This design comes from an exercise in tuning for small area and few clock cycles on the open sky130 flow, not from production work. At most, simulation tests tie the RTL to the original design; equivalence was not proved. The series may have gaps, and a smaller design here may also do less where the tests do not look. The RTL of run 5 was laid out without a check of its function.

run_1/met1.png
The bar under the picture is 200 µm long.
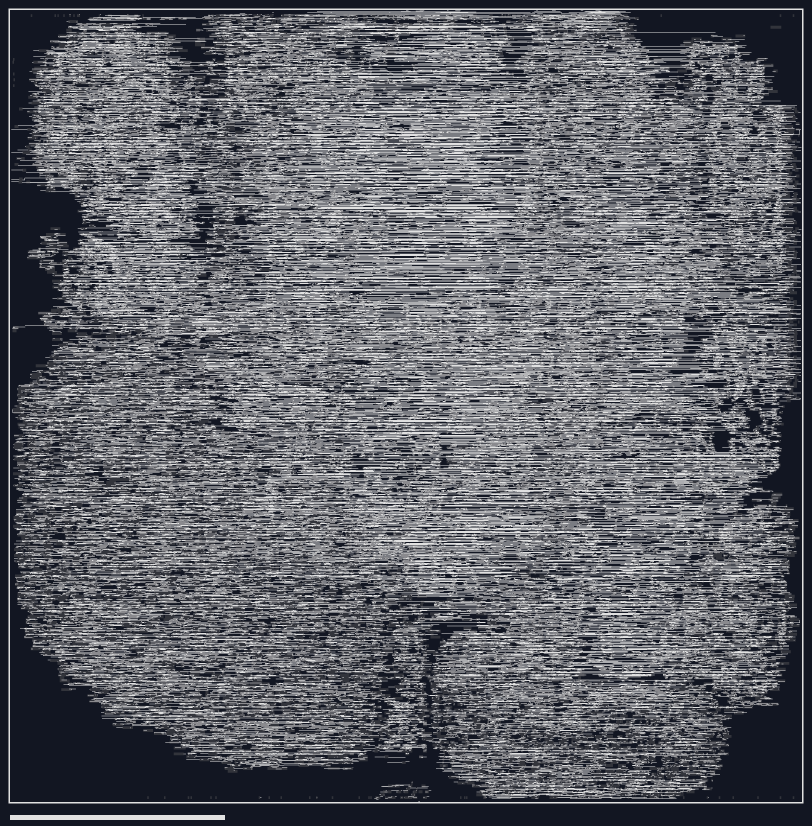
run_1/final_clocks.png
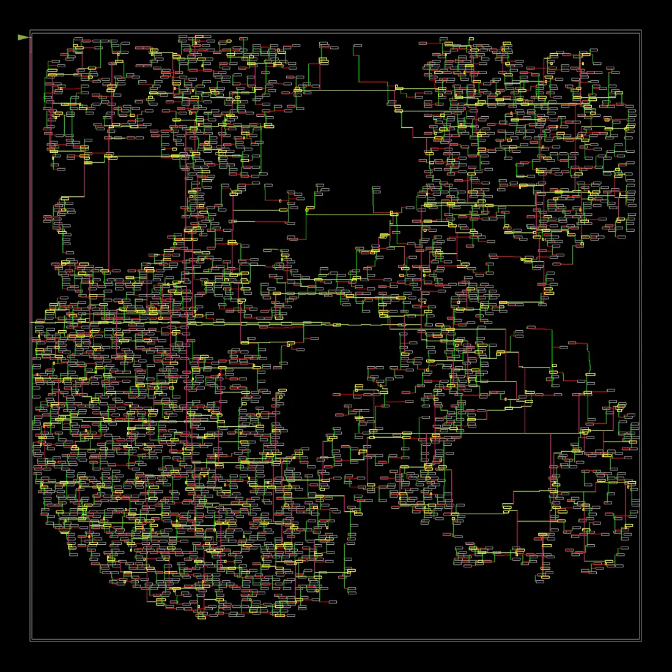
run_1/zoom.png
Region (529, 529) to (579, 579) µm. Cells in grey, sequential cells in the stronger grey; small squares are vias.
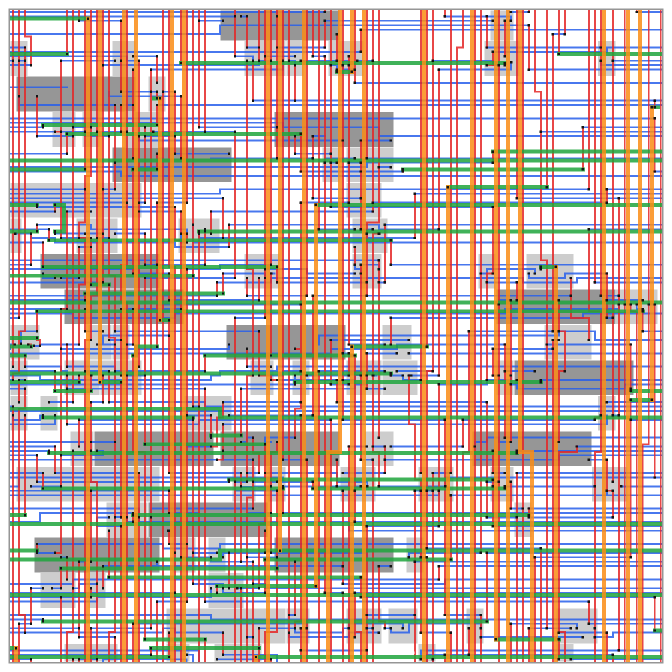
==> flow/design.v, too long to show whole: its modules and the start of the top module <==
// module cv32e40p_clock_gate: 8 lines
// module cv32e41s_sffr: 18 lines
// module cv32e41s_sffs: 18 lines
// module cv32e41s_alert: 35 lines
// module cv32e41s_alignment_buffer: 396 lines
// module cv32e41s_alu: 202 lines
// module cv32e41s_alu_b_cpop: 12 lines
// module cv32e41s_b_decoder: 289 lines
// module cv32e41s_clic_int_controller: 74 lines
// module cv32e41s_compressed_decoder: 288 lines
// module cv32e41s_controller: 161 lines
// module cv32e41s_controller_bypass: 160 lines
// module cv32e41s_controller_fsm: 771 lines
// module cv32e41s_cs_registers: 2806 lines
// module cv32e41s_csr: 70 lines
// module cv32e41s_data_obi_interface: 78 lines
// module cv32e41s_debug_triggers: 337 lines
// module cv32e41s_decoder: 190 lines
// module cv32e41s_div: 171 lines
// module cv32e41s_dummy_instr: 103 lines
// module cv32e41s_ex_stage: 282 lines
// module cv32e41s_ff_one: 52 lines
// module cv32e41s_i_decoder: 303 lines
// module cv32e41s_id_stage: 441 lines
// module cv32e41s_if_stage: 442 lines
// module cv32e41s_incore: 807 lines
// module cv32e41s_instr_obi_interface: 122 lines
// module cv32e41s_int_controller: 56 lines
// module cv32e41s_lfsr: 39 lines
// module cv32e41s_load_store_unit: 493 lines
// module cv32e41s_lsu_response_filter: 95 lines
// module cv32e41s_m_decoder: 87 lines
// module cv32e41s_mpu_test: 210 lines
// module cv32e41s_mpu_test_data: 210 lines
// module cv32e41s_mult: 111 lines
// module cv32e41s_obi_integrity_fifo: 104 lines
// module cv32e41s_pc_check: 125 lines
// module cv32e41s_pc_target: 30 lines
// module cv32e41s_pma: 63 lines
// module cv32e41s_pmp: 189 lines
// module cv32e41s_pmp_walker_64: 238 lines
// module cv32e41s_prefetch_unit: 100 lines
// module cv32e41s_prefetcher: 82 lines
// module cv32e41s_rchk_check: 22 lines
// module cv32e41s_register_file: 90 lines
// module cv32e41s_register_file_ecc: 42 lines
// module cv32e41s_register_file_wrapper: 66 lines
// module cv32e41s_sequencer: 278 lines
// module cv32e41s_sleep_unit: 44 lines
// module cv32e41s_wb_stage: 80 lines
// module cv32e41s_wpt: 85 lines
// module cv32e41s_write_buffer: 63 lines
// module cv32e41s_xpmp: 143 lines
module cv32e41s_incore 
#(
  parameter                             LIB                                     = 0,
  parameter logic RV32                                    = RV32I,
  parameter logic [1:0] B_EXT                                   = B_NONE,
  parameter logic [1:0] M_EXT                                   = M,
  parameter bit                         DEBUG                                   = 1,
  parameter logic [31:0]                DM_REGION_START                         = 32'hF0000000,
  parameter logic [31:0]                DM_REGION_END                           = 32'hF0003FFF,
  parameter int                         DBG_NUM_TRIGGERS                        = 1,
  parameter int                         PMA_NUM_REGIONS                         = 0,
  parameter logic [PMA_NUM_REGIONS*68-1:0]                   PMA_CFG            = '0,
  parameter bit                         CLIC                                    = 0,
  parameter int unsigned                CLIC_ID_WIDTH                           = 5,
  parameter int unsigned                CLIC_INTTHRESHBITS                      = 8,
  parameter int unsigned                PMP_GRANULARITY                         = 0,
  parameter int                         PMP_NUM_REGIONS                         = 0,
  parameter logic [PMP_NUM_REGIONS*8-1:0]                   PMP_PMPNCFG_RV     = '0,
  parameter logic [PMP_NUM_REGIONS*32-1:0]                PMP_PMPADDR_RV     = '0,
  // ...
==> flow/run.sh <==
#!/bin/bash
# synth_recipe.tcl (not shown) runs the flow's synth.tcl, then flattens the netlist and writes it again
# the make line also repeats each setting of config.mk as NAME=value (left out here)
make -C /OpenROAD-flow-scripts/flow DESIGN_CONFIG=/design/flow/config.mk WORK_HOME=/design/flow/orfs CLKGATE_MAP_FILE= SYNTH_SCRIPT=/design/flow/synth_recipe.tcl finish
==> flow/config.mk <==
export PLATFORM = sky130hd
export DESIGN_NAME = cv32e41s_incore
export DESIGN_NICKNAME = cv32e41s_incore
export VERILOG_FILES = /design/flow/design.v
export SDC_FILE = /design/flow/constraint.sdc
export NUM_CORES = 8
export LEC_CHECK = 0
export CAP_MARGIN = 35
export CORE_MARGIN = 2
export CORE_UTILIZATION = 40
export SLEW_MARGIN = 35
==> flow/constraint.sdc <==
create_clock -name core_clock -period 20.0 [get_ports {clk_i}]
set_input_delay 4.0000 -clock core_clock [delete_from_list [all_inputs] [get_ports {clk_i}]]
set_output_delay 4.0000 -clock core_clock [all_outputs]
set_load 0.01 [all_outputs]
==> flow_summary_export.csv, run 1 <==
group,metric,value,unit
sta,report.final.slew_viol_count,0,
critical_path,r2r_slack,8070,ps
sta,layout_worst_path_cycle_share,80.1,%
route,routed-via-count,207073,
clocking,clkTransAtPathRegs,60,ps
critical_path,critical-path-slowest-cell,"sky130_fd_sc_hd__dfrtp_4",
synthesis,netlist_top_cells_area,"sky130_fd_sc_hd__dfrtp_1 32%, sky130_fd_sc_hd__mux4_2 8.1%, sky130_fd_sc_hd__nand2_1 6.4%, sky130_fd_sc_hd__o21ai_0 6.3%, sky130_fd_sc_hd__fa_1 4.7%",
synthesis,yosysWarnings,351,
sta,clock_skew,135,ps
route,avgRoutedWirePerCell,37.3,µm
route,number_of_detailed_route_iterations_in_the_first_pass,13,
floorplan,start_util,40.2,%
synthesis,synth_xor_xnor_area_share,3.54,%
synthesis,largest_family_of_logic_cells_by_synthesized_area,"compound AO/OA/AOI/OAI gates",
synthesis,synth-compound-area-share,19.7,%
floorplan,design.portCount,747,
synthesis,synth.lib_cells_used.distinct,139,
clocking,ctsHtreeMaxLevel,5,
clocking,cts_sinks,2893,
synthesis,synth_area,216000,µm²
clocking,clock_latency,1100,ps
sta,hold_violations,0,
placed_design,dpl_cell_area,230000,µm²
min_path,hold_path_depth,2,
route,post_drt_via_cell_ratio,6.56,
clocking,post_cts.repair.setup_buffers,0,
placed_design,dp_hpwl,879000,µm
sta,timing.setup.tns,0,ps
clocking,clock_buffer_depth,4,
critical_path,path_max_fanout,45,
critical_path,critical_path_buf_inv_count,7,
placed_design,finalWeightedCongestion,1.10,
min_path,type_of_the_worst_min_delay_path,"flop to flop",
sta,worst_hold_slack,427,ps
synthesis,yosys_register_bits,2893,
synthesis,number_of_synthesized_flops_with_an_enable_pin,0,
critical_path,timing.critical_path.depth,29,
synthesis,synth_area_in_simple_gates,15.5,%
sta,post-route-min-period,16020,ps
critical_path,timing.reg2reg.worst_path_depth,37,
clocking,cts-resized-gates,0,
route,detail_route.drc_violations,0,
sta,fmaxAchievable,0.0624,GHz
critical_path,cp-start-kind,"flop",
critical_path,crit_required,16000,ps
placed_design,number_of_buffers_added_on_ports,499,
route,antenna_violating_nets_post_route,0,
placed_design,placed_cells_incl_taps,30782,
floorplan,core_ar,537000,µm²
layout,layout_area_growth_over_synthesis,12.6,%
layout,share_of_post_route_cells_with_drive_strength_above_1,13.7,%
synthesis,fraction_of_the_mapped_netlist_area_in_adder_cells,8.13,%
status,run_status,"no timing/DRC/antenna violations",
synthesis,synth_instances,24193,
floorplan,fp.dieH,738,µm
clocking,clk_root_buffer_cell,"sky130_fd_sc_hd__clkbuf_16",
layout,postLayoutCellArea,243000,µm²
route,detailedRoute.firstIterationViolations,29668,
global_routing,grt_max_degree,164,
global_routing,number_of_antenna_violations_at_the_first_check_in_global_routing,166,
critical_path,critical_path_class,"flop to primary output",
critical_path,crit_arrival,12020,ps
critical_path,end_kind,"primary output",
floorplan,design.die.area,545000,µm²
critical_path,timing.critical_path.slowest_cell_delay,860,ps
sta,max_slew.worst_pin.slew,1250,ps
floorplan,std_cell_rows,269,
synthesis,synth_largest_type_area_fraction,31.9,%
sta,setup_viol,0,
synthesis,synth.yosys.seq_area_share,33.7,%
clocking,cts_tree,"built",
sta,slew-limit-headroom,16.8,%
route,aggregate_routed_wire_length,1180000,µm
global_routing,globalRouteOverflowTotal,0,
floorplan,chipWidth,738,µm
layout,largest_register_ff_count,1216,
global_routing,grt.total_usage,41.8,%
critical_path,cp_common_cell,"sky130_fd_sc_hd__buf_4",
synthesis,synth.avg_cell_area,8.91,µm²
synthesis,ys_dominant_reg_cell,"sky130_fd_sc_hd__dfrtp_1",
synthesis,synth_top_cells_by_count,"3,695 x sky130_fd_sc_hd__nand2_1, 2,749 x sky130_fd_sc_hd__dfrtp_1, 2,694 x sky130_fd_sc_hd__o21ai_0",
clocking,holdBufCountCts,0,
synthesis,synth_top_cell_by_area,"sky130_fd_sc_hd__dfrtp_1",
synthesis,yosys.cell_count.top_type,"sky130_fd_sc_hd__nand2_1",
global_routing,grt_pass1_wl,1600000,µm
global_routing,vias_in_the_first_global_route,191933,
layout,layout.nets,25490,
critical_path,cp_top_family,"buffers and inverters",
job,maxCapViolations,0,
synthesis,synth_async_sr_flop_share,100,%
layout,instances_no_fill,31547,
synthesis,muxShareOfSynthArea,13.6,%
sta,rsz_0062_raised_after_global_routing,"false",
Testbench counts for the RTL of run 1, summed over its fixed seeds: cycles 1,166,485.
Notes on met1.png above:
main direction: horizontal
share of all routed wire: 39%
longest straight run: 208 µm

Notes on final_clocks.png above:
clock buffers created by TritonCTS: 346

Notes on zoom.png above:
| layer | colour |
|---|---|
| met3 | green |
| met2 | red |
| met4 | orange |
| met1 | blue |
cells with their middle in the window: 86
most frequent: nand2_1 (18), dfrtp_1 (14), a22oi_1 (12)
sequential cells in the window: 15

[run 1: per-layer routing]
metal  part of all wire (%)  wire, µm  GRT usage [%]
met1                     39    462000           55.0
met2                     41    478000           58.5
met3                     12    142000           14.1
met4                    7.9     92700           27.1
met5                   0.10      1180          0.376
[run 1: stage by stage]
step | utilization (%) | worst slack (ps)
after floorplan | - | 7640
after global placement | 42.7 | 4960
after detailed placement | 42.9 | 5260
after CTS | 45.1 | 4180
after global routing | 45.2 | 3580
final | 45.2 | 3980
[run 1: layout make-up]
type	instances	area, µm²
fill	52208	294000
multi-input combinational	18302	133000
sequential	2893	72600
timing repair buffer	1405	12500
clock buffer	497	10000
tap	7181	8980
inverter	1014	3810
clock inverter	135	1860
antenna	120	300
[run 1: placed cells by master, fill, tap and decap left out, drive strengths merged, types with 232 or more instances in the layout]
cell	count
inv	1017
ha	583
nor2	1552
nand2	3699
a21oi	1472
nor3	366
mux2i	748
fa	511
xor2	254
xnor2	601
and2	232
mux4	774
nand3	461
a211oi	275
clkbuf	497
dfrtp	2749
clkdlybuf4s50	498
o21ai	2781
mux2	385
buf	907
run_1/pins.png
Pins as bars across the die edge, other pins in grey.
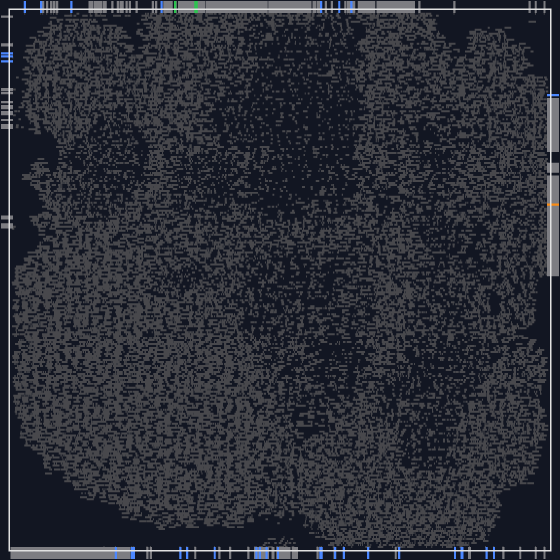

==> run 2: changes to the inputs <==
--- a/flow/config.mk
+++ b/flow/config.mk
@@ -7,2 +7,3 @@
 export LEC_CHECK = 0
+export ABC_AREA = 1
 export CAP_MARGIN = 35
run_2/pins.png
Pins as bars across the die edge, other pins in grey.
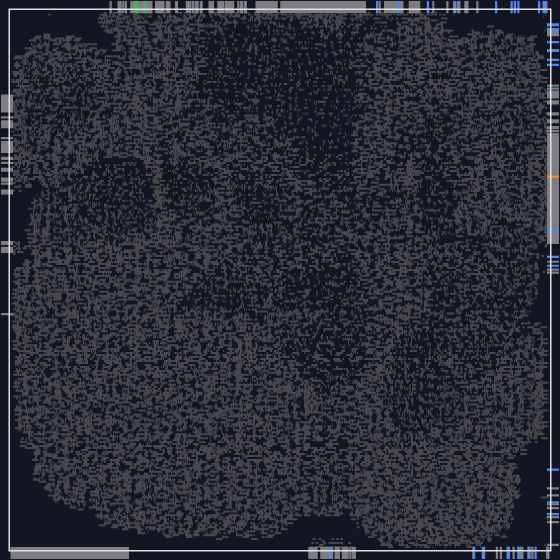
| port | colour | pins | direction | edge |
|---|---|---|---|---|
| instr_prot_o | green | 3 | output | top |
| pmp_lsu_addr_o | blue | 32 | output | 13 right, 11 top, 8 bottom |
| data_dbg_o | orange | 1 | output | right |

run_2/zoom.png
Region (532, 532) to (582, 582) µm. Cells in grey, sequential cells in the stronger grey; small squares are vias.
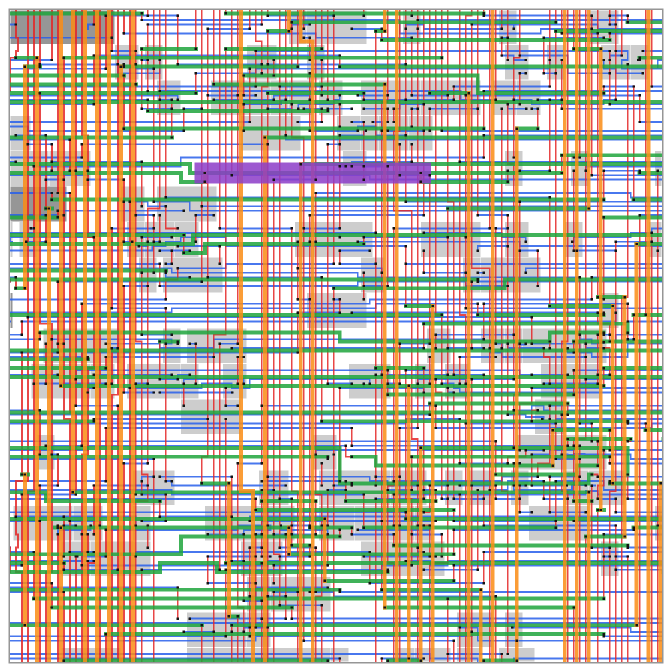
| layer | colour |
|---|---|
| met1 | blue |
| met3 | green |
| met4 | orange |
| met5 | purple |
| met2 | red |
most frequent: ha_1 (27), nand2_1 (19), a21oi_1 (16)
sequential cells in the window: 1
cells with their middle in the window: 107

==> flow_summary_export.csv, run 2 <==
group,metric,value,unit
status,run_status,"no timing/DRC/antenna violations",
layout,instances_no_fill,38269,
clocking,post_cts.repair.setup_buffers,0,
synthesis,synth_area,218000,µm²
clocking,cts-resized-gates,0,
job,maxCapViolations,0,
global_routing,grt.total_usage,44.5,%
layout,mostFrequentLayoutCells,"8,029 x sky130_fd_sc_hd__nand2_1, 4,259 x sky130_fd_sc_hd__o21ai_0, 3,086 x sky130_fd_sc_hd__inv_1",
critical_path,critical_path_class,"input port to primary output",
layout,num-nonclk-buffers,1308,
layout,num_sequential,2893,
placed_design,placed_cells_incl_taps,37463,
synthesis,synth-compound-area-share,22.5,%
layout,multi_input_area,126000,µm²
route,aggregate_routed_wire_length,1270000,µm
clocking,numCtsBuffers,357,
synthesis,yosys_register_bits,2893,
synthesis,yosys.cell_count.top_type,"sky130_fd_sc_hd__nand2_1",
global_routing,globalRouteOverflowTotal,0,
synthesis,yosysWarnings,351,
floorplan,well_tap_count,7234,
route,avgRoutedWirePerCell,33.3,µm
layout,postLayoutCoreUtil,45.0,%
layout,non_clock_inverter_count,3239,
sta,layout_worst_path_cycle_share,81.7,%
floorplan,design.portCount,747,
sta,clock_skew,114,ps
layout,final-seq-area,72600,µm²
synthesis,synth_largest_type_area_fraction,31.6,%
route,number_of_detailed_route_iterations_in_the_first_pass,10,
sta,worst_hold_slack,450,ps
layout,share_of_post_route_cells_with_drive_strength_above_1,6.89,%
synthesis,ys_dominant_reg_cell,"sky130_fd_sc_hd__dfrtp_1",
global_routing,grt_pass1_wl,1740000,µm
critical_path,crit_required,16000,ps
floorplan,start_util,40.1,%
critical_path,cp_top_family,"simple AND/OR/NAND/NOR gates",
critical_path,timing.reg2reg.worst_path_depth,47,
synthesis,synth_top_cell_by_area,"sky130_fd_sc_hd__dfrtp_1",
sta,max_slew.worst_pin.slew,1240,ps
sta,post-route-min-period,16350,ps
layout,n_multi_input_combinational_cell,22807,
min_path,type_of_the_worst_min_delay_path,"flop to flop",
sta,rsz_0062_raised_after_global_routing,"false",
critical_path,path_max_fanout,17,
synthesis,synth.lib_cells_used.distinct,92,
layout,postLayoutCellArea,244000,µm²
placed_design,finalWeightedCongestion,1.12,
critical_path,r2r_slack,8190,ps
sta,hold_violations,0,
placed_design,post_placement_worst_setup_slack,4370,ps
placed_design,number_of_buffers_added_on_ports,499,
global_routing,vias_in_the_first_global_route,219346,
layout,multi_input_area_share,51.6,%
synthesis,synth_area_in_simple_gates,23.3,%
layout,layout.clock.cell_area_share,5.00,%
sta,slew-limit-headroom,17.0,%
floorplan,core_ar,544000,µm²
sta,report.final.slew_viol_count,0,
synthesis,largest_family_of_logic_cells_by_synthesized_area,"simple AND/OR/NAND/NOR gates",
synthesis,fraction_of_the_mapped_netlist_area_in_adder_cells,8.04,%
floorplan,chipWidth,742,µm
route,post_drt_via_cell_ratio,6.34,
sta,finalWorstSetupSlack,3650,ps
synthesis,synth_top_cells_by_count,"8,076 x sky130_fd_sc_hd__nand2_1, 4,311 x sky130_fd_sc_hd__o21ai_0, 3,121 x sky130_fd_sc_hd__inv_1",
global_routing,number_of_antenna_violations_at_the_first_check_in_global_routing,163,
sta,fmaxAchievable,0.0612,GHz
layout,non_clock_buffer_share,4.83,%
critical_path,critical-path-slowest-cell,"sky130_fd_sc_hd__nand2_1",
route,antenna_violating_nets_post_route,0,
critical_path,critical_path_buf_inv_count,8,
critical_path,cp_common_cell,"sky130_fd_sc_hd__nand2_1",
layout,dominant_cells,"multi-input gates",
synthesis,synth.avg_cell_area,7.03,µm²
floorplan,design.die.area,551000,µm²
min_path,hold_path_depth,2,
layout,leading_cell_type_in_the_layout_fill_and_taps_excluded,"sky130_fd_sc_hd__nand2_1",
critical_path,timing.critical_path.slowest_cell_delay,890,ps
clocking,ctsHtreeMaxLevel,5,
layout,register_fraction_of_the_total_cell_area,29.7,%
critical_path,end_kind,"primary output",
synthesis,synth_async_sr_flop_share,100,%
layout,layout.nets,32134,
clocking,clock_buffer_depth,4,
clocking,clkTransAtPathRegs,50,ps
placed_design,dpl_cell_area,231000,µm²
floorplan,fp.dieH,742,µm
global_routing,grt_max_degree,165,
layout,largest_register_ff_count,1216,
critical_path,timing.critical_path.depth,32,
floorplan,std_cell_rows,271,
clocking,holdBufCountCts,0,
critical_path,crit_arrival,12350,ps
synthesis,synth.yosys.seq_area_share,33.3,%
clocking,cts_tree,"built",
critical_path,cp-start-kind,"input port",
synthesis,number_of_synthesized_flops_with_an_enable_pin,0,
placed_design,dp_hpwl,932000,µm
layout,layout_area_growth_over_synthesis,12.2,%
synthesis,muxShareOfSynthArea,0.258,%
synthesis,netlist_top_cells_area,"sky130_fd_sc_hd__dfrtp_1 32%, sky130_fd_sc_hd__nand2_1 14%, sky130_fd_sc_hd__o21ai_0 9.9%, sky130_fd_sc_hd__inv_1 5.4%, sky130_fd_sc_hd__fa_1 4.7%",
route,detailedRoute.firstIterationViolations,38594,
clocking,clk_root_buffer_cell,"sky130_fd_sc_hd__clkbuf_16",
layout,n_antenna_cell,135,
synthesis,synth_instances,30989,
sta,setup_viol,0,
layout,fill_cells,56034,
route,detail_route.drc_violations,0,
synthesis,synth_xor_xnor_area_share,2.90,%
route,routed-via-count,242542,
sta,timing.setup.tns,0,ps
run_2/final_clocks.png
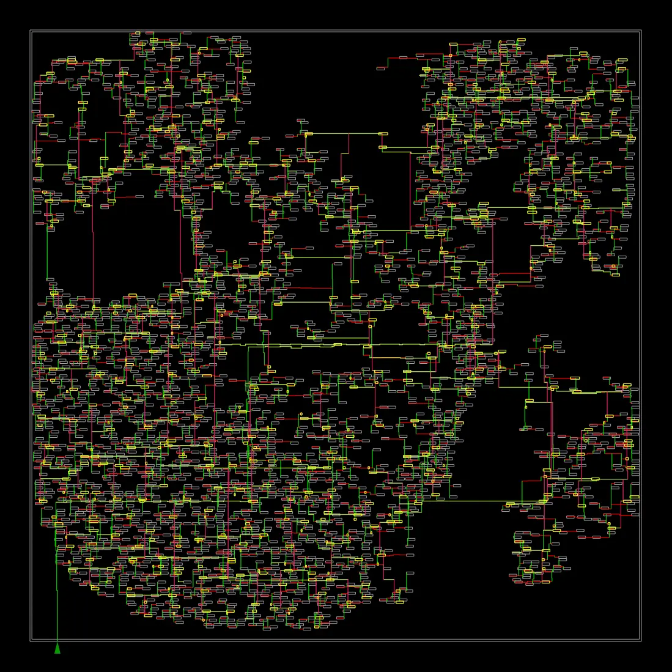
later-pin clock latency in the skew report: 1120 ps
Clock Buffer Count: 484
CTS Sinks: 2,893

==> run 2: cell count changes after synthesis, moves of 225 or more <==
cell / change
sky130_fd_sc_hd__mux2i_1: -706
sky130_fd_sc_hd__a21oi_1: +308
sky130_fd_sc_hd__xor2_1: +225
sky130_fd_sc_hd__nand2_1: +4381
sky130_fd_sc_hd__inv_1: +2119
sky130_fd_sc_hd__nor2_1: +337
sky130_fd_sc_hd__mux4_2: -774
sky130_fd_sc_hd__o221ai_1: +362
sky130_fd_sc_hd__xnor2_1: -357
sky130_fd_sc_hd__nand3_1: +862
sky130_fd_sc_hd__o21ai_0: +1617
sky130_fd_sc_hd__mux2_2: -321
==> run 2: per-layer routing <==
layer / track usage [%] / vias up / share of wire (%)
li1: - / 103035 / -
met1: 58.2 / 118030 / 38
met2: 61.7 / 17574 / 40
met3: 14.9 / 3804 / 13
met4: 30.1 / 99 / 8.3
met5: 0.262 / - / 0.070
==> run 3: changes to the inputs <==
--- a/flow/design.v
+++ b/flow/design.v
@@ -740,3 +740,3 @@
 parameter REGFILE_ECC_WIDTH = 6;
-parameter REGFILE_WORD_WIDTH = (SECURE) ? REGFILE_DATA_WIDTH + REGFILE_ECC_WIDTH : REGFILE_DATA_WIDTH;
+parameter REGFILE_WORD_WIDTH = REGFILE_DATA_WIDTH;
 typedef logic [REGFILE_ADDR_WIDTH-1:0] rf_addr_t;
@@ -2666,6 +2666,2 @@
                   instr_o.bus_resp.rdata = {7'b0, instr[6:2], instr[11:7], 3'b001, instr[11:7], OPCODE_OPIMM};
-                  if (|instr[6:2] && xsecure_ctrl_i.cpuctrl.rndhint) begin
-                    hint_o = 1'b1;
-                    instr_o.bus_resp.rdata = hint_replacement_i;
-                  end
                 end else begin
@@ -5742,46 +5738,7 @@
       );
-      cv32e41s_lfsr
-      #(
-        .LFSR_CFG     (LFSR0_CFG)
-      )
-      lfsr0_i
-      (
-        .clk            ( clk                   ),
-        .rst_n          ( rst_n                 ),
-        .seed_i         ( csr_wdata_int         ),       
-        .seed_we_i      ( secureseed0_we        ),
-        .shift_i        ( lfsr_shift_if_i       ),
-        .data_o         ( xsecure_ctrl_o.lfsr0  ),
-        .lockup_o       ( lfsr_lockup[0]        )
-      );
-      cv32e41s_lfsr
-      #(
-        .LFSR_CFG     (LFSR1_CFG)
-      )
-      lfsr1_i
-      (
-        .clk            ( clk                   ),
-        .rst_n          ( rst_n                 ),
-        .seed_i         ( csr_wdata_int         ),       
-        .seed_we_i      ( secureseed1_we        ),
-        .shift_i        ( lfsr_shift_id_i       ),
-        .data_o         ( xsecure_ctrl_o.lfsr1  ),
-        .lockup_o       ( lfsr_lockup[1]        )
-      );
-      cv32e41s_lfsr
-      #(
-        .LFSR_CFG     (LFSR2_CFG)
-      )
-      lfsr2_i
-      (
-        .clk            ( clk                   ),
-        .rst_n          ( rst_n                 ),
-        .seed_i         ( csr_wdata_int         ),       
-        .seed_we_i      ( secureseed2_we        ),
-        .shift_i        ( lfsr_shift_id_i       ),
-        .data_o         ( xsecure_ctrl_o.lfsr2  ),
-        .lockup_o       ( lfsr_lockup[2]        )
-      );
+      assign xsecure_ctrl_o.lfsr0 = '0;
+      assign xsecure_ctrl_o.lfsr1 = '0;
+      assign xsecure_ctrl_o.lfsr2 = '0;
       assign xsecure_ctrl_o.cpuctrl = cpuctrl_t'(cpuctrl_q);
-      assign lfsr_lockup_o = |lfsr_lockup;
+      assign lfsr_lockup_o = 1'b0;
       assign xsecure_ctrl_o.cntrst = cpuctrl_we || secureseed0_we;
@@ -8904,32 +8861,3 @@
   );
-  cv32e41s_pc_check
-  pc_check_i
-  (
-    .clk                  ( clk                  ),
-    .rst_n                ( rst_n                ),
-    .xsecure_ctrl_i       ( xsecure_ctrl_i       ),
-    .if_valid_i           ( if_valid_o           ),
-    .id_ready_i           ( id_ready_i           ),
-    .id_valid_i           ( id_valid_i           ),
-    .ex_ready_i           ( ex_ready_i           ),
-    .ex_valid_i           ( ex_valid_i           ),
-    .wb_ready_i           ( wb_ready_i           ),
-    .pc_if_i              ( pc_if_o              ),
-    .ctrl_fsm_i           ( ctrl_fsm_i           ),
-    .if_id_pipe_i         ( if_id_pipe_o         ),
-    .id_ex_pipe_i         ( id_ex_pipe_i         ),
-    .jump_target_id_i     ( jump_target_id_i     ),
-    .branch_target_ex_i   ( branch_target_ex_i   ),
-    .branch_decision_ex_i ( branch_decision_ex_i ),
-    .last_sec_op_id_i     ( last_sec_op_id_i     ),
-    .last_op_ex_i         ( id_ex_pipe_i.last_op ),
-    .prefetch_is_ptr_i    ( ptr_in_if_o          ),
-    .mepc_i               ( mepc_i               ),
-    .mtvec_addr_i         ( mtvec_addr_i         ),
-    .dpc_i                ( dpc_i                ),
-    .boot_addr_i          ( boot_addr_i          ),
-    .dm_halt_addr_i       ( dm_halt_addr_i       ),
-    .dm_exception_addr_i  ( dm_exception_addr_i  ),
-    .pc_err_o             ( pc_err_o             )
-  );
+  assign pc_err_o = 1'b0;
   logic test1 = !ctrl_fsm_i.kill_if;
@@ -9435,3 +9363,3 @@
     .PMP_NUM_REGIONS     ( PMP_NUM_REGIONS           ),
-    .DUMMY_INSTRUCTIONS  ( SECURE                    ),
+    .DUMMY_INSTRUCTIONS  ( 1'b0                      ),
     .MTVT_ADDR_WIDTH     ( MTVT_ADDR_WIDTH          ),
@@ -12303,3 +12231,3 @@
    );
-  localparam logic [REGFILE_WORD_WIDTH-1:0] RF_REG_RV = (SECURE) ? {6'b10_1010, 32'h0} : 32'h0;
+  localparam logic [REGFILE_WORD_WIDTH-1:0] RF_REG_RV = 32'h0;
   localparam REGFILE_NUM_WORDS = (RV32 == RV32I) ? 32 : 16;
@@ -12311,3 +12239,3 @@
     if (SECURE) begin
-      assign mem_gated[0] = (dummy_instr_id_i || hint_instr_id_i) ? mem[0] : RF_REG_RV;
+      assign mem_gated[0] = RF_REG_RV;
       for (genvar addr=1; addr < REGFILE_NUM_WORDS; addr++) begin
@@ -12335,25 +12263,3 @@
   generate
-    if (SECURE) begin
-      always_ff @(posedge clk or negedge rst_n) begin
-        if(~rst_n) begin
-          mem[0] <= RF_REG_RV;
-        end else begin
-          if (dummy_instr_wb_i || hint_instr_wb_i) begin
-            for(int j=0; j<REGFILE_NUM_WRITE_PORTS; j++) begin : dummy_rf_write_ports
-              if(we_dec[j][0] == 1'b1) begin
-                mem[0] <= wdata_i[j];
-              end
-            end
-          end
-        end
-      end
-    end else begin  
-      always_ff @(posedge clk or negedge rst_n) begin
-        if(~rst_n) begin
-          mem[0] <= RF_REG_RV;
-        end else begin
-          mem[0] <= RF_REG_RV;
-        end
-      end
-    end
+    assign mem[0] = RF_REG_RV;
     for (i = 1; i < REGFILE_NUM_WORDS; i++)
@@ -12460,24 +12366,4 @@
   endgenerate
-  generate
-    if (SECURE) begin
-      cv32e41s_register_file_ecc
-        #(
-          .REGFILE_NUM_READ_PORTS ( REGFILE_NUM_READ_PORTS )
-          )
-        register_file_ecc
-        (
-         .clk             ( clk                ),
-         .rst_n           ( rst_n              ),
-         .raddr_i         ( raddr_i            ),
-         .rdata_i         ( rf_rdata           ),
-         .waddr_i         ( waddr_i            ),
-         .wdata_i         ( wdata_i            ),
-         .rf_wdata_o      ( rf_wdata           ),
-         .ecc_err_o       ( ecc_err_o          )
-         );
-    end else begin  
-      assign ecc_err_o = 1'b0;
-      assign rf_wdata  = wdata_i;
-    end
-  endgenerate
+  assign ecc_err_o = 1'b0;
+  assign rf_wdata  = wdata_i;
 endmodule
--- a/flow/config.mk
+++ b/flow/config.mk
@@ -7,6 +7,6 @@
 export LEC_CHECK = 0
-export ABC_AREA = 1
-export CAP_MARGIN = 35
+export CAP_MARGIN = 10
 export CORE_MARGIN = 2
-export CORE_UTILIZATION = 40
-export SLEW_MARGIN = 35
+export CORE_UTILIZATION = 65
+export PLACE_DENSITY_LB_ADDON = 0.1
+export SLEW_MARGIN = 10
==> flow_summary_export.csv, run 3 <==
group,metric,value,unit
synthesis,yosys_register_bits,2551,
status,run_status,"did not finish",
synthesis,yosysWarnings,347,
clocking,holdBufCountCts,0,
synthesis,number_of_synthesized_flops_with_an_enable_pin,0,
placed_design,dp_hpwl,700000,µm
synthesis,synth_largest_type_area_fraction,33.0,%
synthesis,netlist_top_cells_area,"sky130_fd_sc_hd__dfrtp_1 33%, sky130_fd_sc_hd__nand2_1 6.5%, sky130_fd_sc_hd__o21ai_0 6.2%, sky130_fd_sc_hd__mux4_2 6.0%, sky130_fd_sc_hd__fa_1 5.4%",
placed_design,placed_cells_incl_taps,24815,
placed_design,finalWeightedCongestion,1.17,
synthesis,ys_dominant_reg_cell,"sky130_fd_sc_hd__dfrtp_1",
clocking,cts-resized-gates,0,
clocking,post_cts.repair.setup_buffers,0,
placed_design,number_of_buffers_added_on_ports,497,
floorplan,fp.dieH,544,µm
clocking,numCtsBuffers,286,
floorplan,std_cell_rows,198,
status,flow.stopped_at,"global routing (5_1_grt)",
clocking,ctsHtreeMaxLevel,5,
floorplan,chipWidth,544,µm
synthesis,synth_area,190000,µm²
synthesis,synth.yosys.seq_area_share,33.7,%
floorplan,design.portCount,747,
floorplan,start_util,65.3,%
synthesis,synth_top_cell_by_area,"sky130_fd_sc_hd__dfrtp_1",
global_routing,grt_max_degree,178,
synthesis,yosys.cell_count.top_type,"sky130_fd_sc_hd__nand2_1",
status,toolErrorMsg,"[ERROR GRT-0116] Global routing finished with congestion. Check the congestion regions in the DRC Viewer.",
clocking,clk_root_buffer_cell,"sky130_fd_sc_hd__clkbuf_16",
clocking,clock_buffer_depth,4,
clocking,cts_sinks,2551,
synthesis,synth.lib_cells_used.distinct,133,
synthesis,synth_top_cells_by_count,"3,262 x sky130_fd_sc_hd__nand2_1, 2,503 x sky130_fd_sc_hd__dfrtp_1, 2,348 x sky130_fd_sc_hd__o21ai_0",
synthesis,synth_instances,21488,
synthesis,synth_async_sr_flop_share,100,%
synthesis,synth.avg_cell_area,8.83,µm²
Testbench counts for the RTL of run 3, summed over its fixed seeds: cycles 1,166,485.
==> run 3: cell count changes after synthesis, sizes merged, moves of 294 or more <==
cell    delta
a21oi    -444
mux2i    +723
mux4     +508
clkbuf   -294
o221ai   -399
o21ai   -2053
nand3    -923
mux2     +481
inv     -2247
nand2   -4837
nor2     -428
==> run 3: logic make-up after synthesis <==
kind of cell,share of synthesized area [%]
AOI/OAI and AO/OA,19.5
xor gates and xnor gates,3.28
adders and majority gates,9.17
buffers and inverters,5.73
DFF,33.7
muxes,13.0
other,0.00198
and+or+nand+nor,15.6
==> run 3: through the flow <==
step | instance area, µm² | hold WS [ps] | setup slack (ps) | utilization (%)
after CTS | 208000 | 411 | 3770 | 71.5
after floorplan | 190000 | 439 | 7580 | -
after detailed placement | 198000 | 469 | 4880 | 68.1
after global placement | 198000 | 452 | 4990 | 68.1
==> run 4: changes to the inputs <==
--- a/flow/config.mk
+++ b/flow/config.mk
@@ -7,6 +7,5 @@
 export LEC_CHECK = 0
-export CAP_MARGIN = 10
+export CAP_MARGIN = 35
 export CORE_MARGIN = 2
-export CORE_UTILIZATION = 65
-export PLACE_DENSITY_LB_ADDON = 0.1
-export SLEW_MARGIN = 10
+export CORE_UTILIZATION = 40
+export SLEW_MARGIN = 35
run_4/met1.png
The bar under the picture is 200 µm long.
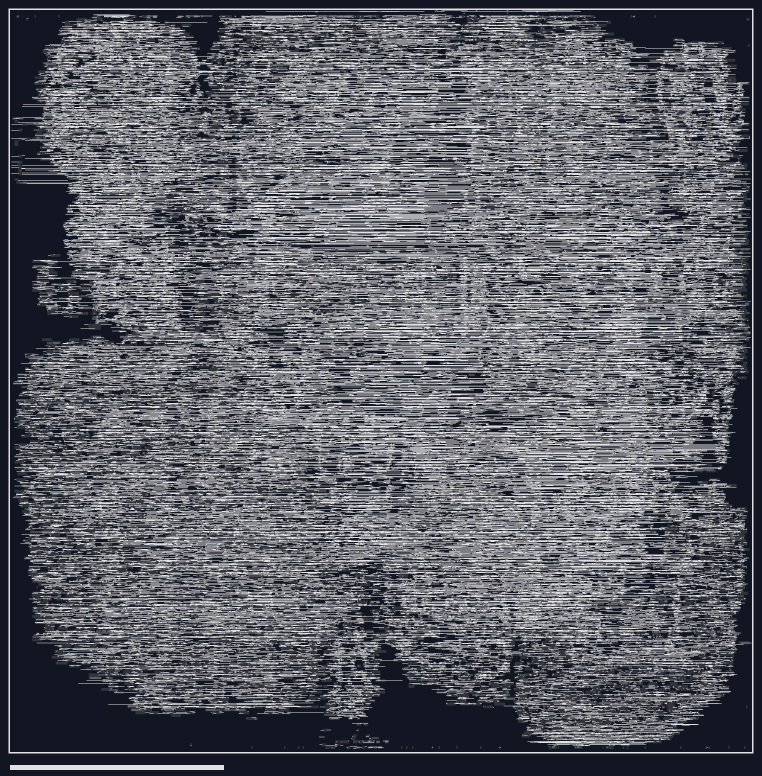
share of all routed wire: 40%
wire length on this layer: 397 mm
main direction: horizontal
nets with wire on the layer: 21,271

run_4/zoom.png
Region (495, 495) to (545, 545) µm. Cells in grey, sequential cells in the stronger grey; small squares are vias.
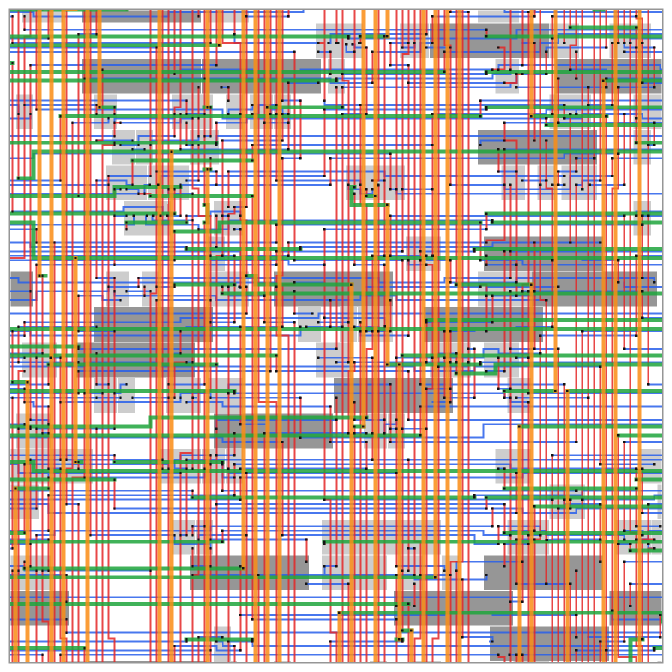
| layer | colour |
|---|---|
| met1 | blue |
| met4 | orange |
| met2 | red |
| met3 | green |
most frequent: nand2_1 (18), dfrtp_1 (16), o21ai_0 (11)
sequential cells in the window: 17
cells with their middle in the window: 85

run_4/pins.png
Pins as bars across the die edge, other pins in grey.
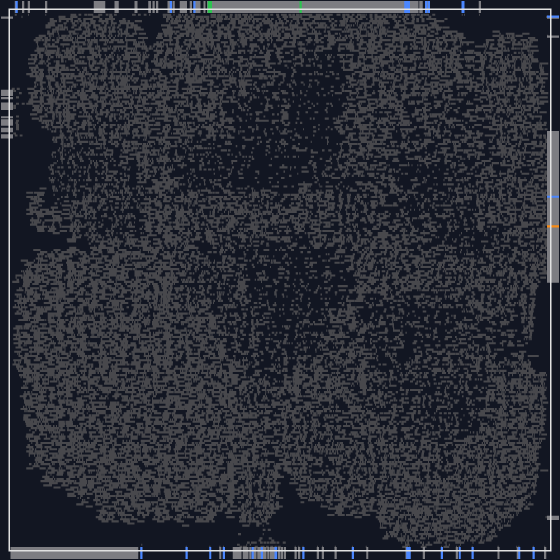
| port | colour | pins | direction | edge |
|---|---|---|---|---|
| data_dbg_o | orange | 1 | output | right |
| instr_prot_o | green | 3 | output | top |
| pmp_lsu_addr_o | blue | 32 | output | 17 bottom, 13 top, 2 right |
all pins by edge: 340 top, 241 bottom, 147 right, 19 left

==> flow_summary_export.csv, run 4 <==
group,metric,value,unit
route,avgRoutedWirePerCell,35.6,µm
floorplan,chipWidth,693,µm
global_routing,globalRouteOverflowTotal,0,
global_routing,grt_use_met3,11.6,%
clocking,numCtsBuffers,313,
layout,largest_register_ff_count,992,
global_routing,grt_pass1_wl,1370000,µm
layout,multi_input_area,117000,µm²
clocking,cts_tree,"built",
critical_path,cp_top_family,"compound AO/OA/AOI/OAI gates",
route,number_of_detailed_route_iterations_in_the_first_pass,10,
route,detailedRoute.firstIterationViolations,25476,
layout,share_of_post_route_cells_with_drive_strength_above_1,12.4,%
synthesis,synth_top_cell_by_area,"sky130_fd_sc_hd__dfrtp_1",
floorplan,start_util,40.2,%
route,detail_route.drc_violations,0,
placed_design,post_placement_worst_setup_slack,4760,ps
critical_path,crit_arrival,12260,ps
sta,rsz_0062_raised_after_global_routing,"false",
critical_path,path_max_fanout,46,
synthesis,synth_largest_type_area_fraction,33.0,%
clocking,cts_sinks,2551,
global_routing,grt_max_degree,168,
sta,slew-limit-headroom,23.6,%
clocking,cts-resized-gates,0,
placed_design,dp_hpwl,742000,µm
layout,layout.nets,22854,
floorplan,fp.dieH,693,µm
synthesis,yosysWarnings,347,
global_routing,grt.total_usage,40.1,%
route,aggregate_routed_wire_length,994000,µm
synthesis,netlist_top_cells_area,"sky130_fd_sc_hd__dfrtp_1 33%, sky130_fd_sc_hd__nand2_1 6.5%, sky130_fd_sc_hd__o21ai_0 6.2%, sky130_fd_sc_hd__mux4_2 6.0%, sky130_fd_sc_hd__fa_1 5.4%",
min_path,hold_path_depth,2,
critical_path,r2r_slack,8120,ps
layout,layout_area_growth_over_synthesis,12.7,%
placed_design,number_of_buffers_added_on_ports,497,
min_path,type_of_the_worst_min_delay_path,"flop to flop",
synthesis,synth_area,190000,µm²
synthesis,synth_async_sr_flop_share,100,%
critical_path,cp-start-kind,"flop",
clocking,post_cts.repair.setup_buffers,0,
sta,setup_viol,0,
synthesis,number_of_synthesized_flops_with_an_enable_pin,0,
sta,layout_worst_path_cycle_share,81.3,%
critical_path,critical-path-slowest-cell,"sky130_fd_sc_hd__dfrtp_4",
clocking,ctsHtreeMaxLevel,5,
floorplan,std_cell_rows,252,
sta,post-route-min-period,16260,ps
status,run_status,"no timing/DRC/antenna violations",
sta,fmaxAchievable,0.0615,GHz
placed_design,finalWeightedCongestion,1.08,
layout,mostFrequentLayoutCells,"3,222 x sky130_fd_sc_hd__nand2_1, 2,477 x sky130_fd_sc_hd__dfrtp_1, 2,311 x sky130_fd_sc_hd__o21ai_0",
route,routed-via-count,179895,
sta,report.final.slew_viol_count,0,
critical_path,timing.critical_path.depth,30,
clocking,holdBufCountCts,0,
clocking,clk_root_buffer_cell,"sky130_fd_sc_hd__clkbuf_16",
synthesis,yosys_register_bits,2551,
critical_path,end_kind,"primary output",
layout,final-seq-area,64000,µm²
synthesis,synth.avg_cell_area,8.83,µm²
sta,max_slew.worst_pin.slew,1150,ps
floorplan,core_ar,472000,µm²
critical_path,timing.critical_path.slowest_cell_delay,800,ps
job,maxCapViolations,0,
route,detailroute.wirelength.met3,113000,µm
critical_path,critical_path_class,"flop to primary output",
synthesis,synth.lib_cells_used.distinct,133,
global_routing,met1_usage,53.9,%
synthesis,yosys.cell_count.top_type,"sky130_fd_sc_hd__nand2_1",
route,antenna_violating_nets_post_route,0,
critical_path,crit_required,16000,ps
critical_path,timing.reg2reg.worst_path_depth,34,
synthesis,synth_instances,21488,
clocking,clock_latency,1050,ps
global_routing,number_of_antenna_violations_at_the_first_check_in_global_routing,129,
sta,hold_violations,0,
route,wl_met1,397000,µm
route,post_drt_via_cell_ratio,6.45,
layout,leading_cell_type_in_the_layout_fill_and_taps_excluded,"sky130_fd_sc_hd__nand2_1",
floorplan,design.die.area,480000,µm²
sta,finalWorstSetupSlack,3740,ps
sta,timing.setup.tns,0,ps
global_routing,use_met2,57.1,%
sta,clock_skew,131,ps
global_routing,vias_in_the_first_global_route,166981,
synthesis,synth.yosys.seq_area_share,33.7,%
synthesis,synth_top_cells_by_count,"3,262 x sky130_fd_sc_hd__nand2_1, 2,503 x sky130_fd_sc_hd__dfrtp_1, 2,348 x sky130_fd_sc_hd__o21ai_0",
route,top_layer_used,"met5",
clocking,clock_buffer_depth,4,
synthesis,ys_dominant_reg_cell,"sky130_fd_sc_hd__dfrtp_1",
critical_path,critical_path_buf_inv_count,5,
layout,fill_cells,45948,
route,amount_of_wire_on_met2_after_detailed_routing,411000,µm
floorplan,design.portCount,747,
clocking,clkTransAtPathRegs,60,ps
global_routing,global_route.peak_usage_layer,"met2",
run 4: layout make-up:
class                           count  area share [%]
Clock buffer                      459            4.29
Multi-Input combinational cell  16315            54.6
Antenna cell                       68          0.0795
Timing Repair Buffer             1201            5.08
Tap cell                         6223            3.64
Inverter                          954            1.67
Sequential cell                  2551            29.9
Clock inverter                    111           0.701
run 4: logic make-up (layout without fill, tap and decap cells):
| group | Yosys count | in the layout | synth area share [%] |
|---|---|---|---|
| mux | 1766 | 1766 | 13.0 |
| xor+xnor | 704 | 704 | 3.28 |
| fa+ha+maj | 1086 | 1086 | 9.17 |
| compound gates | 5989 | 5989 | 19.5 |
| flops | 2551 | 2551 | 33.7 |
| simple gates | 6697 | 6697 | 15.6 |
| other cells | 1 | 141 | 0.00198 |
| buf+inv | 2694 | 2725 | 5.73 |
run 4: through the flow:
stage	hold slack [ps]	util [%]	instance area [µm²]	instances
2_1_floorplan	439	-	190000	21560
3_3_place_gp	454	42.8	202000	27194
3_5_place_dp	456	42.9	203000	27224
4_1_cts	468	45.2	213000	27794
5_1_grt	485	45.3	214000	27827
6_report	468	45.4	214000	27882
run_4/final_clocks.png
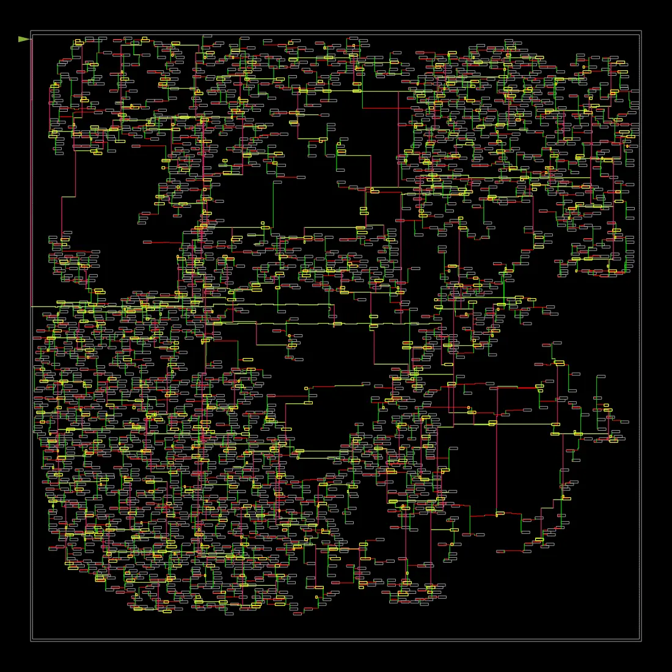

==> run 5: changes to the inputs <==
--- a/flow/design.v
+++ b/flow/design.v
@@ -10508,18 +10508,5 @@
      );
-  cv32e41s_write_buffer
-  #(
-    .PMA_NUM_REGIONS    ( PMA_NUM_REGIONS    ),
-    .PMA_CFG            ( PMA_CFG            )
-  )
-  write_buffer_i
-  (
-    .clk                ( clk                ),
-    .rst_n              ( rst_n              ),
-    .valid_i            ( buffer_trans_valid ),
-    .ready_o            ( buffer_trans_ready ),
-    .trans_i            ( buffer_trans       ),
-    .valid_o            ( bus_trans_valid    ),
-    .ready_i            ( bus_trans_ready    ),
-    .trans_o            ( bus_trans          )
-  );
+  assign bus_trans_valid    = buffer_trans_valid;
+  assign buffer_trans_ready = bus_trans_ready;
+  assign bus_trans          = buffer_trans;
   cv32e41s_data_obi_interface
@@ -12236,2 +12223,4 @@
   logic [REGFILE_NUM_WORDS-1:0] [REGFILE_WORD_WIDTH-1:0] mem_gated ;
+  logic [REGFILE_NUM_WORDS-1:0] [REGFILE_WORD_WIDTH-1:0] mem_q     ;
+  logic [REGFILE_NUM_WORDS-1:0]                          written_q ;
   logic [REGFILE_NUM_WRITE_PORTS-1:0] [REGFILE_NUM_WORDS-1:0] we_dec;
@@ -12250,3 +12239,3 @@
     for (ridx=0; ridx<REGFILE_NUM_READ_PORTS; ridx++) begin : gen_regfile_rdata
-      assign rdata_o[ridx] = mem_gated[raddr_i[ridx][REGFILE_IMPL_ADDR_WIDTH-1:0]];
+      assign rdata_o[ridx] = written_q[raddr_i[ridx][REGFILE_IMPL_ADDR_WIDTH-1:0]] ? mem_q[raddr_i[ridx][REGFILE_IMPL_ADDR_WIDTH-1:0]] : RF_REG_RV;
     end
@@ -12264,14 +12253,18 @@
     assign mem[0] = RF_REG_RV;
+    assign mem_q[0] = RF_REG_RV;
+    assign written_q[0] = 1'b0;
     for (i = 1; i < REGFILE_NUM_WORDS; i++)
     begin : gen_rf
-      always_ff @(posedge clk, negedge rst_n)
+      always_ff @(posedge clk)
       begin : register_write_behavioral
-        if (rst_n==1'b0) begin
-          mem[i] <= RF_REG_RV;
-        end else begin
-          for(int j=0; j<REGFILE_NUM_WRITE_PORTS; j++) begin : rf_write_ports
-            if(we_dec[j][i] == 1'b1) begin
-              mem[i] <= wdata_i[j];
-            end
-          end
+        if (we_dec[0][i] == 1'b1) begin
+          mem_q[i] <= wdata_i[0];
+        end
+      end
+      always_ff @(posedge clk, negedge rst_n)
+      begin : register_written
+        if (rst_n == 1'b0) begin
+          written_q[i] <= 1'b0;
+        end else if (we_dec[0][i] == 1'b1) begin
+          written_q[i] <= 1'b1;
         end
--- a/flow/config.mk
+++ b/flow/config.mk
@@ -7,5 +7,5 @@
 export LEC_CHECK = 0
-export CAP_MARGIN = 35
+export CAP_MARGIN = 10
 export CORE_MARGIN = 2
-export CORE_UTILIZATION = 40
-export SLEW_MARGIN = 35
+export CORE_UTILIZATION = 45
+export SLEW_MARGIN = 10
run_5/final_clocks.png
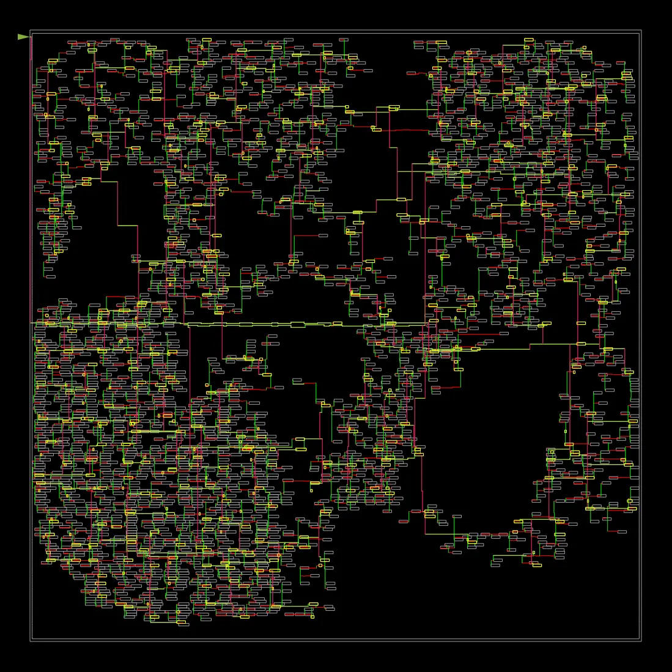
later-pin clock latency in the skew report: 1010 ps
setup clock skew after layout: 113 ps
CTS Sinks: 2,581
num sequential: 2,581
clock buffers created by TritonCTS: 300

run_5/met1.png
The bar under the picture is 200 µm long.
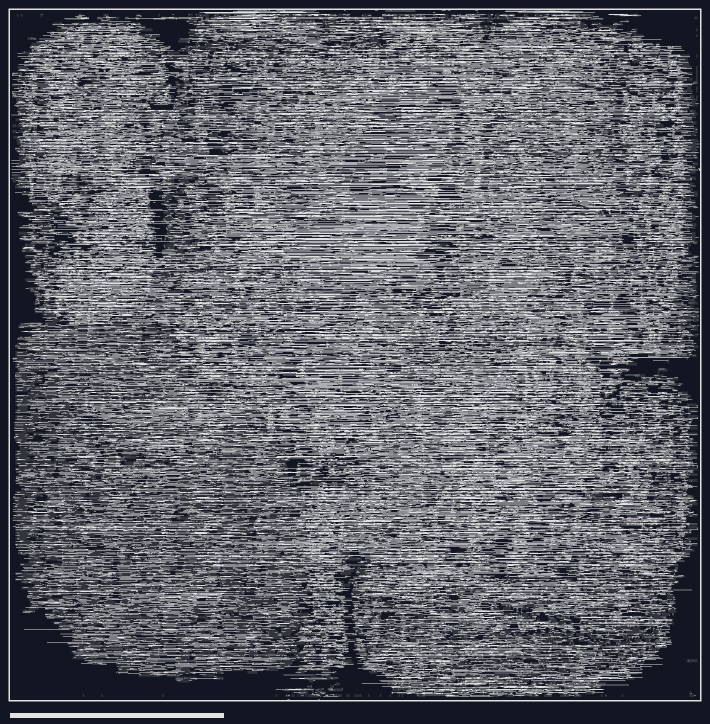
nets with wire on the layer: 19,319
share of all routed wire: 39%
main direction: horizontal
longest straight run: 159 µm
wire length on this layer: 353 mm

run_5/zoom.png
Region (459, 459) to (509, 509) µm. Cells in grey, sequential cells in the stronger grey; small squares are vias.
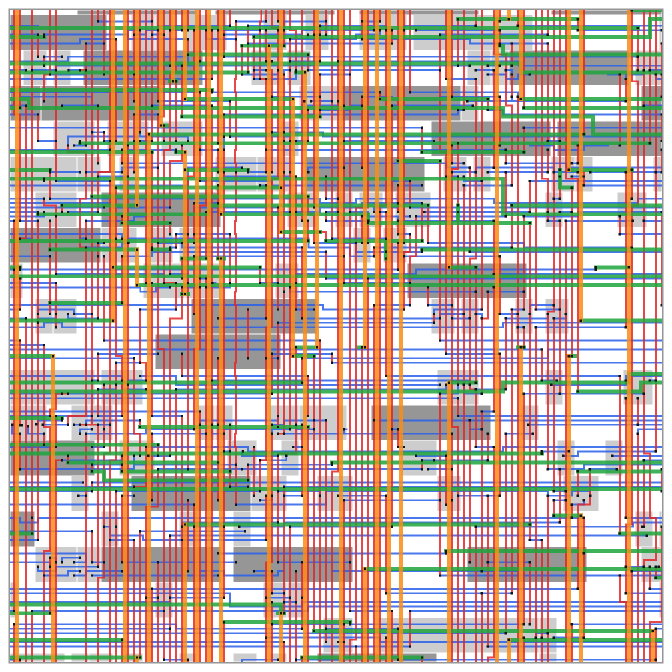
| layer | colour |
|---|---|
| met3 | green |
| met1 | blue |
| met4 | orange |
| met2 | red |
sequential cells in the window: 19
most frequent: dfrtp_1 (17), nand2_1 (16), o21ai_0 (12)
cells with their middle in the window: 111

==> flow_summary_export.csv, run 5 <==
group,metric,value,unit
status,run_status,"failed layout checks",
status,so_faults,"max-capacitance violations, max-slew violations",
route,aggregate_routed_wire_length,915000,µm
critical_path,critical-path-slowest-cell,"sky130_fd_sc_hd__o21ai_0",
floorplan,fp.dieH,645,µm
synthesis,ys_dominant_reg_cell,"sky130_fd_sc_hd__dfrtp_1",
synthesis,largest_family_of_logic_cells_by_synthesized_area,"compound AO/OA/AOI/OAI gates",
synthesis,synth_top_cells_by_count,"2,378 x sky130_fd_sc_hd__nand2_1, 1,541 x sky130_fd_sc_hd__dfrtp_1, 1,502 x sky130_fd_sc_hd__o21ai_0",
clocking,clock_buffer_depth,4,
floorplan,core_ar,410000,µm²
critical_path,critical_path_buf_inv_count,4,
clocking,cts_tree,"built",
synthesis,synth_instances,19215,
synthesis,yosys_register_bits,2581,
clocking,cts-resized-gates,0,
placed_design,dp_hpwl,684000,µm
layout,layout_area_growth_over_synthesis,12.0,%
critical_path,critical_path_class,"flop to primary output",
synthesis,yosys.cell_count.top_type,"sky130_fd_sc_hd__nand2_1",
route,number_of_detailed_route_iterations_in_the_first_pass,10,
synthesis,fraction_of_the_mapped_netlist_area_in_adder_cells,9.53,%
synthesis,synth.lib_cells_used.distinct,123,
placed_design,post_placement_worst_setup_slack,4770,ps
global_routing,number_of_antenna_violations_at_the_first_check_in_global_routing,102,
route,routed-via-count,167668,
job,maxCapViolations,1,
sta,rsz_0062_raised_after_global_routing,"false",
global_routing,vias_in_the_first_global_route,155902,
sta,layout_worst_path_cycle_share,78.3,%
sta,timing.setup.tns,0,ps
synthesis,synth_xor_xnor_area_share,3.00,%
sta,fmaxAchievable,0.0639,GHz
critical_path,crit_arrival,11660,ps
synthesis,synth_top_cell_by_area,"sky130_fd_sc_hd__dfrtp_1",
synthesis,synth_async_sr_flop_share,61.6,%
critical_path,cp_top_family,"compound AO/OA/AOI/OAI gates",
synthesis,synth-compound-area-share,17.2,%
placed_design,dpl_cell_area,197000,µm²
floorplan,std_cell_rows,235,
critical_path,end_kind,"primary output",
route,avgRoutedWirePerCell,36.6,µm
floorplan,chipWidth,645,µm
placed_design,placed_cells_incl_taps,24411,
critical_path,timing.critical_path.depth,28,
critical_path,timing.critical_path.slowest_cell_delay,810,ps
route,antenna_violating_nets_post_route,0,
critical_path,path_max_fanout,41,
global_routing,globalRouteOverflowTotal,0,
synthesis,synth.yosys.seq_area_share,37.6,%
synthesis,yosysWarnings,346,
route,detail_route.drc_violations,0,
sta,report.final.slew_viol_count,5,
placed_design,number_of_buffers_added_on_ports,496,
sta,worst_hold_slack,467,ps
sta,finalWorstSetupSlack,4340,ps
floorplan,design.portCount,747,
synthesis,synth_area_in_simple_gates,13.8,%
layout,largest_register_ff_count,992,
synthesis,muxShareOfSynthArea,13.5,%
layout,instances_no_fill,25025,
clocking,post_cts.repair.setup_buffers,0,
placed_design,finalWeightedCongestion,1.11,
clocking,holdBufCountCts,0,
critical_path,r2r_slack,7460,ps
sta,max_slew.worst_pin.slew,1500,ps
route,post_drt_via_cell_ratio,6.70,
floorplan,start_util,45.2,%
layout,postLayoutCellArea,207000,µm²
clocking,clk_root_buffer_cell,"sky130_fd_sc_hd__clkbuf_16",
layout,share_of_post_route_cells_with_drive_strength_above_1,12.7,%
synthesis,synth.avg_cell_area,9.64,µm²
critical_path,timing.reg2reg.worst_path_depth,34,
route,detailedRoute.firstIterationViolations,26133,
layout,mostFrequentLayoutCells,"2,369 x sky130_fd_sc_hd__nand2_1, 1,519 x sky130_fd_sc_hd__dfrtp_1, 1,487 x sky130_fd_sc_hd__o21ai_0",
floorplan,design.die.area,417000,µm²
layout,leading_cell_type_in_the_layout_fill_and_taps_excluded,"sky130_fd_sc_hd__nand2_1",
sta,post-route-min-period,15660,ps
layout,postLayoutCoreUtil,50.6,%
synthesis,synth_area,185000,µm²
synthesis,number_of_synthesized_flops_with_an_enable_pin,992,
global_routing,grt_pass1_wl,1250000,µm
global_routing,grt_max_degree,156,
clocking,ctsHtreeMaxLevel,5,
sta,slew-limit-headroom,-0.312,%
critical_path,crit_required,16000,ps
clocking,clkTransAtPathRegs,60,ps
min_path,type_of_the_worst_min_delay_path,"flop to flop",
sta,hold_violations,0,
sta,setup_viol,0,
global_routing,grt.total_usage,42.8,%
synthesis,synth_largest_type_area_fraction,20.8,%
layout,layout.nets,20804,
min_path,hold_path_depth,2,
synthesis,netlist_top_cells_area,"sky130_fd_sc_hd__dfrtp_1 21%, sky130_fd_sc_hd__edfxtp_1 16%, sky130_fd_sc_hd__mux4_2 7.0%, sky130_fd_sc_hd__fa_1 5.5%, sky130_fd_sc_hd__nand2_1 4.8%",
[run 5: cell families (layout without fill, tap and decap cells)]
logic type / after synthesis / in the layout
and+or+nand+nor: 5680 / 5680
muxes: 1720 / 1720
DFF: 2581 / 2581
buffers and inverters: 2439 / 2667
AOI/OAI and AO/OA: 5058 / 5058
other: 2 / 133
adders and majority gates: 1105 / 1105
xor gates and xnor gates: 630 / 630
[run 5: layout make-up]
class / instances / area [µm²]
fill: 38028 / 202000
multi-input combinational: 14267 / 107000
sequential: 2581 / 69700
timing repair buffer: 1135 / 9860
clock buffer: 405 / 8450
tap: 5451 / 6820
inverter: 981 / 3680
clock inverter: 146 / 1850
antenna: 59 / 148
[run 5: routing by layer]
layer | GRT usage [%] | vias to the layer above | share of wire [%]
met4 | 27.6 | 62 | 7.9
li1 | - | 69823 | -
met2 | 60.9 | 10898 | 42
met3 | 12.4 | 2403 | 12
met1 | 56.8 | 84482 | 39
met5 | 0 | - | 0.048
[run 5: worst min-delay path: stages (launching register included)]
cell,delay (ps)
sky130_fd_sc_hd__dfstp_2,360
sky130_fd_sc_hd__inv_1,40
sky130_fd_sc_hd__mux2i_1,60
run_5/pins.png
Pins as bars across the die edge, other pins in grey.
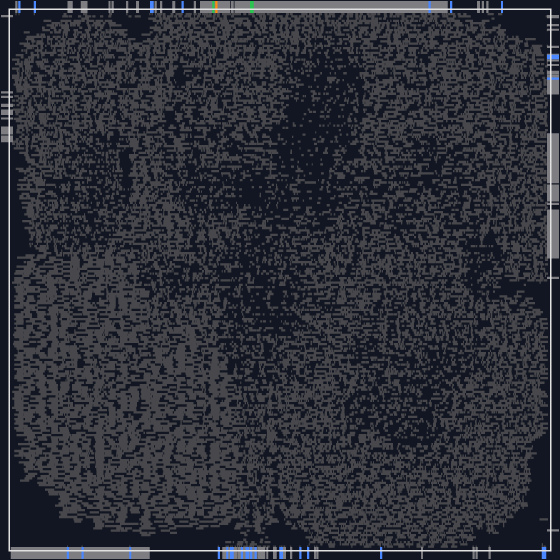

==> run 6: changes to the inputs <==
--- a/flow/design.v
+++ b/flow/design.v
@@ -1922,6 +1922,2 @@
       end
-      ALU_B_ROL,
-      ALU_B_ROR : begin
-        shifter_bb = operand_a_i;
-      end
       ALU_B_BSET,
@@ -1989,4 +1985,3 @@
   logic [ 5:0] cpop_result_o;
-  assign clz_data_in = div_clz_en_i ? div_clz_data_rev_i :
-                       (operator_i == ALU_B_CTZ) ? operand_a_i : operand_a_rev;
+  assign clz_data_in = div_clz_data_rev_i;
   cv32e41s_ff_one ff_one_i
@@ -2033,35 +2028,9 @@
       ALU_XOR    : result_o = operand_a_i ^  operand_b_i;
-      ALU_B_ANDN : result_o = operand_a_i & ~operand_b_i;
-      ALU_B_ORN  : result_o = operand_a_i | ~operand_b_i;
-      ALU_B_XNOR : result_o = operand_a_i ^ ~operand_b_i;
       ALU_ADD,
-      ALU_SUB : result_o = adder_result;
+      ALU_SUB    : result_o = adder_result;
       ALU_SLL,
       ALU_SRL,
-      ALU_SRA,
-      ALU_B_ROL,
-      ALU_B_ROR,
-      ALU_B_BSET,
-      ALU_B_BCLR,
-      ALU_B_BINV,
-      ALU_B_BEXT   : result_o = shifter_result;
-      ALU_SLT, ALU_SLTU: result_o = {31'b0, !(is_greater || is_equal)};
-      ALU_B_SH1ADD,
-      ALU_B_SH2ADD,
-      ALU_B_SH3ADD : result_o = result_shnadd;
-      ALU_B_CLZ,
-      ALU_B_CTZ    : result_o = {26'h0, div_clz_result_o};
-      ALU_B_CPOP   : result_o = {26'h0, cpop_result_o};
-      ALU_B_MIN,
-      ALU_B_MINU   : result_o = min_minu_result;
-      ALU_B_MAX,
-      ALU_B_MAXU   : result_o = max_maxu_result;
-      ALU_B_ORC_B  : result_o = {{(8){|operand_a_i[31:24]}}, {(8){|operand_a_i[23:16]}}, {(8){|operand_a_i[15:8]}}, {(8){|operand_a_i[7:0]}}};
-      ALU_B_REV8   : result_o = {operand_a_i[7:0], operand_a_i[15:8], operand_a_i[23:16], operand_a_i[31:24]};
-      ALU_B_SEXT_B : result_o = {{(24){operand_a_i[ 7]}}, operand_a_i[ 7:0]};
-      ALU_B_SEXT_H : result_o = {{(16){operand_a_i[15]}}, operand_a_i[15:0]};
-      ALU_B_ZEXT_H : result_o = {16'h0000, operand_a_i[15:0]};
-      ALU_B_CLMUL  : result_o = clmul_result;
-      ALU_B_CLMULH : result_o = clmulh_result;
-      ALU_B_CLMULR : result_o = clmulr_result;
+      ALU_SRA    : result_o = shifter_result;
+      ALU_SLT,
+      ALU_SLTU   : result_o = {31'b0, !(is_greater || is_equal)};
       default: ;
@@ -11243,4 +11212,27 @@
   assign op_b = (operator_i == MUL_M32) ? op_b_i : {{16{mulh_b[16]}}, mulh_b[15:0]};
-  assign int_result = $signed(op_a) * $signed(op_b);
-  assign result   = $signed(int_result) + $signed(mulh_acc);
+  logic [33:0] booth_a;
+  logic [33:0] booth_rows [0:15];
+  logic [15:0] booth_neg;
+  assign booth_a = {{2{op_a[31]}}, op_a};
+  always_comb begin
+    for (int k = 0; k < 16; k++) begin
+      logic bb0, bb1, bbm1, x1, x2;
+      logic [33:0] mag;
+      bbm1 = (k == 0) ? 1'b0 : op_b[2*k-1];
+      bb0  = op_b[2*k];
+      bb1  = op_b[2*k+1];
+      x1   = bb0 ^ bbm1;
+      x2   = (bb1 & ~bb0 & ~bbm1) | (~bb1 & bb0 & bbm1);
+      mag  = x1 ? booth_a : (x2 ? {booth_a[32:0], 1'b0} : 34'd0);
+      booth_neg[k]  = bb1;
+      booth_rows[k] = (bb1 ? ~mag : mag) << (2*k);
+    end
+  end
+  always_comb begin
+    logic [33:0] s;
+    s = {mulh_acc[32], mulh_acc};
+    for (int k = 0; k < 16; k++) s = s + booth_rows[k] + (34'(booth_neg[k]) << (2*k));
+    result = s;
+  end
+  assign int_result = '0;
   assign result_o = result[31:0];
--- a/flow/config.mk
+++ b/flow/config.mk
@@ -7,5 +7,7 @@
 export LEC_CHECK = 0
-export CAP_MARGIN = 10
+export CAP_MARGIN = 25
 export CORE_MARGIN = 2
-export CORE_UTILIZATION = 45
-export SLEW_MARGIN = 10
+export CORE_UTILIZATION = 40
+export CTS_BUF_LIST = sky130_fd_sc_hd__clkbuf_4 sky130_fd_sc_hd__clkbuf_8
+export CTS_CLUSTER_SIZE = 30
+export SLEW_MARGIN = 25
run_6/pins.png
Pins as bars across the die edge, other pins in grey.
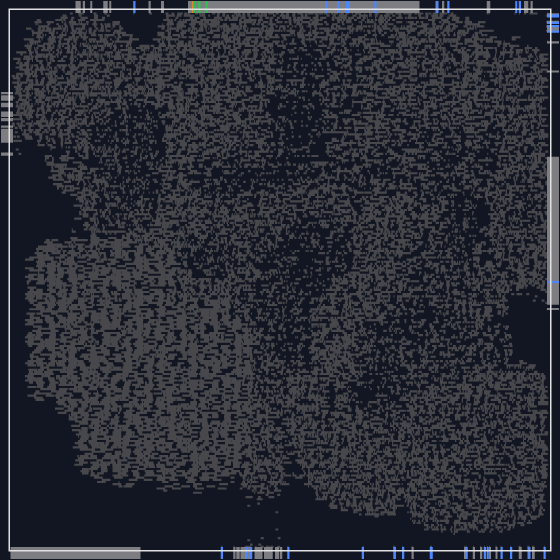
| port | colour | pins | direction | edge |
|---|---|---|---|---|
| pmp_lsu_addr_o | blue | 32 | output | 16 bottom, 10 top, 6 right |
| data_dbg_o | orange | 1 | output | top |
| instr_prot_o | green | 3 | output | top |
all pins by edge: 333 top, 240 bottom, 148 right, 26 left

run_6/met1.png
The bar under the picture is 200 µm long.
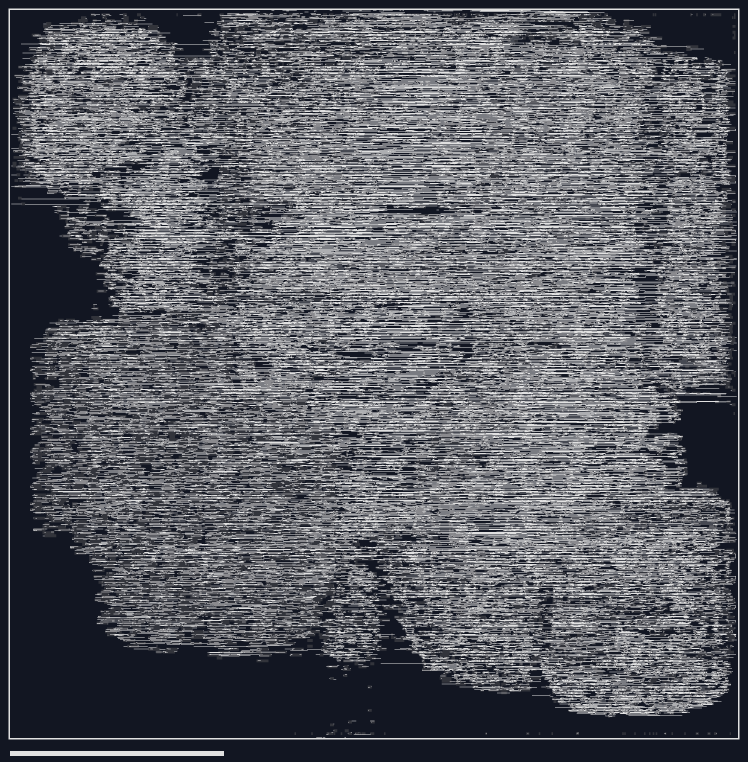
longest straight run: 149 µm
nets with wire on the layer: 18,815

run_6/zoom.png
Region (485, 485) to (535, 535) µm. Cells in grey, sequential cells in the stronger grey; small squares are vias.
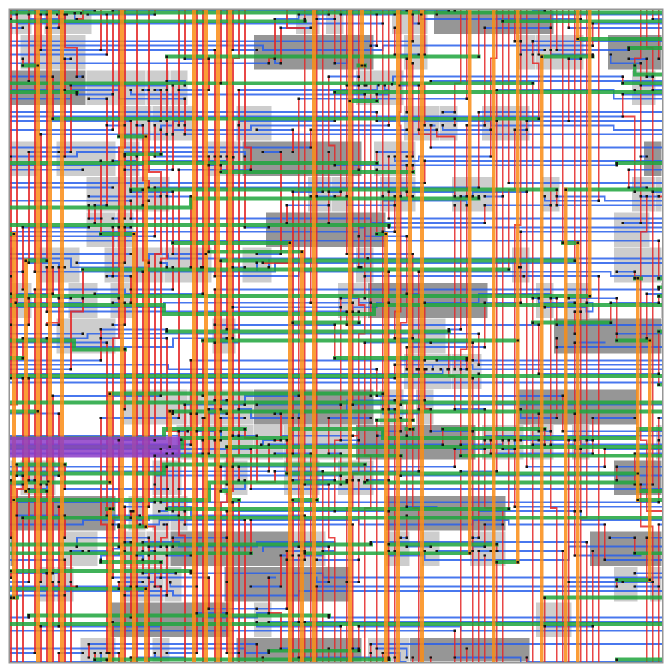
| layer | colour |
|---|---|
| met1 | blue |
| met4 | orange |
| met2 | red |
| met3 | green |
| met5 | purple |
sequential cells in the window: 18
cells with their middle in the window: 114
most frequent: nand2_1 (17), dfrtp_1 (16), o21ai_0 (13)

==> flow_summary_export.csv, run 6 <==
group,metric,value,unit
global_routing,grt_max_degree,159,
sta,layout_worst_path_cycle_share,84.0,%
synthesis,yosys_register_bits,2581,
global_routing,met1_usage,51.5,%
route,detailedRoute.firstIterationViolations,27024,
clocking,ctsHtreeMaxLevel,5,
critical_path,cp-start-kind,"flop",
job,maxCapViolations,0,
sta,rsz_0062_raised_after_global_routing,"false",
synthesis,synth_top_cells_by_count,"1,729 x sky130_fd_sc_hd__nand2_1, 1,581 x sky130_fd_sc_hd__a21oi_1, 1,541 x sky130_fd_sc_hd__dfrtp_1",
synthesis,synth_xor_xnor_area_share,3.67,%
synthesis,synth_async_sr_flop_share,61.6,%
sta,max_slew.worst_pin.slew,1280,ps
sta,post-route-min-period,16810,ps
synthesis,synth.lib_cells_used.distinct,116,
sta,slew-limit-headroom,14.2,%
route,wl_met1,356000,µm
floorplan,std_cell_rows,248,
synthesis,synth_largest_type_area_fraction,21.1,%
sta,hold_violations,0,
route,post_drt_via_cell_ratio,6.66,
critical_path,r2r_slack,7660,ps
sta,timing.setup.tns,0,ps
global_routing,grt_use_met3,10.7,%
layout,leading_cell_type_in_the_layout_fill_and_taps_excluded,"sky130_fd_sc_hd__nand2_1",
critical_path,timing.reg2reg.worst_path_depth,29,
placed_design,number_of_buffers_added_on_ports,496,
route,detailroute.wirelength.met3,113000,µm
clocking,cts_tree,"built",
clocking,cts-resized-gates,0,
layout,layout.nets,20203,
sta,report.final.slew_viol_count,0,
sta,clock_skew,142,ps
synthesis,synth_area_in_simple_gates,12.2,%
critical_path,crit_arrival,12810,ps
route,detail_route.drc_violations,0,
clocking,clkTransAtPathRegs,60,ps
global_routing,globalRouteOverflowTotal,0,
global_routing,grt.total_usage,38.6,%
synthesis,largest_family_of_logic_cells_by_synthesized_area,"compound AO/OA/AOI/OAI gates",
route,routed-via-count,169064,
synthesis,synth_top_cell_by_area,"sky130_fd_sc_hd__dfrtp_1",
status,run_status,"no timing/DRC/antenna violations",
floorplan,design.portCount,747,
global_routing,grt_pass1_wl,1270000,µm
floorplan,core_ar,456000,µm²
placed_design,finalWeightedCongestion,1.10,
clocking,clock_latency,1290,ps
synthesis,synth-compound-area-share,19.6,%
clocking,clock_buffer_depth,4,
synthesis,synth_area,183000,µm²
layout,postLayoutCellArea,205000,µm²
critical_path,timing.critical_path.slowest_cell_delay,940,ps
clocking,post_cts.repair.setup_buffers,0,
clocking,clk_root_buffer_cell,"sky130_fd_sc_hd__clkbuf_8",
route,aggregate_routed_wire_length,925000,µm
critical_path,critical_path_class,"flop to primary output",
synthesis,ys_dominant_reg_cell,"sky130_fd_sc_hd__dfrtp_1",
route,antenna_violating_nets_post_route,0,
synthesis,synth.avg_cell_area,9.70,µm²
synthesis,synth.yosys.seq_area_share,38.0,%
critical_path,critical-path-slowest-cell,"sky130_fd_sc_hd__dfrtp_4",
route,avgRoutedWirePerCell,36.4,µm
route,amount_of_wire_on_met2_after_detailed_routing,378000,µm
global_routing,use_met2,54.6,%
route,number_of_detailed_route_iterations_in_the_first_pass,15,
clocking,holdBufCountCts,0,
sta,finalWorstSetupSlack,3190,ps
floorplan,start_util,40.1,%
layout,instances_no_fill,25394,
sta,worst_hold_slack,456,ps
min_path,hold_path_depth,1,
min_path,type_of_the_worst_min_delay_path,"flop to flop",
clocking,numCtsBuffers,449,
synthesis,yosys.cell_count.top_type,"sky130_fd_sc_hd__nand2_1",
synthesis,fraction_of_the_mapped_netlist_area_in_adder_cells,6.66,%
layout,mostFrequentLayoutCells,"1,717 x sky130_fd_sc_hd__nand2_1, 1,540 x sky130_fd_sc_hd__a21oi_1, 1,519 x sky130_fd_sc_hd__dfrtp_1",
route,top_layer_used,"met5",
floorplan,fp.dieH,680,µm
layout,postLayoutCoreUtil,45.1,%
critical_path,end_kind,"primary output",
clocking,cts_sinks,2581,
synthesis,yosysWarnings,347,
placed_design,dp_hpwl,678000,µm
synthesis,number_of_synthesized_flops_with_an_enable_pin,992,
floorplan,design.die.area,463000,µm²
global_routing,number_of_antenna_violations_at_the_first_check_in_global_routing,93,
floorplan,chipWidth,680,µm
placed_design,placed_cells_incl_taps,24503,
layout,layout_area_growth_over_synthesis,12.3,%
layout,largest_register_ff_count,992,
critical_path,crit_required,16000,ps
placed_design,post_placement_worst_setup_slack,4400,ps
sta,fmaxAchievable,0.0595,GHz
placed_design,dpl_cell_area,195000,µm²
global_routing,vias_in_the_first_global_route,156348,
synthesis,synth_instances,18865,
synthesis,netlist_top_cells_area,"sky130_fd_sc_hd__dfrtp_1 21%, sky130_fd_sc_hd__edfxtp_1 16%, sky130_fd_sc_hd__mux4_2 7.3%, sky130_fd_sc_hd__a21oi_1 4.3%, sky130_fd_sc_hd__mux2i_1 4.2%",
synthesis,muxShareOfSynthArea,14.7,%
layout,share_of_post_route_cells_with_drive_strength_above_1,15.4,%
critical_path,path_max_fanout,53,
sta,setup_viol,0,
global_routing,global_route.peak_usage_layer,"met2",
Testbench counts for the RTL of run 6, summed over its fixed seeds: cycles 1,166,485.
==> run 6: cell types whose count changed in the layout (fill, tap and decap cells not counted), moves of 240 or more <==
cell                        delta
sky130_fd_sc_hd__clkbuf_8    +512
sky130_fd_sc_hd__clkbuf_16   -310
sky130_fd_sc_hd__fa_1        -240
sky130_fd_sc_hd__nand2_1     -652
sky130_fd_sc_hd__inv_1       -334
sky130_fd_sc_hd__o22ai_1     +257
==> run 6: worst max-delay path: cells and delay by family, from the launching register on <==
kind / cells / cell delay [ps]
multiplexers: 3 / 1060
AND/OR/NAND/NOR: 6 / 1420
adder cells (fa/ha/maj): 2 / 450
buffers and inverters: 5 / 2130
AO/OA/AOI/OAI: 14 / 5440
flip-flops: 1 / 940
==> run 6: layout make-up <==
| class | count | area [µm²] |
|---|---|---|
| fillers | 43526 | 250000 |
| multi-input cells | 14117 | 106000 |
| diodes | 52 | 130 |
| clock buffers | 705 | 8710 |
| inverters | 654 | 2460 |
| repair buffers | 1154 | 10100 |
| flip-flops and latches | 2581 | 69700 |
| clock inverters | 131 | 1260 |
| well taps | 6000 | 7510 |
run_6/final_clocks.png
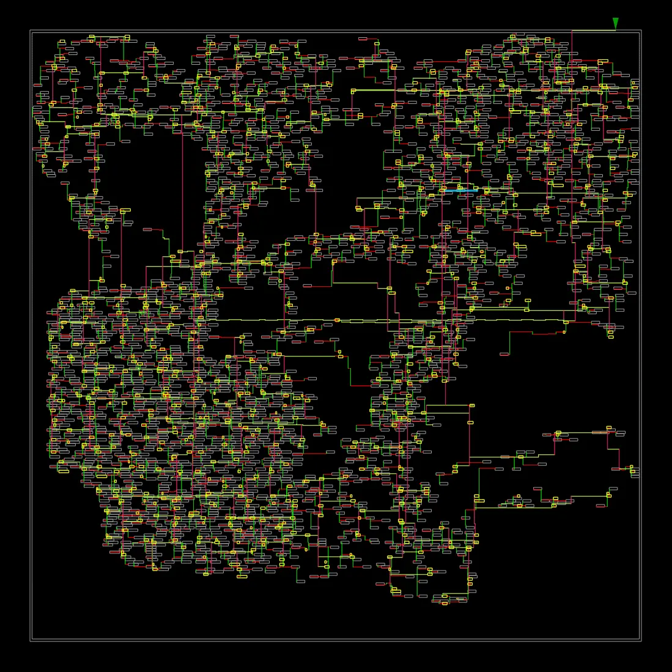

==> run 7: changes to the inputs <==
==> flow/config.mk (replaced) <==
export PLATFORM = sky130hd
export DESIGN_NAME = cv32e41s_incore
export DESIGN_NICKNAME = cv32e41s_incore
export VERILOG_FILES = /design/flow/design.v
export SDC_FILE = /design/flow/constraint.sdc
export NUM_CORES = 8
export LEC_CHECK = 0
export CAP_MARGIN = 35
export CORE_MARGIN = 2
export CORE_UTILIZATION = 40
export SLEW_MARGIN = 35
run_7/final_clocks.png
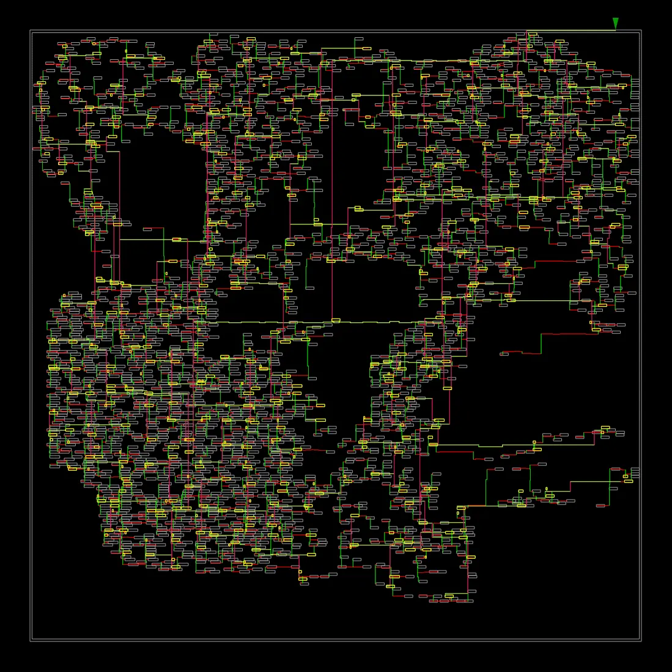
later-pin clock latency in the skew report: 1000 ps
Clock Buffer Count: 411
setup clock skew after layout: 106 ps

run_7/met1.png
The bar under the picture is 200 µm long.
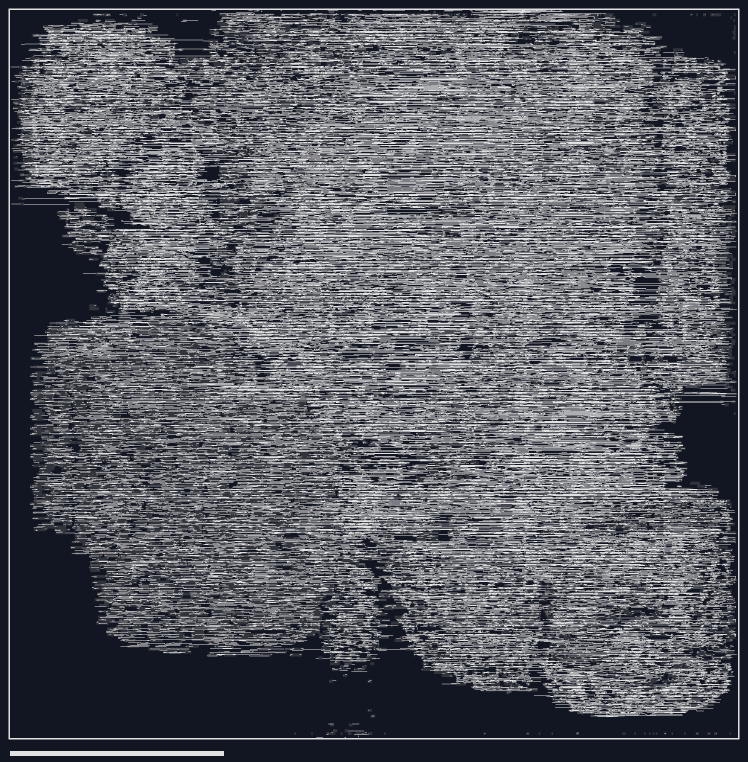
main direction: horizontal
wire length on this layer: 355 mm
nets with wire on the layer: 18,627

run_7/pins.png
Pins as bars across the die edge, other pins in grey.
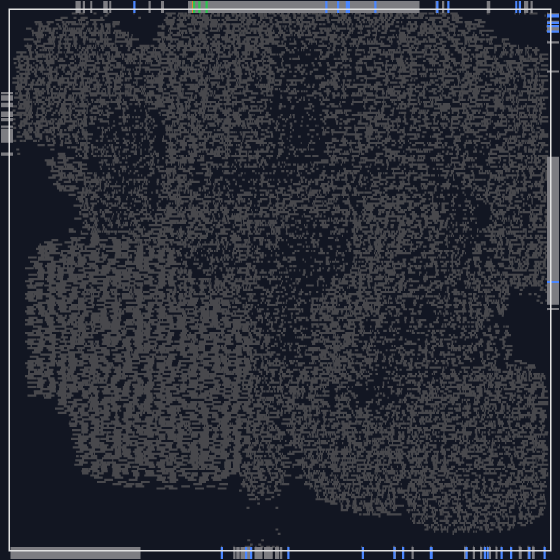
| port | colour | pins | direction | edge |
|---|---|---|---|---|
| data_dbg_o | orange | 1 | output | top |
| pmp_lsu_addr_o | blue | 32 | output | 16 bottom, 10 top, 6 right |
| instr_prot_o | green | 3 | output | top |
all pins by edge: 333 top, 240 bottom, 148 right, 26 left

==> flow_summary_export.csv, run 7 <==
group,metric,value,unit
floorplan,core_ar,456000,µm²
sta,worst_hold_slack,479,ps
critical_path,crit_required,16000,ps
sta,hold_violations,0,
global_routing,use_met2,54.7,%
global_routing,number_of_antenna_violations_at_the_first_check_in_global_routing,88,
synthesis,synth.yosys.seq_area_share,38.0,%
layout,largest_register_ff_count,992,
global_routing,vias_in_the_first_global_route,154899,
layout,fill_cells,43265,
clocking,numCtsBuffers,300,
route,detailedRoute.firstIterationViolations,27583,
sta,setup_viol,0,
job,maxCapViolations,0,
global_routing,globalRouteOverflowTotal,0,
global_routing,grt_max_degree,159,
synthesis,ys_dominant_reg_cell,"sky130_fd_sc_hd__dfrtp_1",
route,avgRoutedWirePerCell,36.8,µm
synthesis,synth_top_cell_by_area,"sky130_fd_sc_hd__dfrtp_1",
global_routing,met1_usage,51.6,%
route,number_of_detailed_route_iterations_in_the_first_pass,13,
critical_path,timing.reg2reg.worst_path_depth,29,
global_routing,grt_use_met3,10.2,%
critical_path,critical_path_buf_inv_count,5,
clocking,clkTransAtPathRegs,60,ps
sta,finalWorstSetupSlack,3600,ps
placed_design,dp_hpwl,678000,µm
floorplan,start_util,40.1,%
floorplan,fp.dieH,680,µm
layout,mostFrequentLayoutCells,"1,714 x sky130_fd_sc_hd__nand2_1, 1,531 x sky130_fd_sc_hd__a21oi_1, 1,518 x sky130_fd_sc_hd__dfrtp_1",
critical_path,cp-start-kind,"flop",
route,routed-via-count,169511,
critical_path,timing.critical_path.depth,30,
clocking,cts-resized-gates,0,
min_path,hold_path_depth,2,
global_routing,global_route.peak_usage_layer,"met2",
critical_path,path_max_fanout,53,
synthesis,synth.avg_cell_area,9.70,µm²
layout,instances_no_fill,25104,
route,wl_met1,355000,µm
sta,post-route-min-period,16400,ps
synthesis,number_of_synthesized_flops_with_an_enable_pin,992,
route,amount_of_wire_on_met2_after_detailed_routing,382000,µm
placed_design,dpl_cell_area,195000,µm²
route,aggregate_routed_wire_length,924000,µm
synthesis,yosys_register_bits,2581,
critical_path,crit_arrival,12400,ps
clocking,cts_tree,"built",
synthesis,fraction_of_the_mapped_netlist_area_in_adder_cells,6.66,%
min_path,type_of_the_worst_min_delay_path,"flop to flop",
placed_design,number_of_buffers_added_on_ports,496,
sta,report.final.slew_viol_count,0,
synthesis,synth_top_cells_by_count,"1,729 x sky130_fd_sc_hd__nand2_1, 1,581 x sky130_fd_sc_hd__a21oi_1, 1,541 x sky130_fd_sc_hd__dfrtp_1",
synthesis,synth_instances,18865,
layout,share_of_post_route_cells_with_drive_strength_above_1,14.2,%
layout,leading_cell_type_in_the_layout_fill_and_taps_excluded,"sky130_fd_sc_hd__nand2_1",
route,detail_route.drc_violations,0,
sta,max_slew.worst_pin.slew,1210,ps
synthesis,synth.lib_cells_used.distinct,116,
sta,timing.setup.tns,0,ps
synthesis,synth_area_in_simple_gates,12.2,%
critical_path,end_kind,"primary output",
placed_design,placed_cells_incl_taps,24503,
floorplan,chipWidth,680,µm
layout,layout_area_growth_over_synthesis,12.6,%
layout,postLayoutCoreUtil,45.2,%
route,top_layer_used,"met5",
global_routing,grt.total_usage,38.6,%
critical_path,critical_path_class,"flop to primary output",
sta,rsz_0062_raised_after_global_routing,"false",
synthesis,largest_family_of_logic_cells_by_synthesized_area,"compound AO/OA/AOI/OAI gates",
clocking,holdBufCountCts,0,
layout,postLayoutCellArea,206000,µm²
critical_path,r2r_slack,7830,ps
synthesis,netlist_top_cells_area,"sky130_fd_sc_hd__dfrtp_1 21%, sky130_fd_sc_hd__edfxtp_1 16%, sky130_fd_sc_hd__mux4_2 7.3%, sky130_fd_sc_hd__a21oi_1 4.3%, sky130_fd_sc_hd__mux2i_1 4.2%",
synthesis,synth-compound-area-share,19.6,%
critical_path,critical-path-slowest-cell,"sky130_fd_sc_hd__dfrtp_4",
critical_path,timing.critical_path.slowest_cell_delay,930,ps
synthesis,synth_largest_type_area_fraction,21.1,%
synthesis,yosysWarnings,347,
placed_design,finalWeightedCongestion,1.10,
floorplan,design.portCount,747,
sta,fmaxAchievable,0.0610,GHz
layout,layout.nets,20064,
global_routing,grt_pass1_wl,1260000,µm
placed_design,post_placement_worst_setup_slack,4430,ps
floorplan,design.die.area,463000,µm²
synthesis,synth_async_sr_flop_share,61.6,%
clocking,clock_buffer_depth,4,
critical_path,cp_top_family,"compound AO/OA/AOI/OAI gates",
sta,layout_worst_path_cycle_share,82.0,%
synthesis,synth_area,183000,µm²
clocking,clk_root_buffer_cell,"sky130_fd_sc_hd__clkbuf_16",
clocking,cts_sinks,2581,
clocking,post_cts.repair.setup_buffers,0,
clocking,ctsHtreeMaxLevel,5,
route,detailroute.wirelength.met3,113000,µm
route,antenna_violating_nets_post_route,0,
route,post_drt_via_cell_ratio,6.75,
synthesis,yosys.cell_count.top_type,"sky130_fd_sc_hd__nand2_1",
synthesis,synth_xor_xnor_area_share,3.67,%
floorplan,std_cell_rows,248,
status,run_status,"no timing/DRC/antenna violations",
synthesis,muxShareOfSynthArea,14.7,%
sta,slew-limit-headroom,18.8,%
## run 7: cell counts after synthesis
No cell type changed its count.
## run 7: cells by family (layout without fill, tap and decap cells)
logic type               after synthesis  in the layout
adder cells (fa/ha/maj)              812            812
XOR/XNOR                             761            761
other                                  2            124
multiplexers                        1875           1875
flip-flops                          2581           2581
buffers and inverters               2239           2356
AO/OA/AOI/OAI                       5703           5703
AND/OR/NAND/NOR                     4892           4892
## run 7: cell type report
class	count	area (µm²)	share of cell area, %
sequential	2581	69700	33.8
timing repair buffer	1164	10300	4.99
inverter	654	2460	1.19
clock buffer	411	8460	4.11
antenna	50	125	0.0607
multi-input combinational	14117	106000	51.4
tap	6000	7510	3.64
clock inverter	127	1570	0.763
## run 7: worst min-delay path, cell delays in order, from the launching register on
cell and delay [ps]:
sky130_fd_sc_hd__dfrtp_1 340, sky130_fd_sc_hd__nand2_1 50, sky130_fd_sc_hd__o21ai_0 60
run_7/zoom.png
Region (485, 485) to (535, 535) µm. Cells in grey, sequential cells in the stronger grey; small squares are vias.
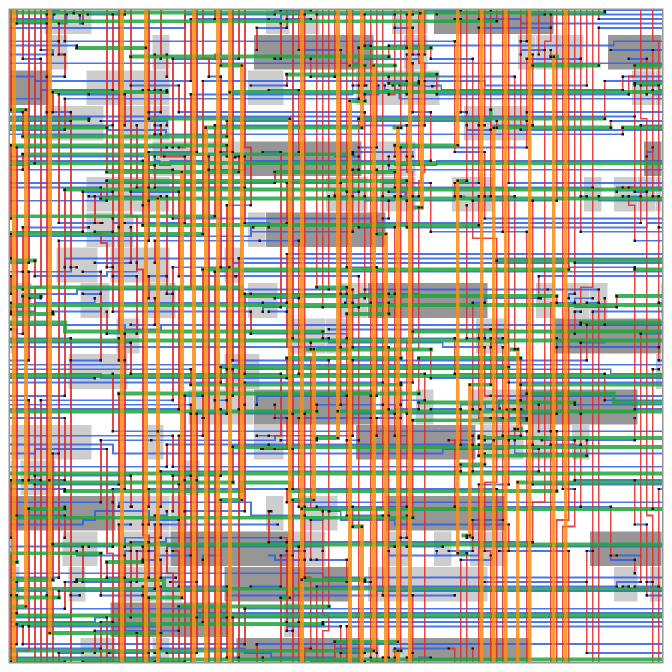

==> run 8: changes to the inputs <==
--- a/flow/design.v
+++ b/flow/design.v
@@ -1393,2 +1393,27 @@
   } internal_bus_dev_e;
+  function automatic logic [63:0] inc64_rc(logic [63:0] a);
+    logic c;
+    c = 1'b1;
+    for (int i = 0; i < 64; i++) begin
+      inc64_rc[i] = a[i] ^ c;
+      c = c & a[i];
+    end
+  endfunction
+  function automatic logic [32:0] add32_rc(logic [31:0] a, logic [31:0] b, logic ci);
+    logic c;
+    c = ci;
+    for (int i = 0; i < 32; i++) begin
+      add32_rc[i] = a[i] ^ b[i] ^ c;
+      c = (a[i] & b[i]) | (a[i] & c) | (b[i] & c);
+    end
+    add32_rc[32] = c;
+  endfunction
+  function automatic logic geu32_rc(logic [31:0] a, logic [31:0] b);
+    logic c;
+    c = 1'b1;
+    for (int i = 0; i < 32; i++) begin
+      c = (a[i] & ~b[i]) | (a[i] & c) | (~b[i] & c);
+    end
+    geu32_rc = c;
+  endfunction
 module cv32e40p_clock_gate (
@@ -1661,3 +1686,3 @@
   end  
-  assign addr_incr = {addr_q[31:2], 2'b00} + 32'h4;
+  assign addr_incr = add32_rc({addr_q[31:2], 2'b00}, 32'h4, 1'b0);
   always_comb
@@ -6425,3 +6450,3 @@
     for (incr_gidx=0; incr_gidx<32; incr_gidx++) begin : gen_mhpmcounter_increment
-      assign mhpmcounter_increment[incr_gidx] = mhpmcounter_rdata[incr_gidx] + 1;
+      assign mhpmcounter_increment[incr_gidx] = inc64_rc(mhpmcounter_rdata[incr_gidx]);
     end
@@ -6893,3 +6918,3 @@
         assign if_addr_match[idx] = (tdata1_rdata[idx][MCONTROL2_6_MATCH_HIGH:MCONTROL2_6_MATCH_LOW] == 4'h0) ? (pc_if_i == tdata2_rdata[idx]) :
-                                    (tdata1_rdata[idx][MCONTROL2_6_MATCH_HIGH:MCONTROL2_6_MATCH_LOW] == 4'h2) ? (pc_if_i >= tdata2_rdata[idx]) : (pc_if_i < tdata2_rdata[idx]);
+                                    (tdata1_rdata[idx][MCONTROL2_6_MATCH_HIGH:MCONTROL2_6_MATCH_LOW] == 4'h2) ? geu32_rc(pc_if_i, tdata2_rdata[idx]) : !geu32_rc(pc_if_i, tdata2_rdata[idx]);
         assign priv_lvl_match_en_if[idx] = (tdata1_rdata[idx][MCONTROL2_6_M] && (priv_lvl_if_i == PRIV_LVL_M)) ||
@@ -7311,3 +7336,3 @@
   assign divisor_mux = init_en ? alu_op_b_shifted_i : {comp_inv_q, (divisor_q[$high(divisor_q):1])};
-  assign comp_out = ((remainder_q == divisor_q) || ((remainder_q > divisor_q) ^ comp_inv_q)) &&
+  assign comp_out = ((remainder_q == divisor_q) || ((!geu32_rc(divisor_q, remainder_q)) ^ comp_inv_q)) &&
                     ((|remainder_q) || op_b_is_zero);
@@ -7315,5 +7340,5 @@
   assign add_a_mux = init_en ? op_a_i : divisor_q;
-  assign add_out   = init_remainder_pos ? add_b_mux + add_a_mux : add_b_mux - $signed(add_a_mux);
+  assign add_out   = add32_rc(add_b_mux, init_remainder_pos ? add_a_mux : ~add_a_mux, !init_remainder_pos);
   assign res_mux  = div_rem_q ? remainder_q : quotient_q;
-  assign result_o = res_inv_q ? -$signed(res_mux) : res_mux;
+  assign result_o = add32_rc(res_mux ^ {32{res_inv_q}}, 32'd0, res_inv_q);
   assign cnt_d_dummy = 6'd32 - alu_shift_amt_o;
@@ -7618,3 +7643,3 @@
     .operand_b_i         ( id_ex_pipe_i.alu_operand_b    ),
-    .muldiv_operand_b_i  ( id_ex_pipe_i.muldiv_operand_b ),
+    .muldiv_operand_b_i  ( id_ex_pipe_i.alu_operand_b ),
     .div_clz_en_i        ( div_clz_en                    ),
@@ -7636,4 +7661,4 @@
          .operator_i         ( id_ex_pipe_i.div_operator            ),
-         .op_a_i             ( id_ex_pipe_i.muldiv_operand_a        ),
-         .op_b_i             ( id_ex_pipe_i.muldiv_operand_b        ),
+         .op_a_i             ( id_ex_pipe_i.alu_operand_a        ),
+         .op_b_i             ( id_ex_pipe_i.alu_operand_b        ),
          .alu_clz_result_i   ( div_clz_result                       ),
@@ -7670,4 +7695,4 @@
          .signed_mode_i   ( id_ex_pipe_i.mul_signed_mode  ),
-         .op_a_i          ( id_ex_pipe_i.muldiv_operand_a ),
-         .op_b_i          ( id_ex_pipe_i.muldiv_operand_b ),
+         .op_a_i          ( id_ex_pipe_i.alu_operand_a ),
+         .op_b_i          ( id_ex_pipe_i.alu_operand_b ),
          .result_o        ( mul_result                    ),
@@ -8467,2 +8492,4 @@
           id_ex_pipe_o.alu_operand_a        <= operand_a;                
+        end else if (mul_en || div_en) begin
+          id_ex_pipe_o.alu_operand_a        <= operand_a_fw;             
         end
@@ -8470,2 +8497,4 @@
           id_ex_pipe_o.alu_operand_b        <= operand_b;                
+        end else if (mul_en || div_en) begin
+          id_ex_pipe_o.alu_operand_b        <= operand_b_fw;
         end
@@ -8492,6 +8521,2 @@
         end
-        if (mul_en || div_en) begin
-          id_ex_pipe_o.muldiv_operand_a     <= operand_a_fw;             
-          id_ex_pipe_o.muldiv_operand_b     <= operand_b_fw;             
-        end
         id_ex_pipe_o.csr_en                 <= csr_en;
@@ -11487,12 +11512,13 @@
   assign jmp_target_o = pc_target;  
-  assign pc_next_o    = pc_id_i + (dummy_i ? 32'd0 : compressed_i ? 32'd2 : 32'd4);
+  assign pc_next_o    = add32_rc(pc_id_i, (dummy_i ? 32'd0 : compressed_i ? 32'd2 : 32'd4), 1'b0);
+  logic [31:0] tgt_a, tgt_b;
   always_comb begin : pc_target_mux
     case (bch_jmp_mux_sel_i)
-      CT_TBLJMP: pc_target = {jvt_addr_i, {(32-JVT_ADDR_WIDTH){1'b0}}} + {22'd0, jvt_index_i, 2'b00};
-      CT_JAL:    pc_target = pc_id_i   + imm_uj_type_i;
-      CT_BCH:    pc_target = pc_id_i   + imm_sb_type_i;
-      CT_JALR:   pc_target = jalr_fw_i + imm_i_type_i;     
-      default:   pc_target = jalr_fw_i + imm_i_type_i;
+      CT_TBLJMP: begin tgt_a = {jvt_addr_i, {(32-JVT_ADDR_WIDTH){1'b0}}}; tgt_b = {22'd0, jvt_index_i, 2'b00}; end
+      CT_JAL:    begin tgt_a = pc_id_i;   tgt_b = imm_uj_type_i; end
+      CT_BCH:    begin tgt_a = pc_id_i;   tgt_b = imm_sb_type_i; end
+      default:   begin tgt_a = jalr_fw_i; tgt_b = imm_i_type_i;  end     
     endcase
   end
+  assign pc_target = tgt_a + tgt_b;
 endmodule
@@ -12111,3 +12137,3 @@
   privlvl_t                      trans_priv_lvl_q;
-  assign trans_addr_incr = {trans_addr_q[31:1], 1'b0} + 32'd4;
+  assign trans_addr_incr = add32_rc({trans_addr_q[31:1], 1'b0}, 32'd4, 1'b0);
   assign trans_valid_o = fetch_valid_i;
--- a/flow/config.mk
+++ b/flow/config.mk
@@ -7,5 +7,8 @@
 export LEC_CHECK = 0
-export CAP_MARGIN = 35
+export ABC_AREA = 1
+export CAP_MARGIN = 25
 export CORE_MARGIN = 2
 export CORE_UTILIZATION = 40
-export SLEW_MARGIN = 35
+export CTS_BUF_LIST = sky130_fd_sc_hd__clkbuf_4 sky130_fd_sc_hd__clkbuf_8
+export CTS_CLUSTER_SIZE = 30
+export SLEW_MARGIN = 25
run_8/zoom.png
Region (475, 475) to (525, 525) µm. Cells in grey, sequential cells in the stronger grey; small squares are vias.
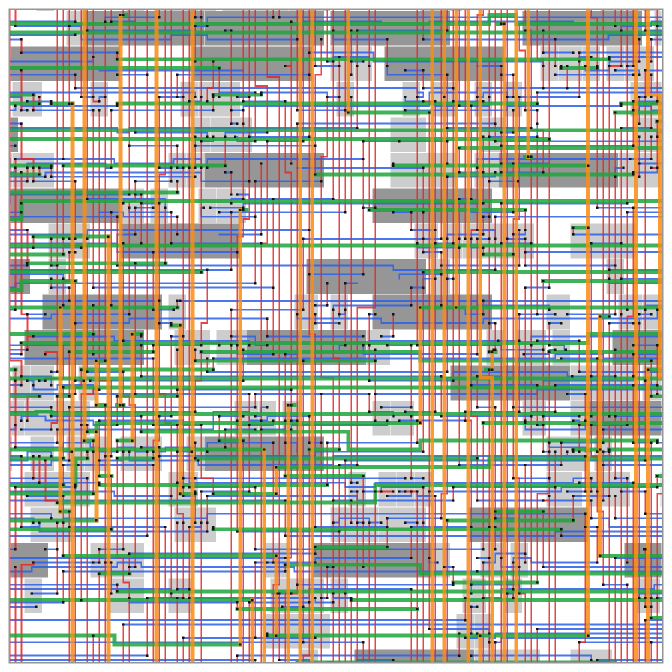
| layer | colour |
|---|---|
| met2 | red |
| met3 | green |
| met4 | orange |
| met1 | blue |
most frequent: nand2_1 (31), dfrtp_1 (22), o21ai_0 (21)
cells with their middle in the window: 128
sequential cells in the window: 22

run_8/final_clocks.png
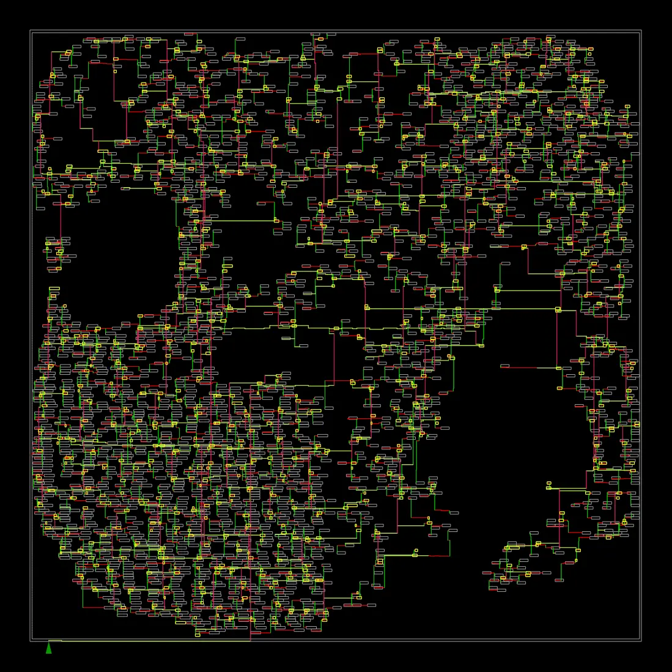
setup clock skew after layout: 198 ps
Clock Buffer Count: 683
CTS Sinks: 2,517

==> flow_summary_export.csv, run 8 <==
group,metric,value,unit
route,aggregate_routed_wire_length,974000,µm
synthesis,yosys.cell_count.top_type,"sky130_fd_sc_hd__nand2_1",
route,post_drt_via_cell_ratio,6.31,
clocking,clkTransAtPathRegs,70,ps
synthesis,synth_xor_xnor_area_share,3.22,%
synthesis,synth_top_cell_by_area,"sky130_fd_sc_hd__dfrtp_1",
synthesis,fraction_of_the_mapped_netlist_area_in_adder_cells,8.43,%
layout,share_of_post_route_cells_with_drive_strength_above_1,9.05,%
status,run_status,"no timing/DRC/antenna violations",
clocking,clock_latency,1330,ps
synthesis,yosys_register_bits,2517,
clocking,cts_tree,"built",
sta,report.final.slew_viol_count,0,
layout,layout_area_growth_over_synthesis,12.6,%
synthesis,largest_family_of_logic_cells_by_synthesized_area,"compound AO/OA/AOI/OAI gates",
sta,layout_worst_path_cycle_share,84.5,%
layout,multi_input_area,93400,µm²
clocking,post_cts.repair.setup_buffers,0,
global_routing,grt_max_degree,164,
floorplan,design.die.area,445000,µm²
critical_path,cp_common_cell,"sky130_fd_sc_hd__nand2_1",
sta,slew-limit-headroom,9.67,%
route,amount_of_wire_on_met2_after_detailed_routing,399000,µm
synthesis,synth_instances,22436,
synthesis,synth_area,176000,µm²
floorplan,chipWidth,667,µm
critical_path,timing.critical_path.slowest_cell_delay,960,ps
synthesis,number_of_synthesized_flops_with_an_enable_pin,992,
route,top_layer_used,"met5",
synthesis,muxShareOfSynthArea,0.413,%
global_routing,globalRouteOverflowTotal,0,
synthesis,yosysWarnings,347,
critical_path,r2r_slack,5010,ps
clocking,clk_root_buffer_cell,"sky130_fd_sc_hd__clkbuf_8",
layout,instances_no_fill,28770,
synthesis,synth.yosys.seq_area_share,38.7,%
global_routing,met1_usage,55.4,%
global_routing,grt_pass1_wl,1330000,µm
route,detail_route.drc_violations,0,
critical_path,crit_required,16000,ps
synthesis,synth_async_sr_flop_share,60.6,%
sta,setup_viol,0,
synthesis,synth.lib_cells_used.distinct,89,
critical_path,end_kind,"primary output",
synthesis,synth-compound-area-share,22.9,%
synthesis,synth_area_in_simple_gates,17.4,%
critical_path,path_max_fanout,102,
route,wl_met1,377000,µm
floorplan,std_cell_rows,243,
sta,max_slew.worst_pin.slew,1340,ps
global_routing,vias_in_the_first_global_route,166526,
layout,layout.nets,24004,
sta,finalWorstSetupSlack,3110,ps
critical_path,timing.reg2reg.worst_path_depth,40,
layout,leading_cell_type_in_the_layout_fill_and_taps_excluded,"sky130_fd_sc_hd__nand2_1",
clocking,holdBufCountCts,0,
sta,timing.setup.tns,0,ps
floorplan,start_util,40.1,%
min_path,hold_path_depth,2,
synthesis,netlist_top_cells_area,"sky130_fd_sc_hd__dfrtp_1 21%, sky130_fd_sc_hd__edfxtp_1 17%, sky130_fd_sc_hd__nand2_1 9.3%, sky130_fd_sc_hd__o21ai_0 8.4%, sky130_fd_sc_hd__ha_1 5.0%",
sta,post-route-min-period,16890,ps
floorplan,fp.dieH,667,µm
synthesis,synth_top_cells_by_count,"4,359 x sky130_fd_sc_hd__nand2_1, 2,949 x sky130_fd_sc_hd__o21ai_0, 2,274 x sky130_fd_sc_hd__inv_1",
floorplan,core_ar,438000,µm²
global_routing,grt_use_met3,11.4,%
global_routing,number_of_antenna_violations_at_the_first_check_in_global_routing,112,
layout,final-seq-area,68000,µm²
placed_design,placed_cells_incl_taps,27850,
critical_path,cp-start-kind,"flop",
clocking,clock_buffer_depth,4,
clocking,ctsHtreeMaxLevel,5,
route,antenna_violating_nets_post_route,0,
synthesis,synth_largest_type_area_fraction,21.0,%
critical_path,critical_path_class,"flop to primary output",
global_routing,global_route.peak_usage_layer,"met2",
floorplan,design.portCount,747,
route,number_of_detailed_route_iterations_in_the_first_pass,9,
synthesis,ys_dominant_reg_cell,"sky130_fd_sc_hd__dfrtp_1",
synthesis,synth.avg_cell_area,7.83,µm²
critical_path,crit_arrival,12890,ps
layout,postLayoutCellArea,198000,µm²
route,detailedRoute.firstIterationViolations,27251,
sta,fmaxAchievable,0.0592,GHz
clocking,numCtsBuffers,457,
sta,rsz_0062_raised_after_global_routing,"false",
min_path,type_of_the_worst_min_delay_path,"flop to flop",
placed_design,post_placement_worst_setup_slack,3970,ps
route,avgRoutedWirePerCell,33.9,µm
layout,postLayoutCoreUtil,45.2,%
clocking,cts-resized-gates,0,
layout,mostFrequentLayoutCells,"4,349 x sky130_fd_sc_hd__nand2_1, 2,885 x sky130_fd_sc_hd__o21ai_0, 2,260 x sky130_fd_sc_hd__inv_1",
route,routed-via-count,181628,
route,detailroute.wirelength.met3,116000,µm
sta,worst_hold_slack,446,ps
placed_design,dp_hpwl,711000,µm
layout,fill_cells,44224,
placed_design,number_of_buffers_added_on_ports,496,
placed_design,dpl_cell_area,188000,µm²
global_routing,grt.total_usage,42.2,%
job,maxCapViolations,0,
global_routing,use_met2,60.3,%
sta,hold_violations,0,
critical_path,critical-path-slowest-cell,"sky130_fd_sc_hd__a311oi_2",
Testbench counts for the RTL of run 8, summed over its fixed seeds: cycles 1,166,485.
run_8/pins.png
Pins as bars across the die edge, other pins in grey.
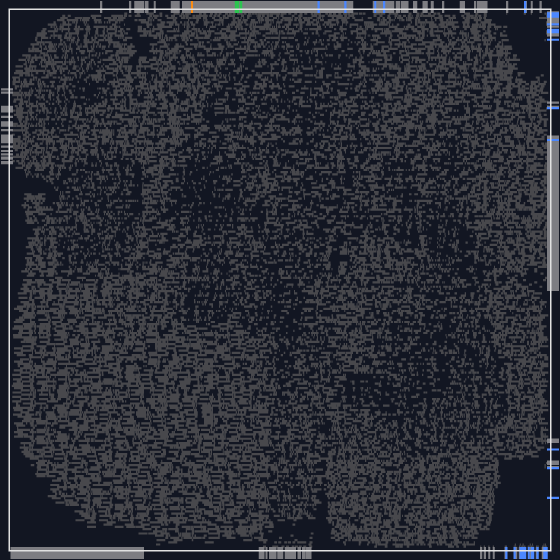
| port | colour | pins | direction | edge |
|---|---|---|---|---|
| instr_prot_o | green | 3 | output | top |
| pmp_lsu_addr_o | blue | 32 | output | 15 bottom, 12 right, 5 top |
| data_dbg_o | orange | 1 | output | top |
all pins by edge: 315 top, 239 bottom, 170 right, 23 left

run 8: cell types whose count changed in the layout (fill, tap and decap cells not counted), moves of 325 or more:
cell,previous run,this run
sky130_fd_sc_hd__nand2_1,1714,4349
sky130_fd_sc_hd__mux4_2,596,0
sky130_fd_sc_hd__xnor2_1,511,134
sky130_fd_sc_hd__mux2_2,475,36
sky130_fd_sc_hd__clkbuf_8,41,540
sky130_fd_sc_hd__o21ai_0,1477,2885
sky130_fd_sc_hd__mux2i_1,719,32
sky130_fd_sc_hd__nand3_1,369,711
sky130_fd_sc_hd__inv_1,627,2260
sky130_fd_sc_hd__o211ai_1,118,443
run 8: worst max-delay path: cells and delay by family (launching register included):
family / cells / cell delay (ps)
adder cells (fa/ha/maj): 1 / 260
flip-flops: 1 / 750
AND/OR/NAND/NOR: 29 / 3230
AO/OA/AOI/OAI: 17 / 4200
XOR/XNOR: 1 / 940
buffers and inverters: 5 / 2140
run 8: final cells by class:
class,instances,share of cell area (%)
inverter,2409,4.59
antenna,65,0.0822
timing repair buffer,1160,5.12
tap,5757,3.64
sequential,2517,34.4
clock inverter,159,0.641
multi-input combinational,16020,47.2
clock buffer,683,4.30
run_8/met1.png
The bar under the picture is 200 µm long.
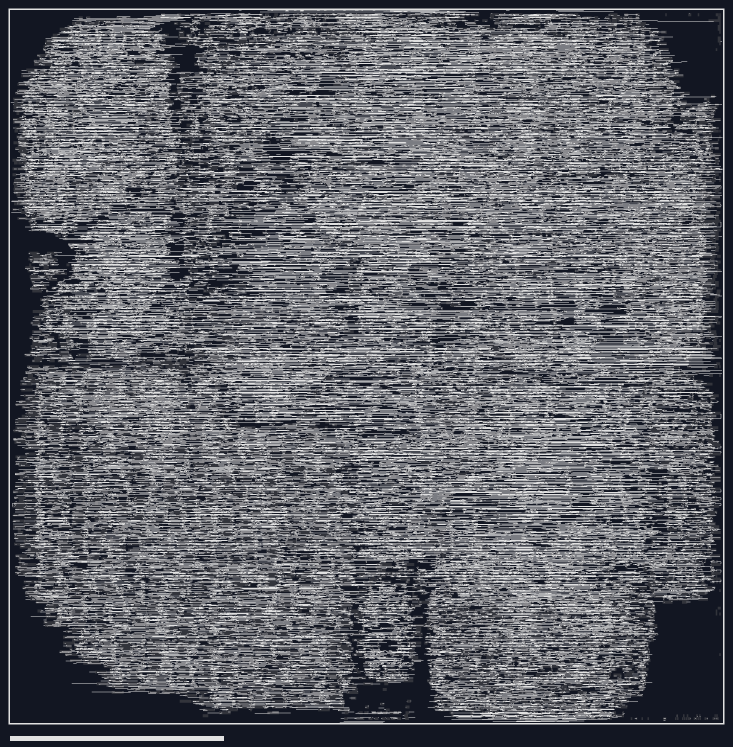

==> run 9: changes to the inputs <==
--- a/flow/config.mk
+++ b/flow/config.mk
@@ -8,7 +8,5 @@
 export ABC_AREA = 1
-export CAP_MARGIN = 25
+export CAP_MARGIN = 35
 export CORE_MARGIN = 2
 export CORE_UTILIZATION = 40
-export CTS_BUF_LIST = sky130_fd_sc_hd__clkbuf_4 sky130_fd_sc_hd__clkbuf_8
-export CTS_CLUSTER_SIZE = 30
-export SLEW_MARGIN = 25
+export SLEW_MARGIN = 35
run_9/met1.png
The bar under the picture is 200 µm long.
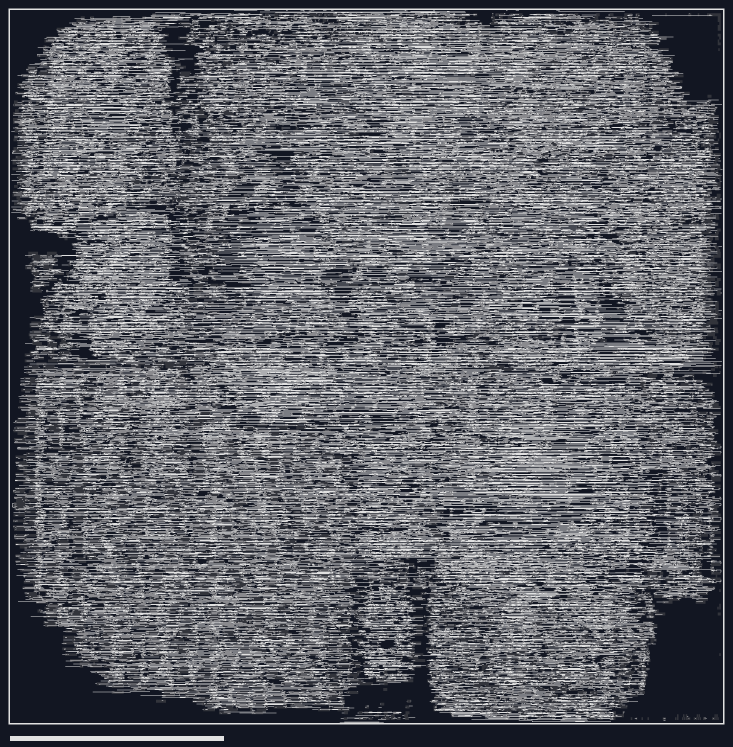
longest straight run: 164 µm
main direction: horizontal
nets with wire on the layer: 22,180
wire length on this layer: 378 mm

run_9/final_clocks.png
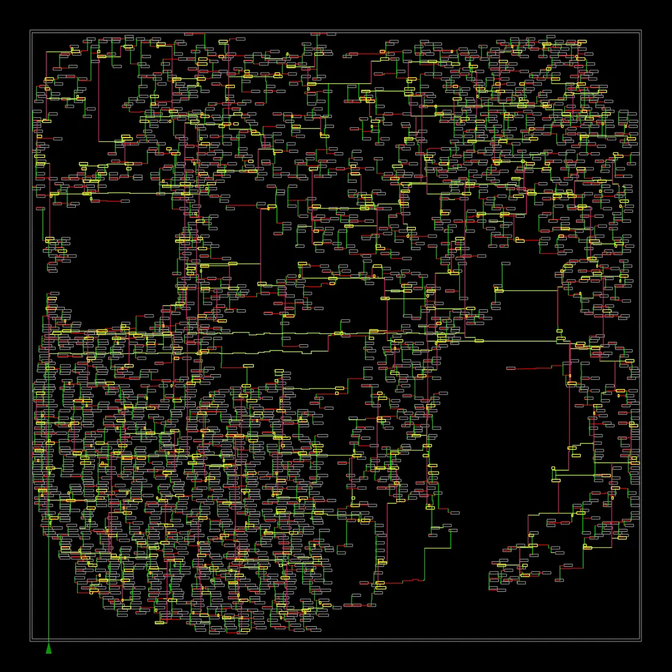
later-pin clock latency in the skew report: 1050 ps
num sequential: 2,517
Clock Buffer Count: 432
clock buffers created by TritonCTS: 311

run_9/pins.png
Pins as bars across the die edge, other pins in grey.
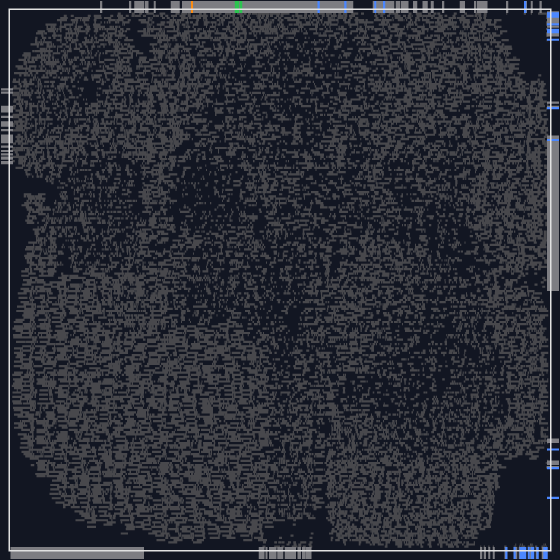
| port | colour | pins | direction | edge |
|---|---|---|---|---|
| pmp_lsu_addr_o | blue | 32 | output | 15 bottom, 12 right, 5 top |
| data_dbg_o | orange | 1 | output | top |
| instr_prot_o | green | 3 | output | top |
all pins by edge: 315 top, 239 bottom, 170 right, 23 left

==> flow_summary_export.csv, run 9 <==
group,metric,value,unit
status,run_status,"no timing/DRC/antenna violations",
critical_path,path_max_fanout,102,
synthesis,largest_family_of_logic_cells_by_synthesized_area,"compound AO/OA/AOI/OAI gates",
layout,n_multi_input_combinational_cell,16020,
clocking,cts_sinks,2517,
layout,multi_input_area_share,47.2,%
layout,non_clock_buffer_share,5.18,%
critical_path,crit_required,16000,ps
synthesis,synth-compound-area-share,22.9,%
synthesis,yosysWarnings,347,
global_routing,grt_pass1_wl,1330000,µm
sta,fmaxAchievable,0.0605,GHz
critical_path,crit_arrival,12530,ps
synthesis,synth_instances,22436,
clocking,cts-resized-gates,0,
clocking,holdBufCountCts,0,
critical_path,cp-start-kind,"flop",
layout,postLayoutCellArea,199000,µm²
route,aggregate_routed_wire_length,973000,µm
route,post_drt_via_cell_ratio,6.33,
sta,slew-limit-headroom,25.5,%
global_routing,number_of_antenna_violations_at_the_first_check_in_global_routing,115,
layout,register_fraction_of_the_total_cell_area,34.2,%
synthesis,synth.lib_cells_used.distinct,89,
synthesis,synth.avg_cell_area,7.83,µm²
min_path,hold_path_depth,2,
critical_path,critical-path-slowest-cell,"sky130_fd_sc_hd__a311oi_2",
clocking,post_cts.repair.setup_buffers,0,
critical_path,timing.reg2reg.worst_path_depth,40,
clocking,clkTransAtPathRegs,60,ps
floorplan,design.die.area,445000,µm²
layout,n_antenna_cell,44,
synthesis,synth_largest_type_area_fraction,21.0,%
sta,finalWorstSetupSlack,3470,ps
floorplan,chipWidth,667,µm
sta,post-route-min-period,16530,ps
sta,report.final.slew_viol_count,0,
layout,leading_cell_type_in_the_layout_fill_and_taps_excluded,"sky130_fd_sc_hd__nand2_1",
critical_path,timing.critical_path.slowest_cell_delay,910,ps
sta,clock_skew,132,ps
layout,fill_cells,43888,
synthesis,synth_top_cell_by_area,"sky130_fd_sc_hd__dfrtp_1",
route,antenna_violating_nets_post_route,0,
critical_path,r2r_slack,5000,ps
sta,setup_viol,0,
placed_design,dpl_cell_area,188000,µm²
route,number_of_detailed_route_iterations_in_the_first_pass,7,
global_routing,globalRouteOverflowTotal,0,
synthesis,synth_area_in_simple_gates,17.4,%
synthesis,muxShareOfSynthArea,0.413,%
placed_design,finalWeightedCongestion,1.08,
global_routing,grt_max_degree,164,
floorplan,fp.dieH,667,µm
placed_design,number_of_buffers_added_on_ports,496,
global_routing,vias_in_the_first_global_route,165515,
synthesis,synth_async_sr_flop_share,60.6,%
sta,rsz_0062_raised_after_global_routing,"false",
layout,largest_register_ff_count,992,
sta,hold_violations,0,
synthesis,netlist_top_cells_area,"sky130_fd_sc_hd__dfrtp_1 21%, sky130_fd_sc_hd__edfxtp_1 17%, sky130_fd_sc_hd__nand2_1 9.3%, sky130_fd_sc_hd__o21ai_0 8.4%, sky130_fd_sc_hd__ha_1 5.0%",
sta,worst_hold_slack,451,ps
clocking,ctsHtreeMaxLevel,5,
layout,multi_input_area,93800,µm²
route,detailedRoute.firstIterationViolations,27393,
floorplan,std_cell_rows,243,
layout,share_of_post_route_cells_with_drive_strength_above_1,8.01,%
job,maxCapViolations,0,
synthesis,yosys_register_bits,2517,
sta,max_slew.worst_pin.slew,1110,ps
synthesis,synth_top_cells_by_count,"4,359 x sky130_fd_sc_hd__nand2_1, 2,949 x sky130_fd_sc_hd__o21ai_0, 2,274 x sky130_fd_sc_hd__inv_1",
synthesis,ys_dominant_reg_cell,"sky130_fd_sc_hd__dfrtp_1",
floorplan,well_tap_count,5757,
floorplan,design.portCount,747,
global_routing,grt.total_usage,42.2,%
synthesis,synth_area,176000,µm²
layout,mostFrequentLayoutCells,"4,349 x sky130_fd_sc_hd__nand2_1, 2,871 x sky130_fd_sc_hd__o21ai_0, 2,255 x sky130_fd_sc_hd__inv_1",
synthesis,yosys.cell_count.top_type,"sky130_fd_sc_hd__nand2_1",
floorplan,core_ar,438000,µm²
layout,final-seq-area,68000,µm²
route,detail_route.drc_violations,0,
critical_path,end_kind,"primary output",
layout,num-nonclk-buffers,1166,
layout,layout.clock.cell_area_share,5.13,%
min_path,type_of_the_worst_min_delay_path,"flop to flop",
route,routed-via-count,180132,
route,avgRoutedWirePerCell,34.2,µm
clocking,clock_buffer_depth,4,
synthesis,synth.yosys.seq_area_share,38.7,%
layout,layout.nets,23864,
sta,layout_worst_path_cycle_share,82.6,%
layout,dominant_cells,"multi-input gates",
layout,layout_area_growth_over_synthesis,13.1,%
synthesis,synth_xor_xnor_area_share,3.22,%
clocking,clk_root_buffer_cell,"sky130_fd_sc_hd__clkbuf_16",
synthesis,fraction_of_the_mapped_netlist_area_in_adder_cells,8.43,%
critical_path,cp_common_cell,"sky130_fd_sc_hd__nand2_1",
layout,non_clock_inverter_count,2409,
critical_path,critical_path_class,"flop to primary output",
placed_design,dp_hpwl,711000,µm
clocking,cts_tree,"built",
sta,timing.setup.tns,0,ps
placed_design,post_placement_worst_setup_slack,3920,ps
floorplan,start_util,40.1,%
synthesis,number_of_synthesized_flops_with_an_enable_pin,992,
-- run 9: layer usage --
layer | track usage (%) | part of all wire, % | wire length (µm)
met1 | 55.7 | 39 | 378000
met2 | 60.5 | 41 | 401000
met3 | 10.9 | 12 | 114000
met4 | 28.8 | 8.2 | 79500
met5 | 0.195 | 0.029 | 279
-- run 9: stage by stage --
stage | util, % | cells
after detailed placement | 43.0 | 27857
after global routing | 45.4 | 28432
after CTS | 45.3 | 28412
after floorplan | - | 22508
final | 45.4 | 28468
after global placement | 42.8 | 27839
-- run 9: worst max-delay path, delay by kind of cell (launching register included) --
family,cells,cell delay [ps]
XOR/XNOR,1,840
AND/OR/NAND/NOR,29,3210
adder cells (fa/ha/maj),1,260
AO/OA/AOI/OAI,17,4200
flip-flops,1,720
buffers and inverters,5,2130

==> port drivers added, routing unchanged <==
Ports are ideal in the flow. The routed layouts listed here were re-timed in OpenROAD. Step 1 (the two cells are an assumption about what drives the block):
set clk [get_ports {clk_i}]
set_driving_cell -lib_cell sky130_fd_sc_hd__clkbuf_16 $clk
set_driving_cell -lib_cell sky130_fd_sc_hd__buf_2 [delete_from_list [all_inputs] $clk]
Step 2 adds t to the input delays and takes it off the output delays; t is the mean of the earliest and latest rising clock arrival at the registers after step 1. Input paths then give back, and output paths get back, about the clock's delay inside the block. Slacks: ideal / step 1 / step 2; pairs: ideal / step 1.
| run | t, ns | setup slack, ns | worst data-port slew with drivers (ns) |
|---|---|---|---|
| run 1 | 1.156 | 3.981 / 3.858 / 4.547 | 0.20 |
| run 2 | 1.176 | 3.654 / 3.536 / 3.536 | 0.18 |
| run 4 | 1.098 | 3.736 / 3.620 / 4.311 | 0.28 |
| run 5 | 1.062 | 4.340 / 4.204 / 4.204 | 0.19 |
| run 6 | 1.353 | 3.193 / 3.061 / 3.844 | 0.25 |
| run 7 | 1.079 | 3.598 / 3.464 / 3.935 | 0.23 |
| run 8 | 1.347 | 3.108 / 2.988 / 3.623 | 0.24 |
| run 9 | 1.083 | 3.472 / 3.369 / 3.607 | 0.24 |
For run 5, which loses most, drivers alone change the setup slack by -0.136 ns; drivers and shift together by -0.136 ns.
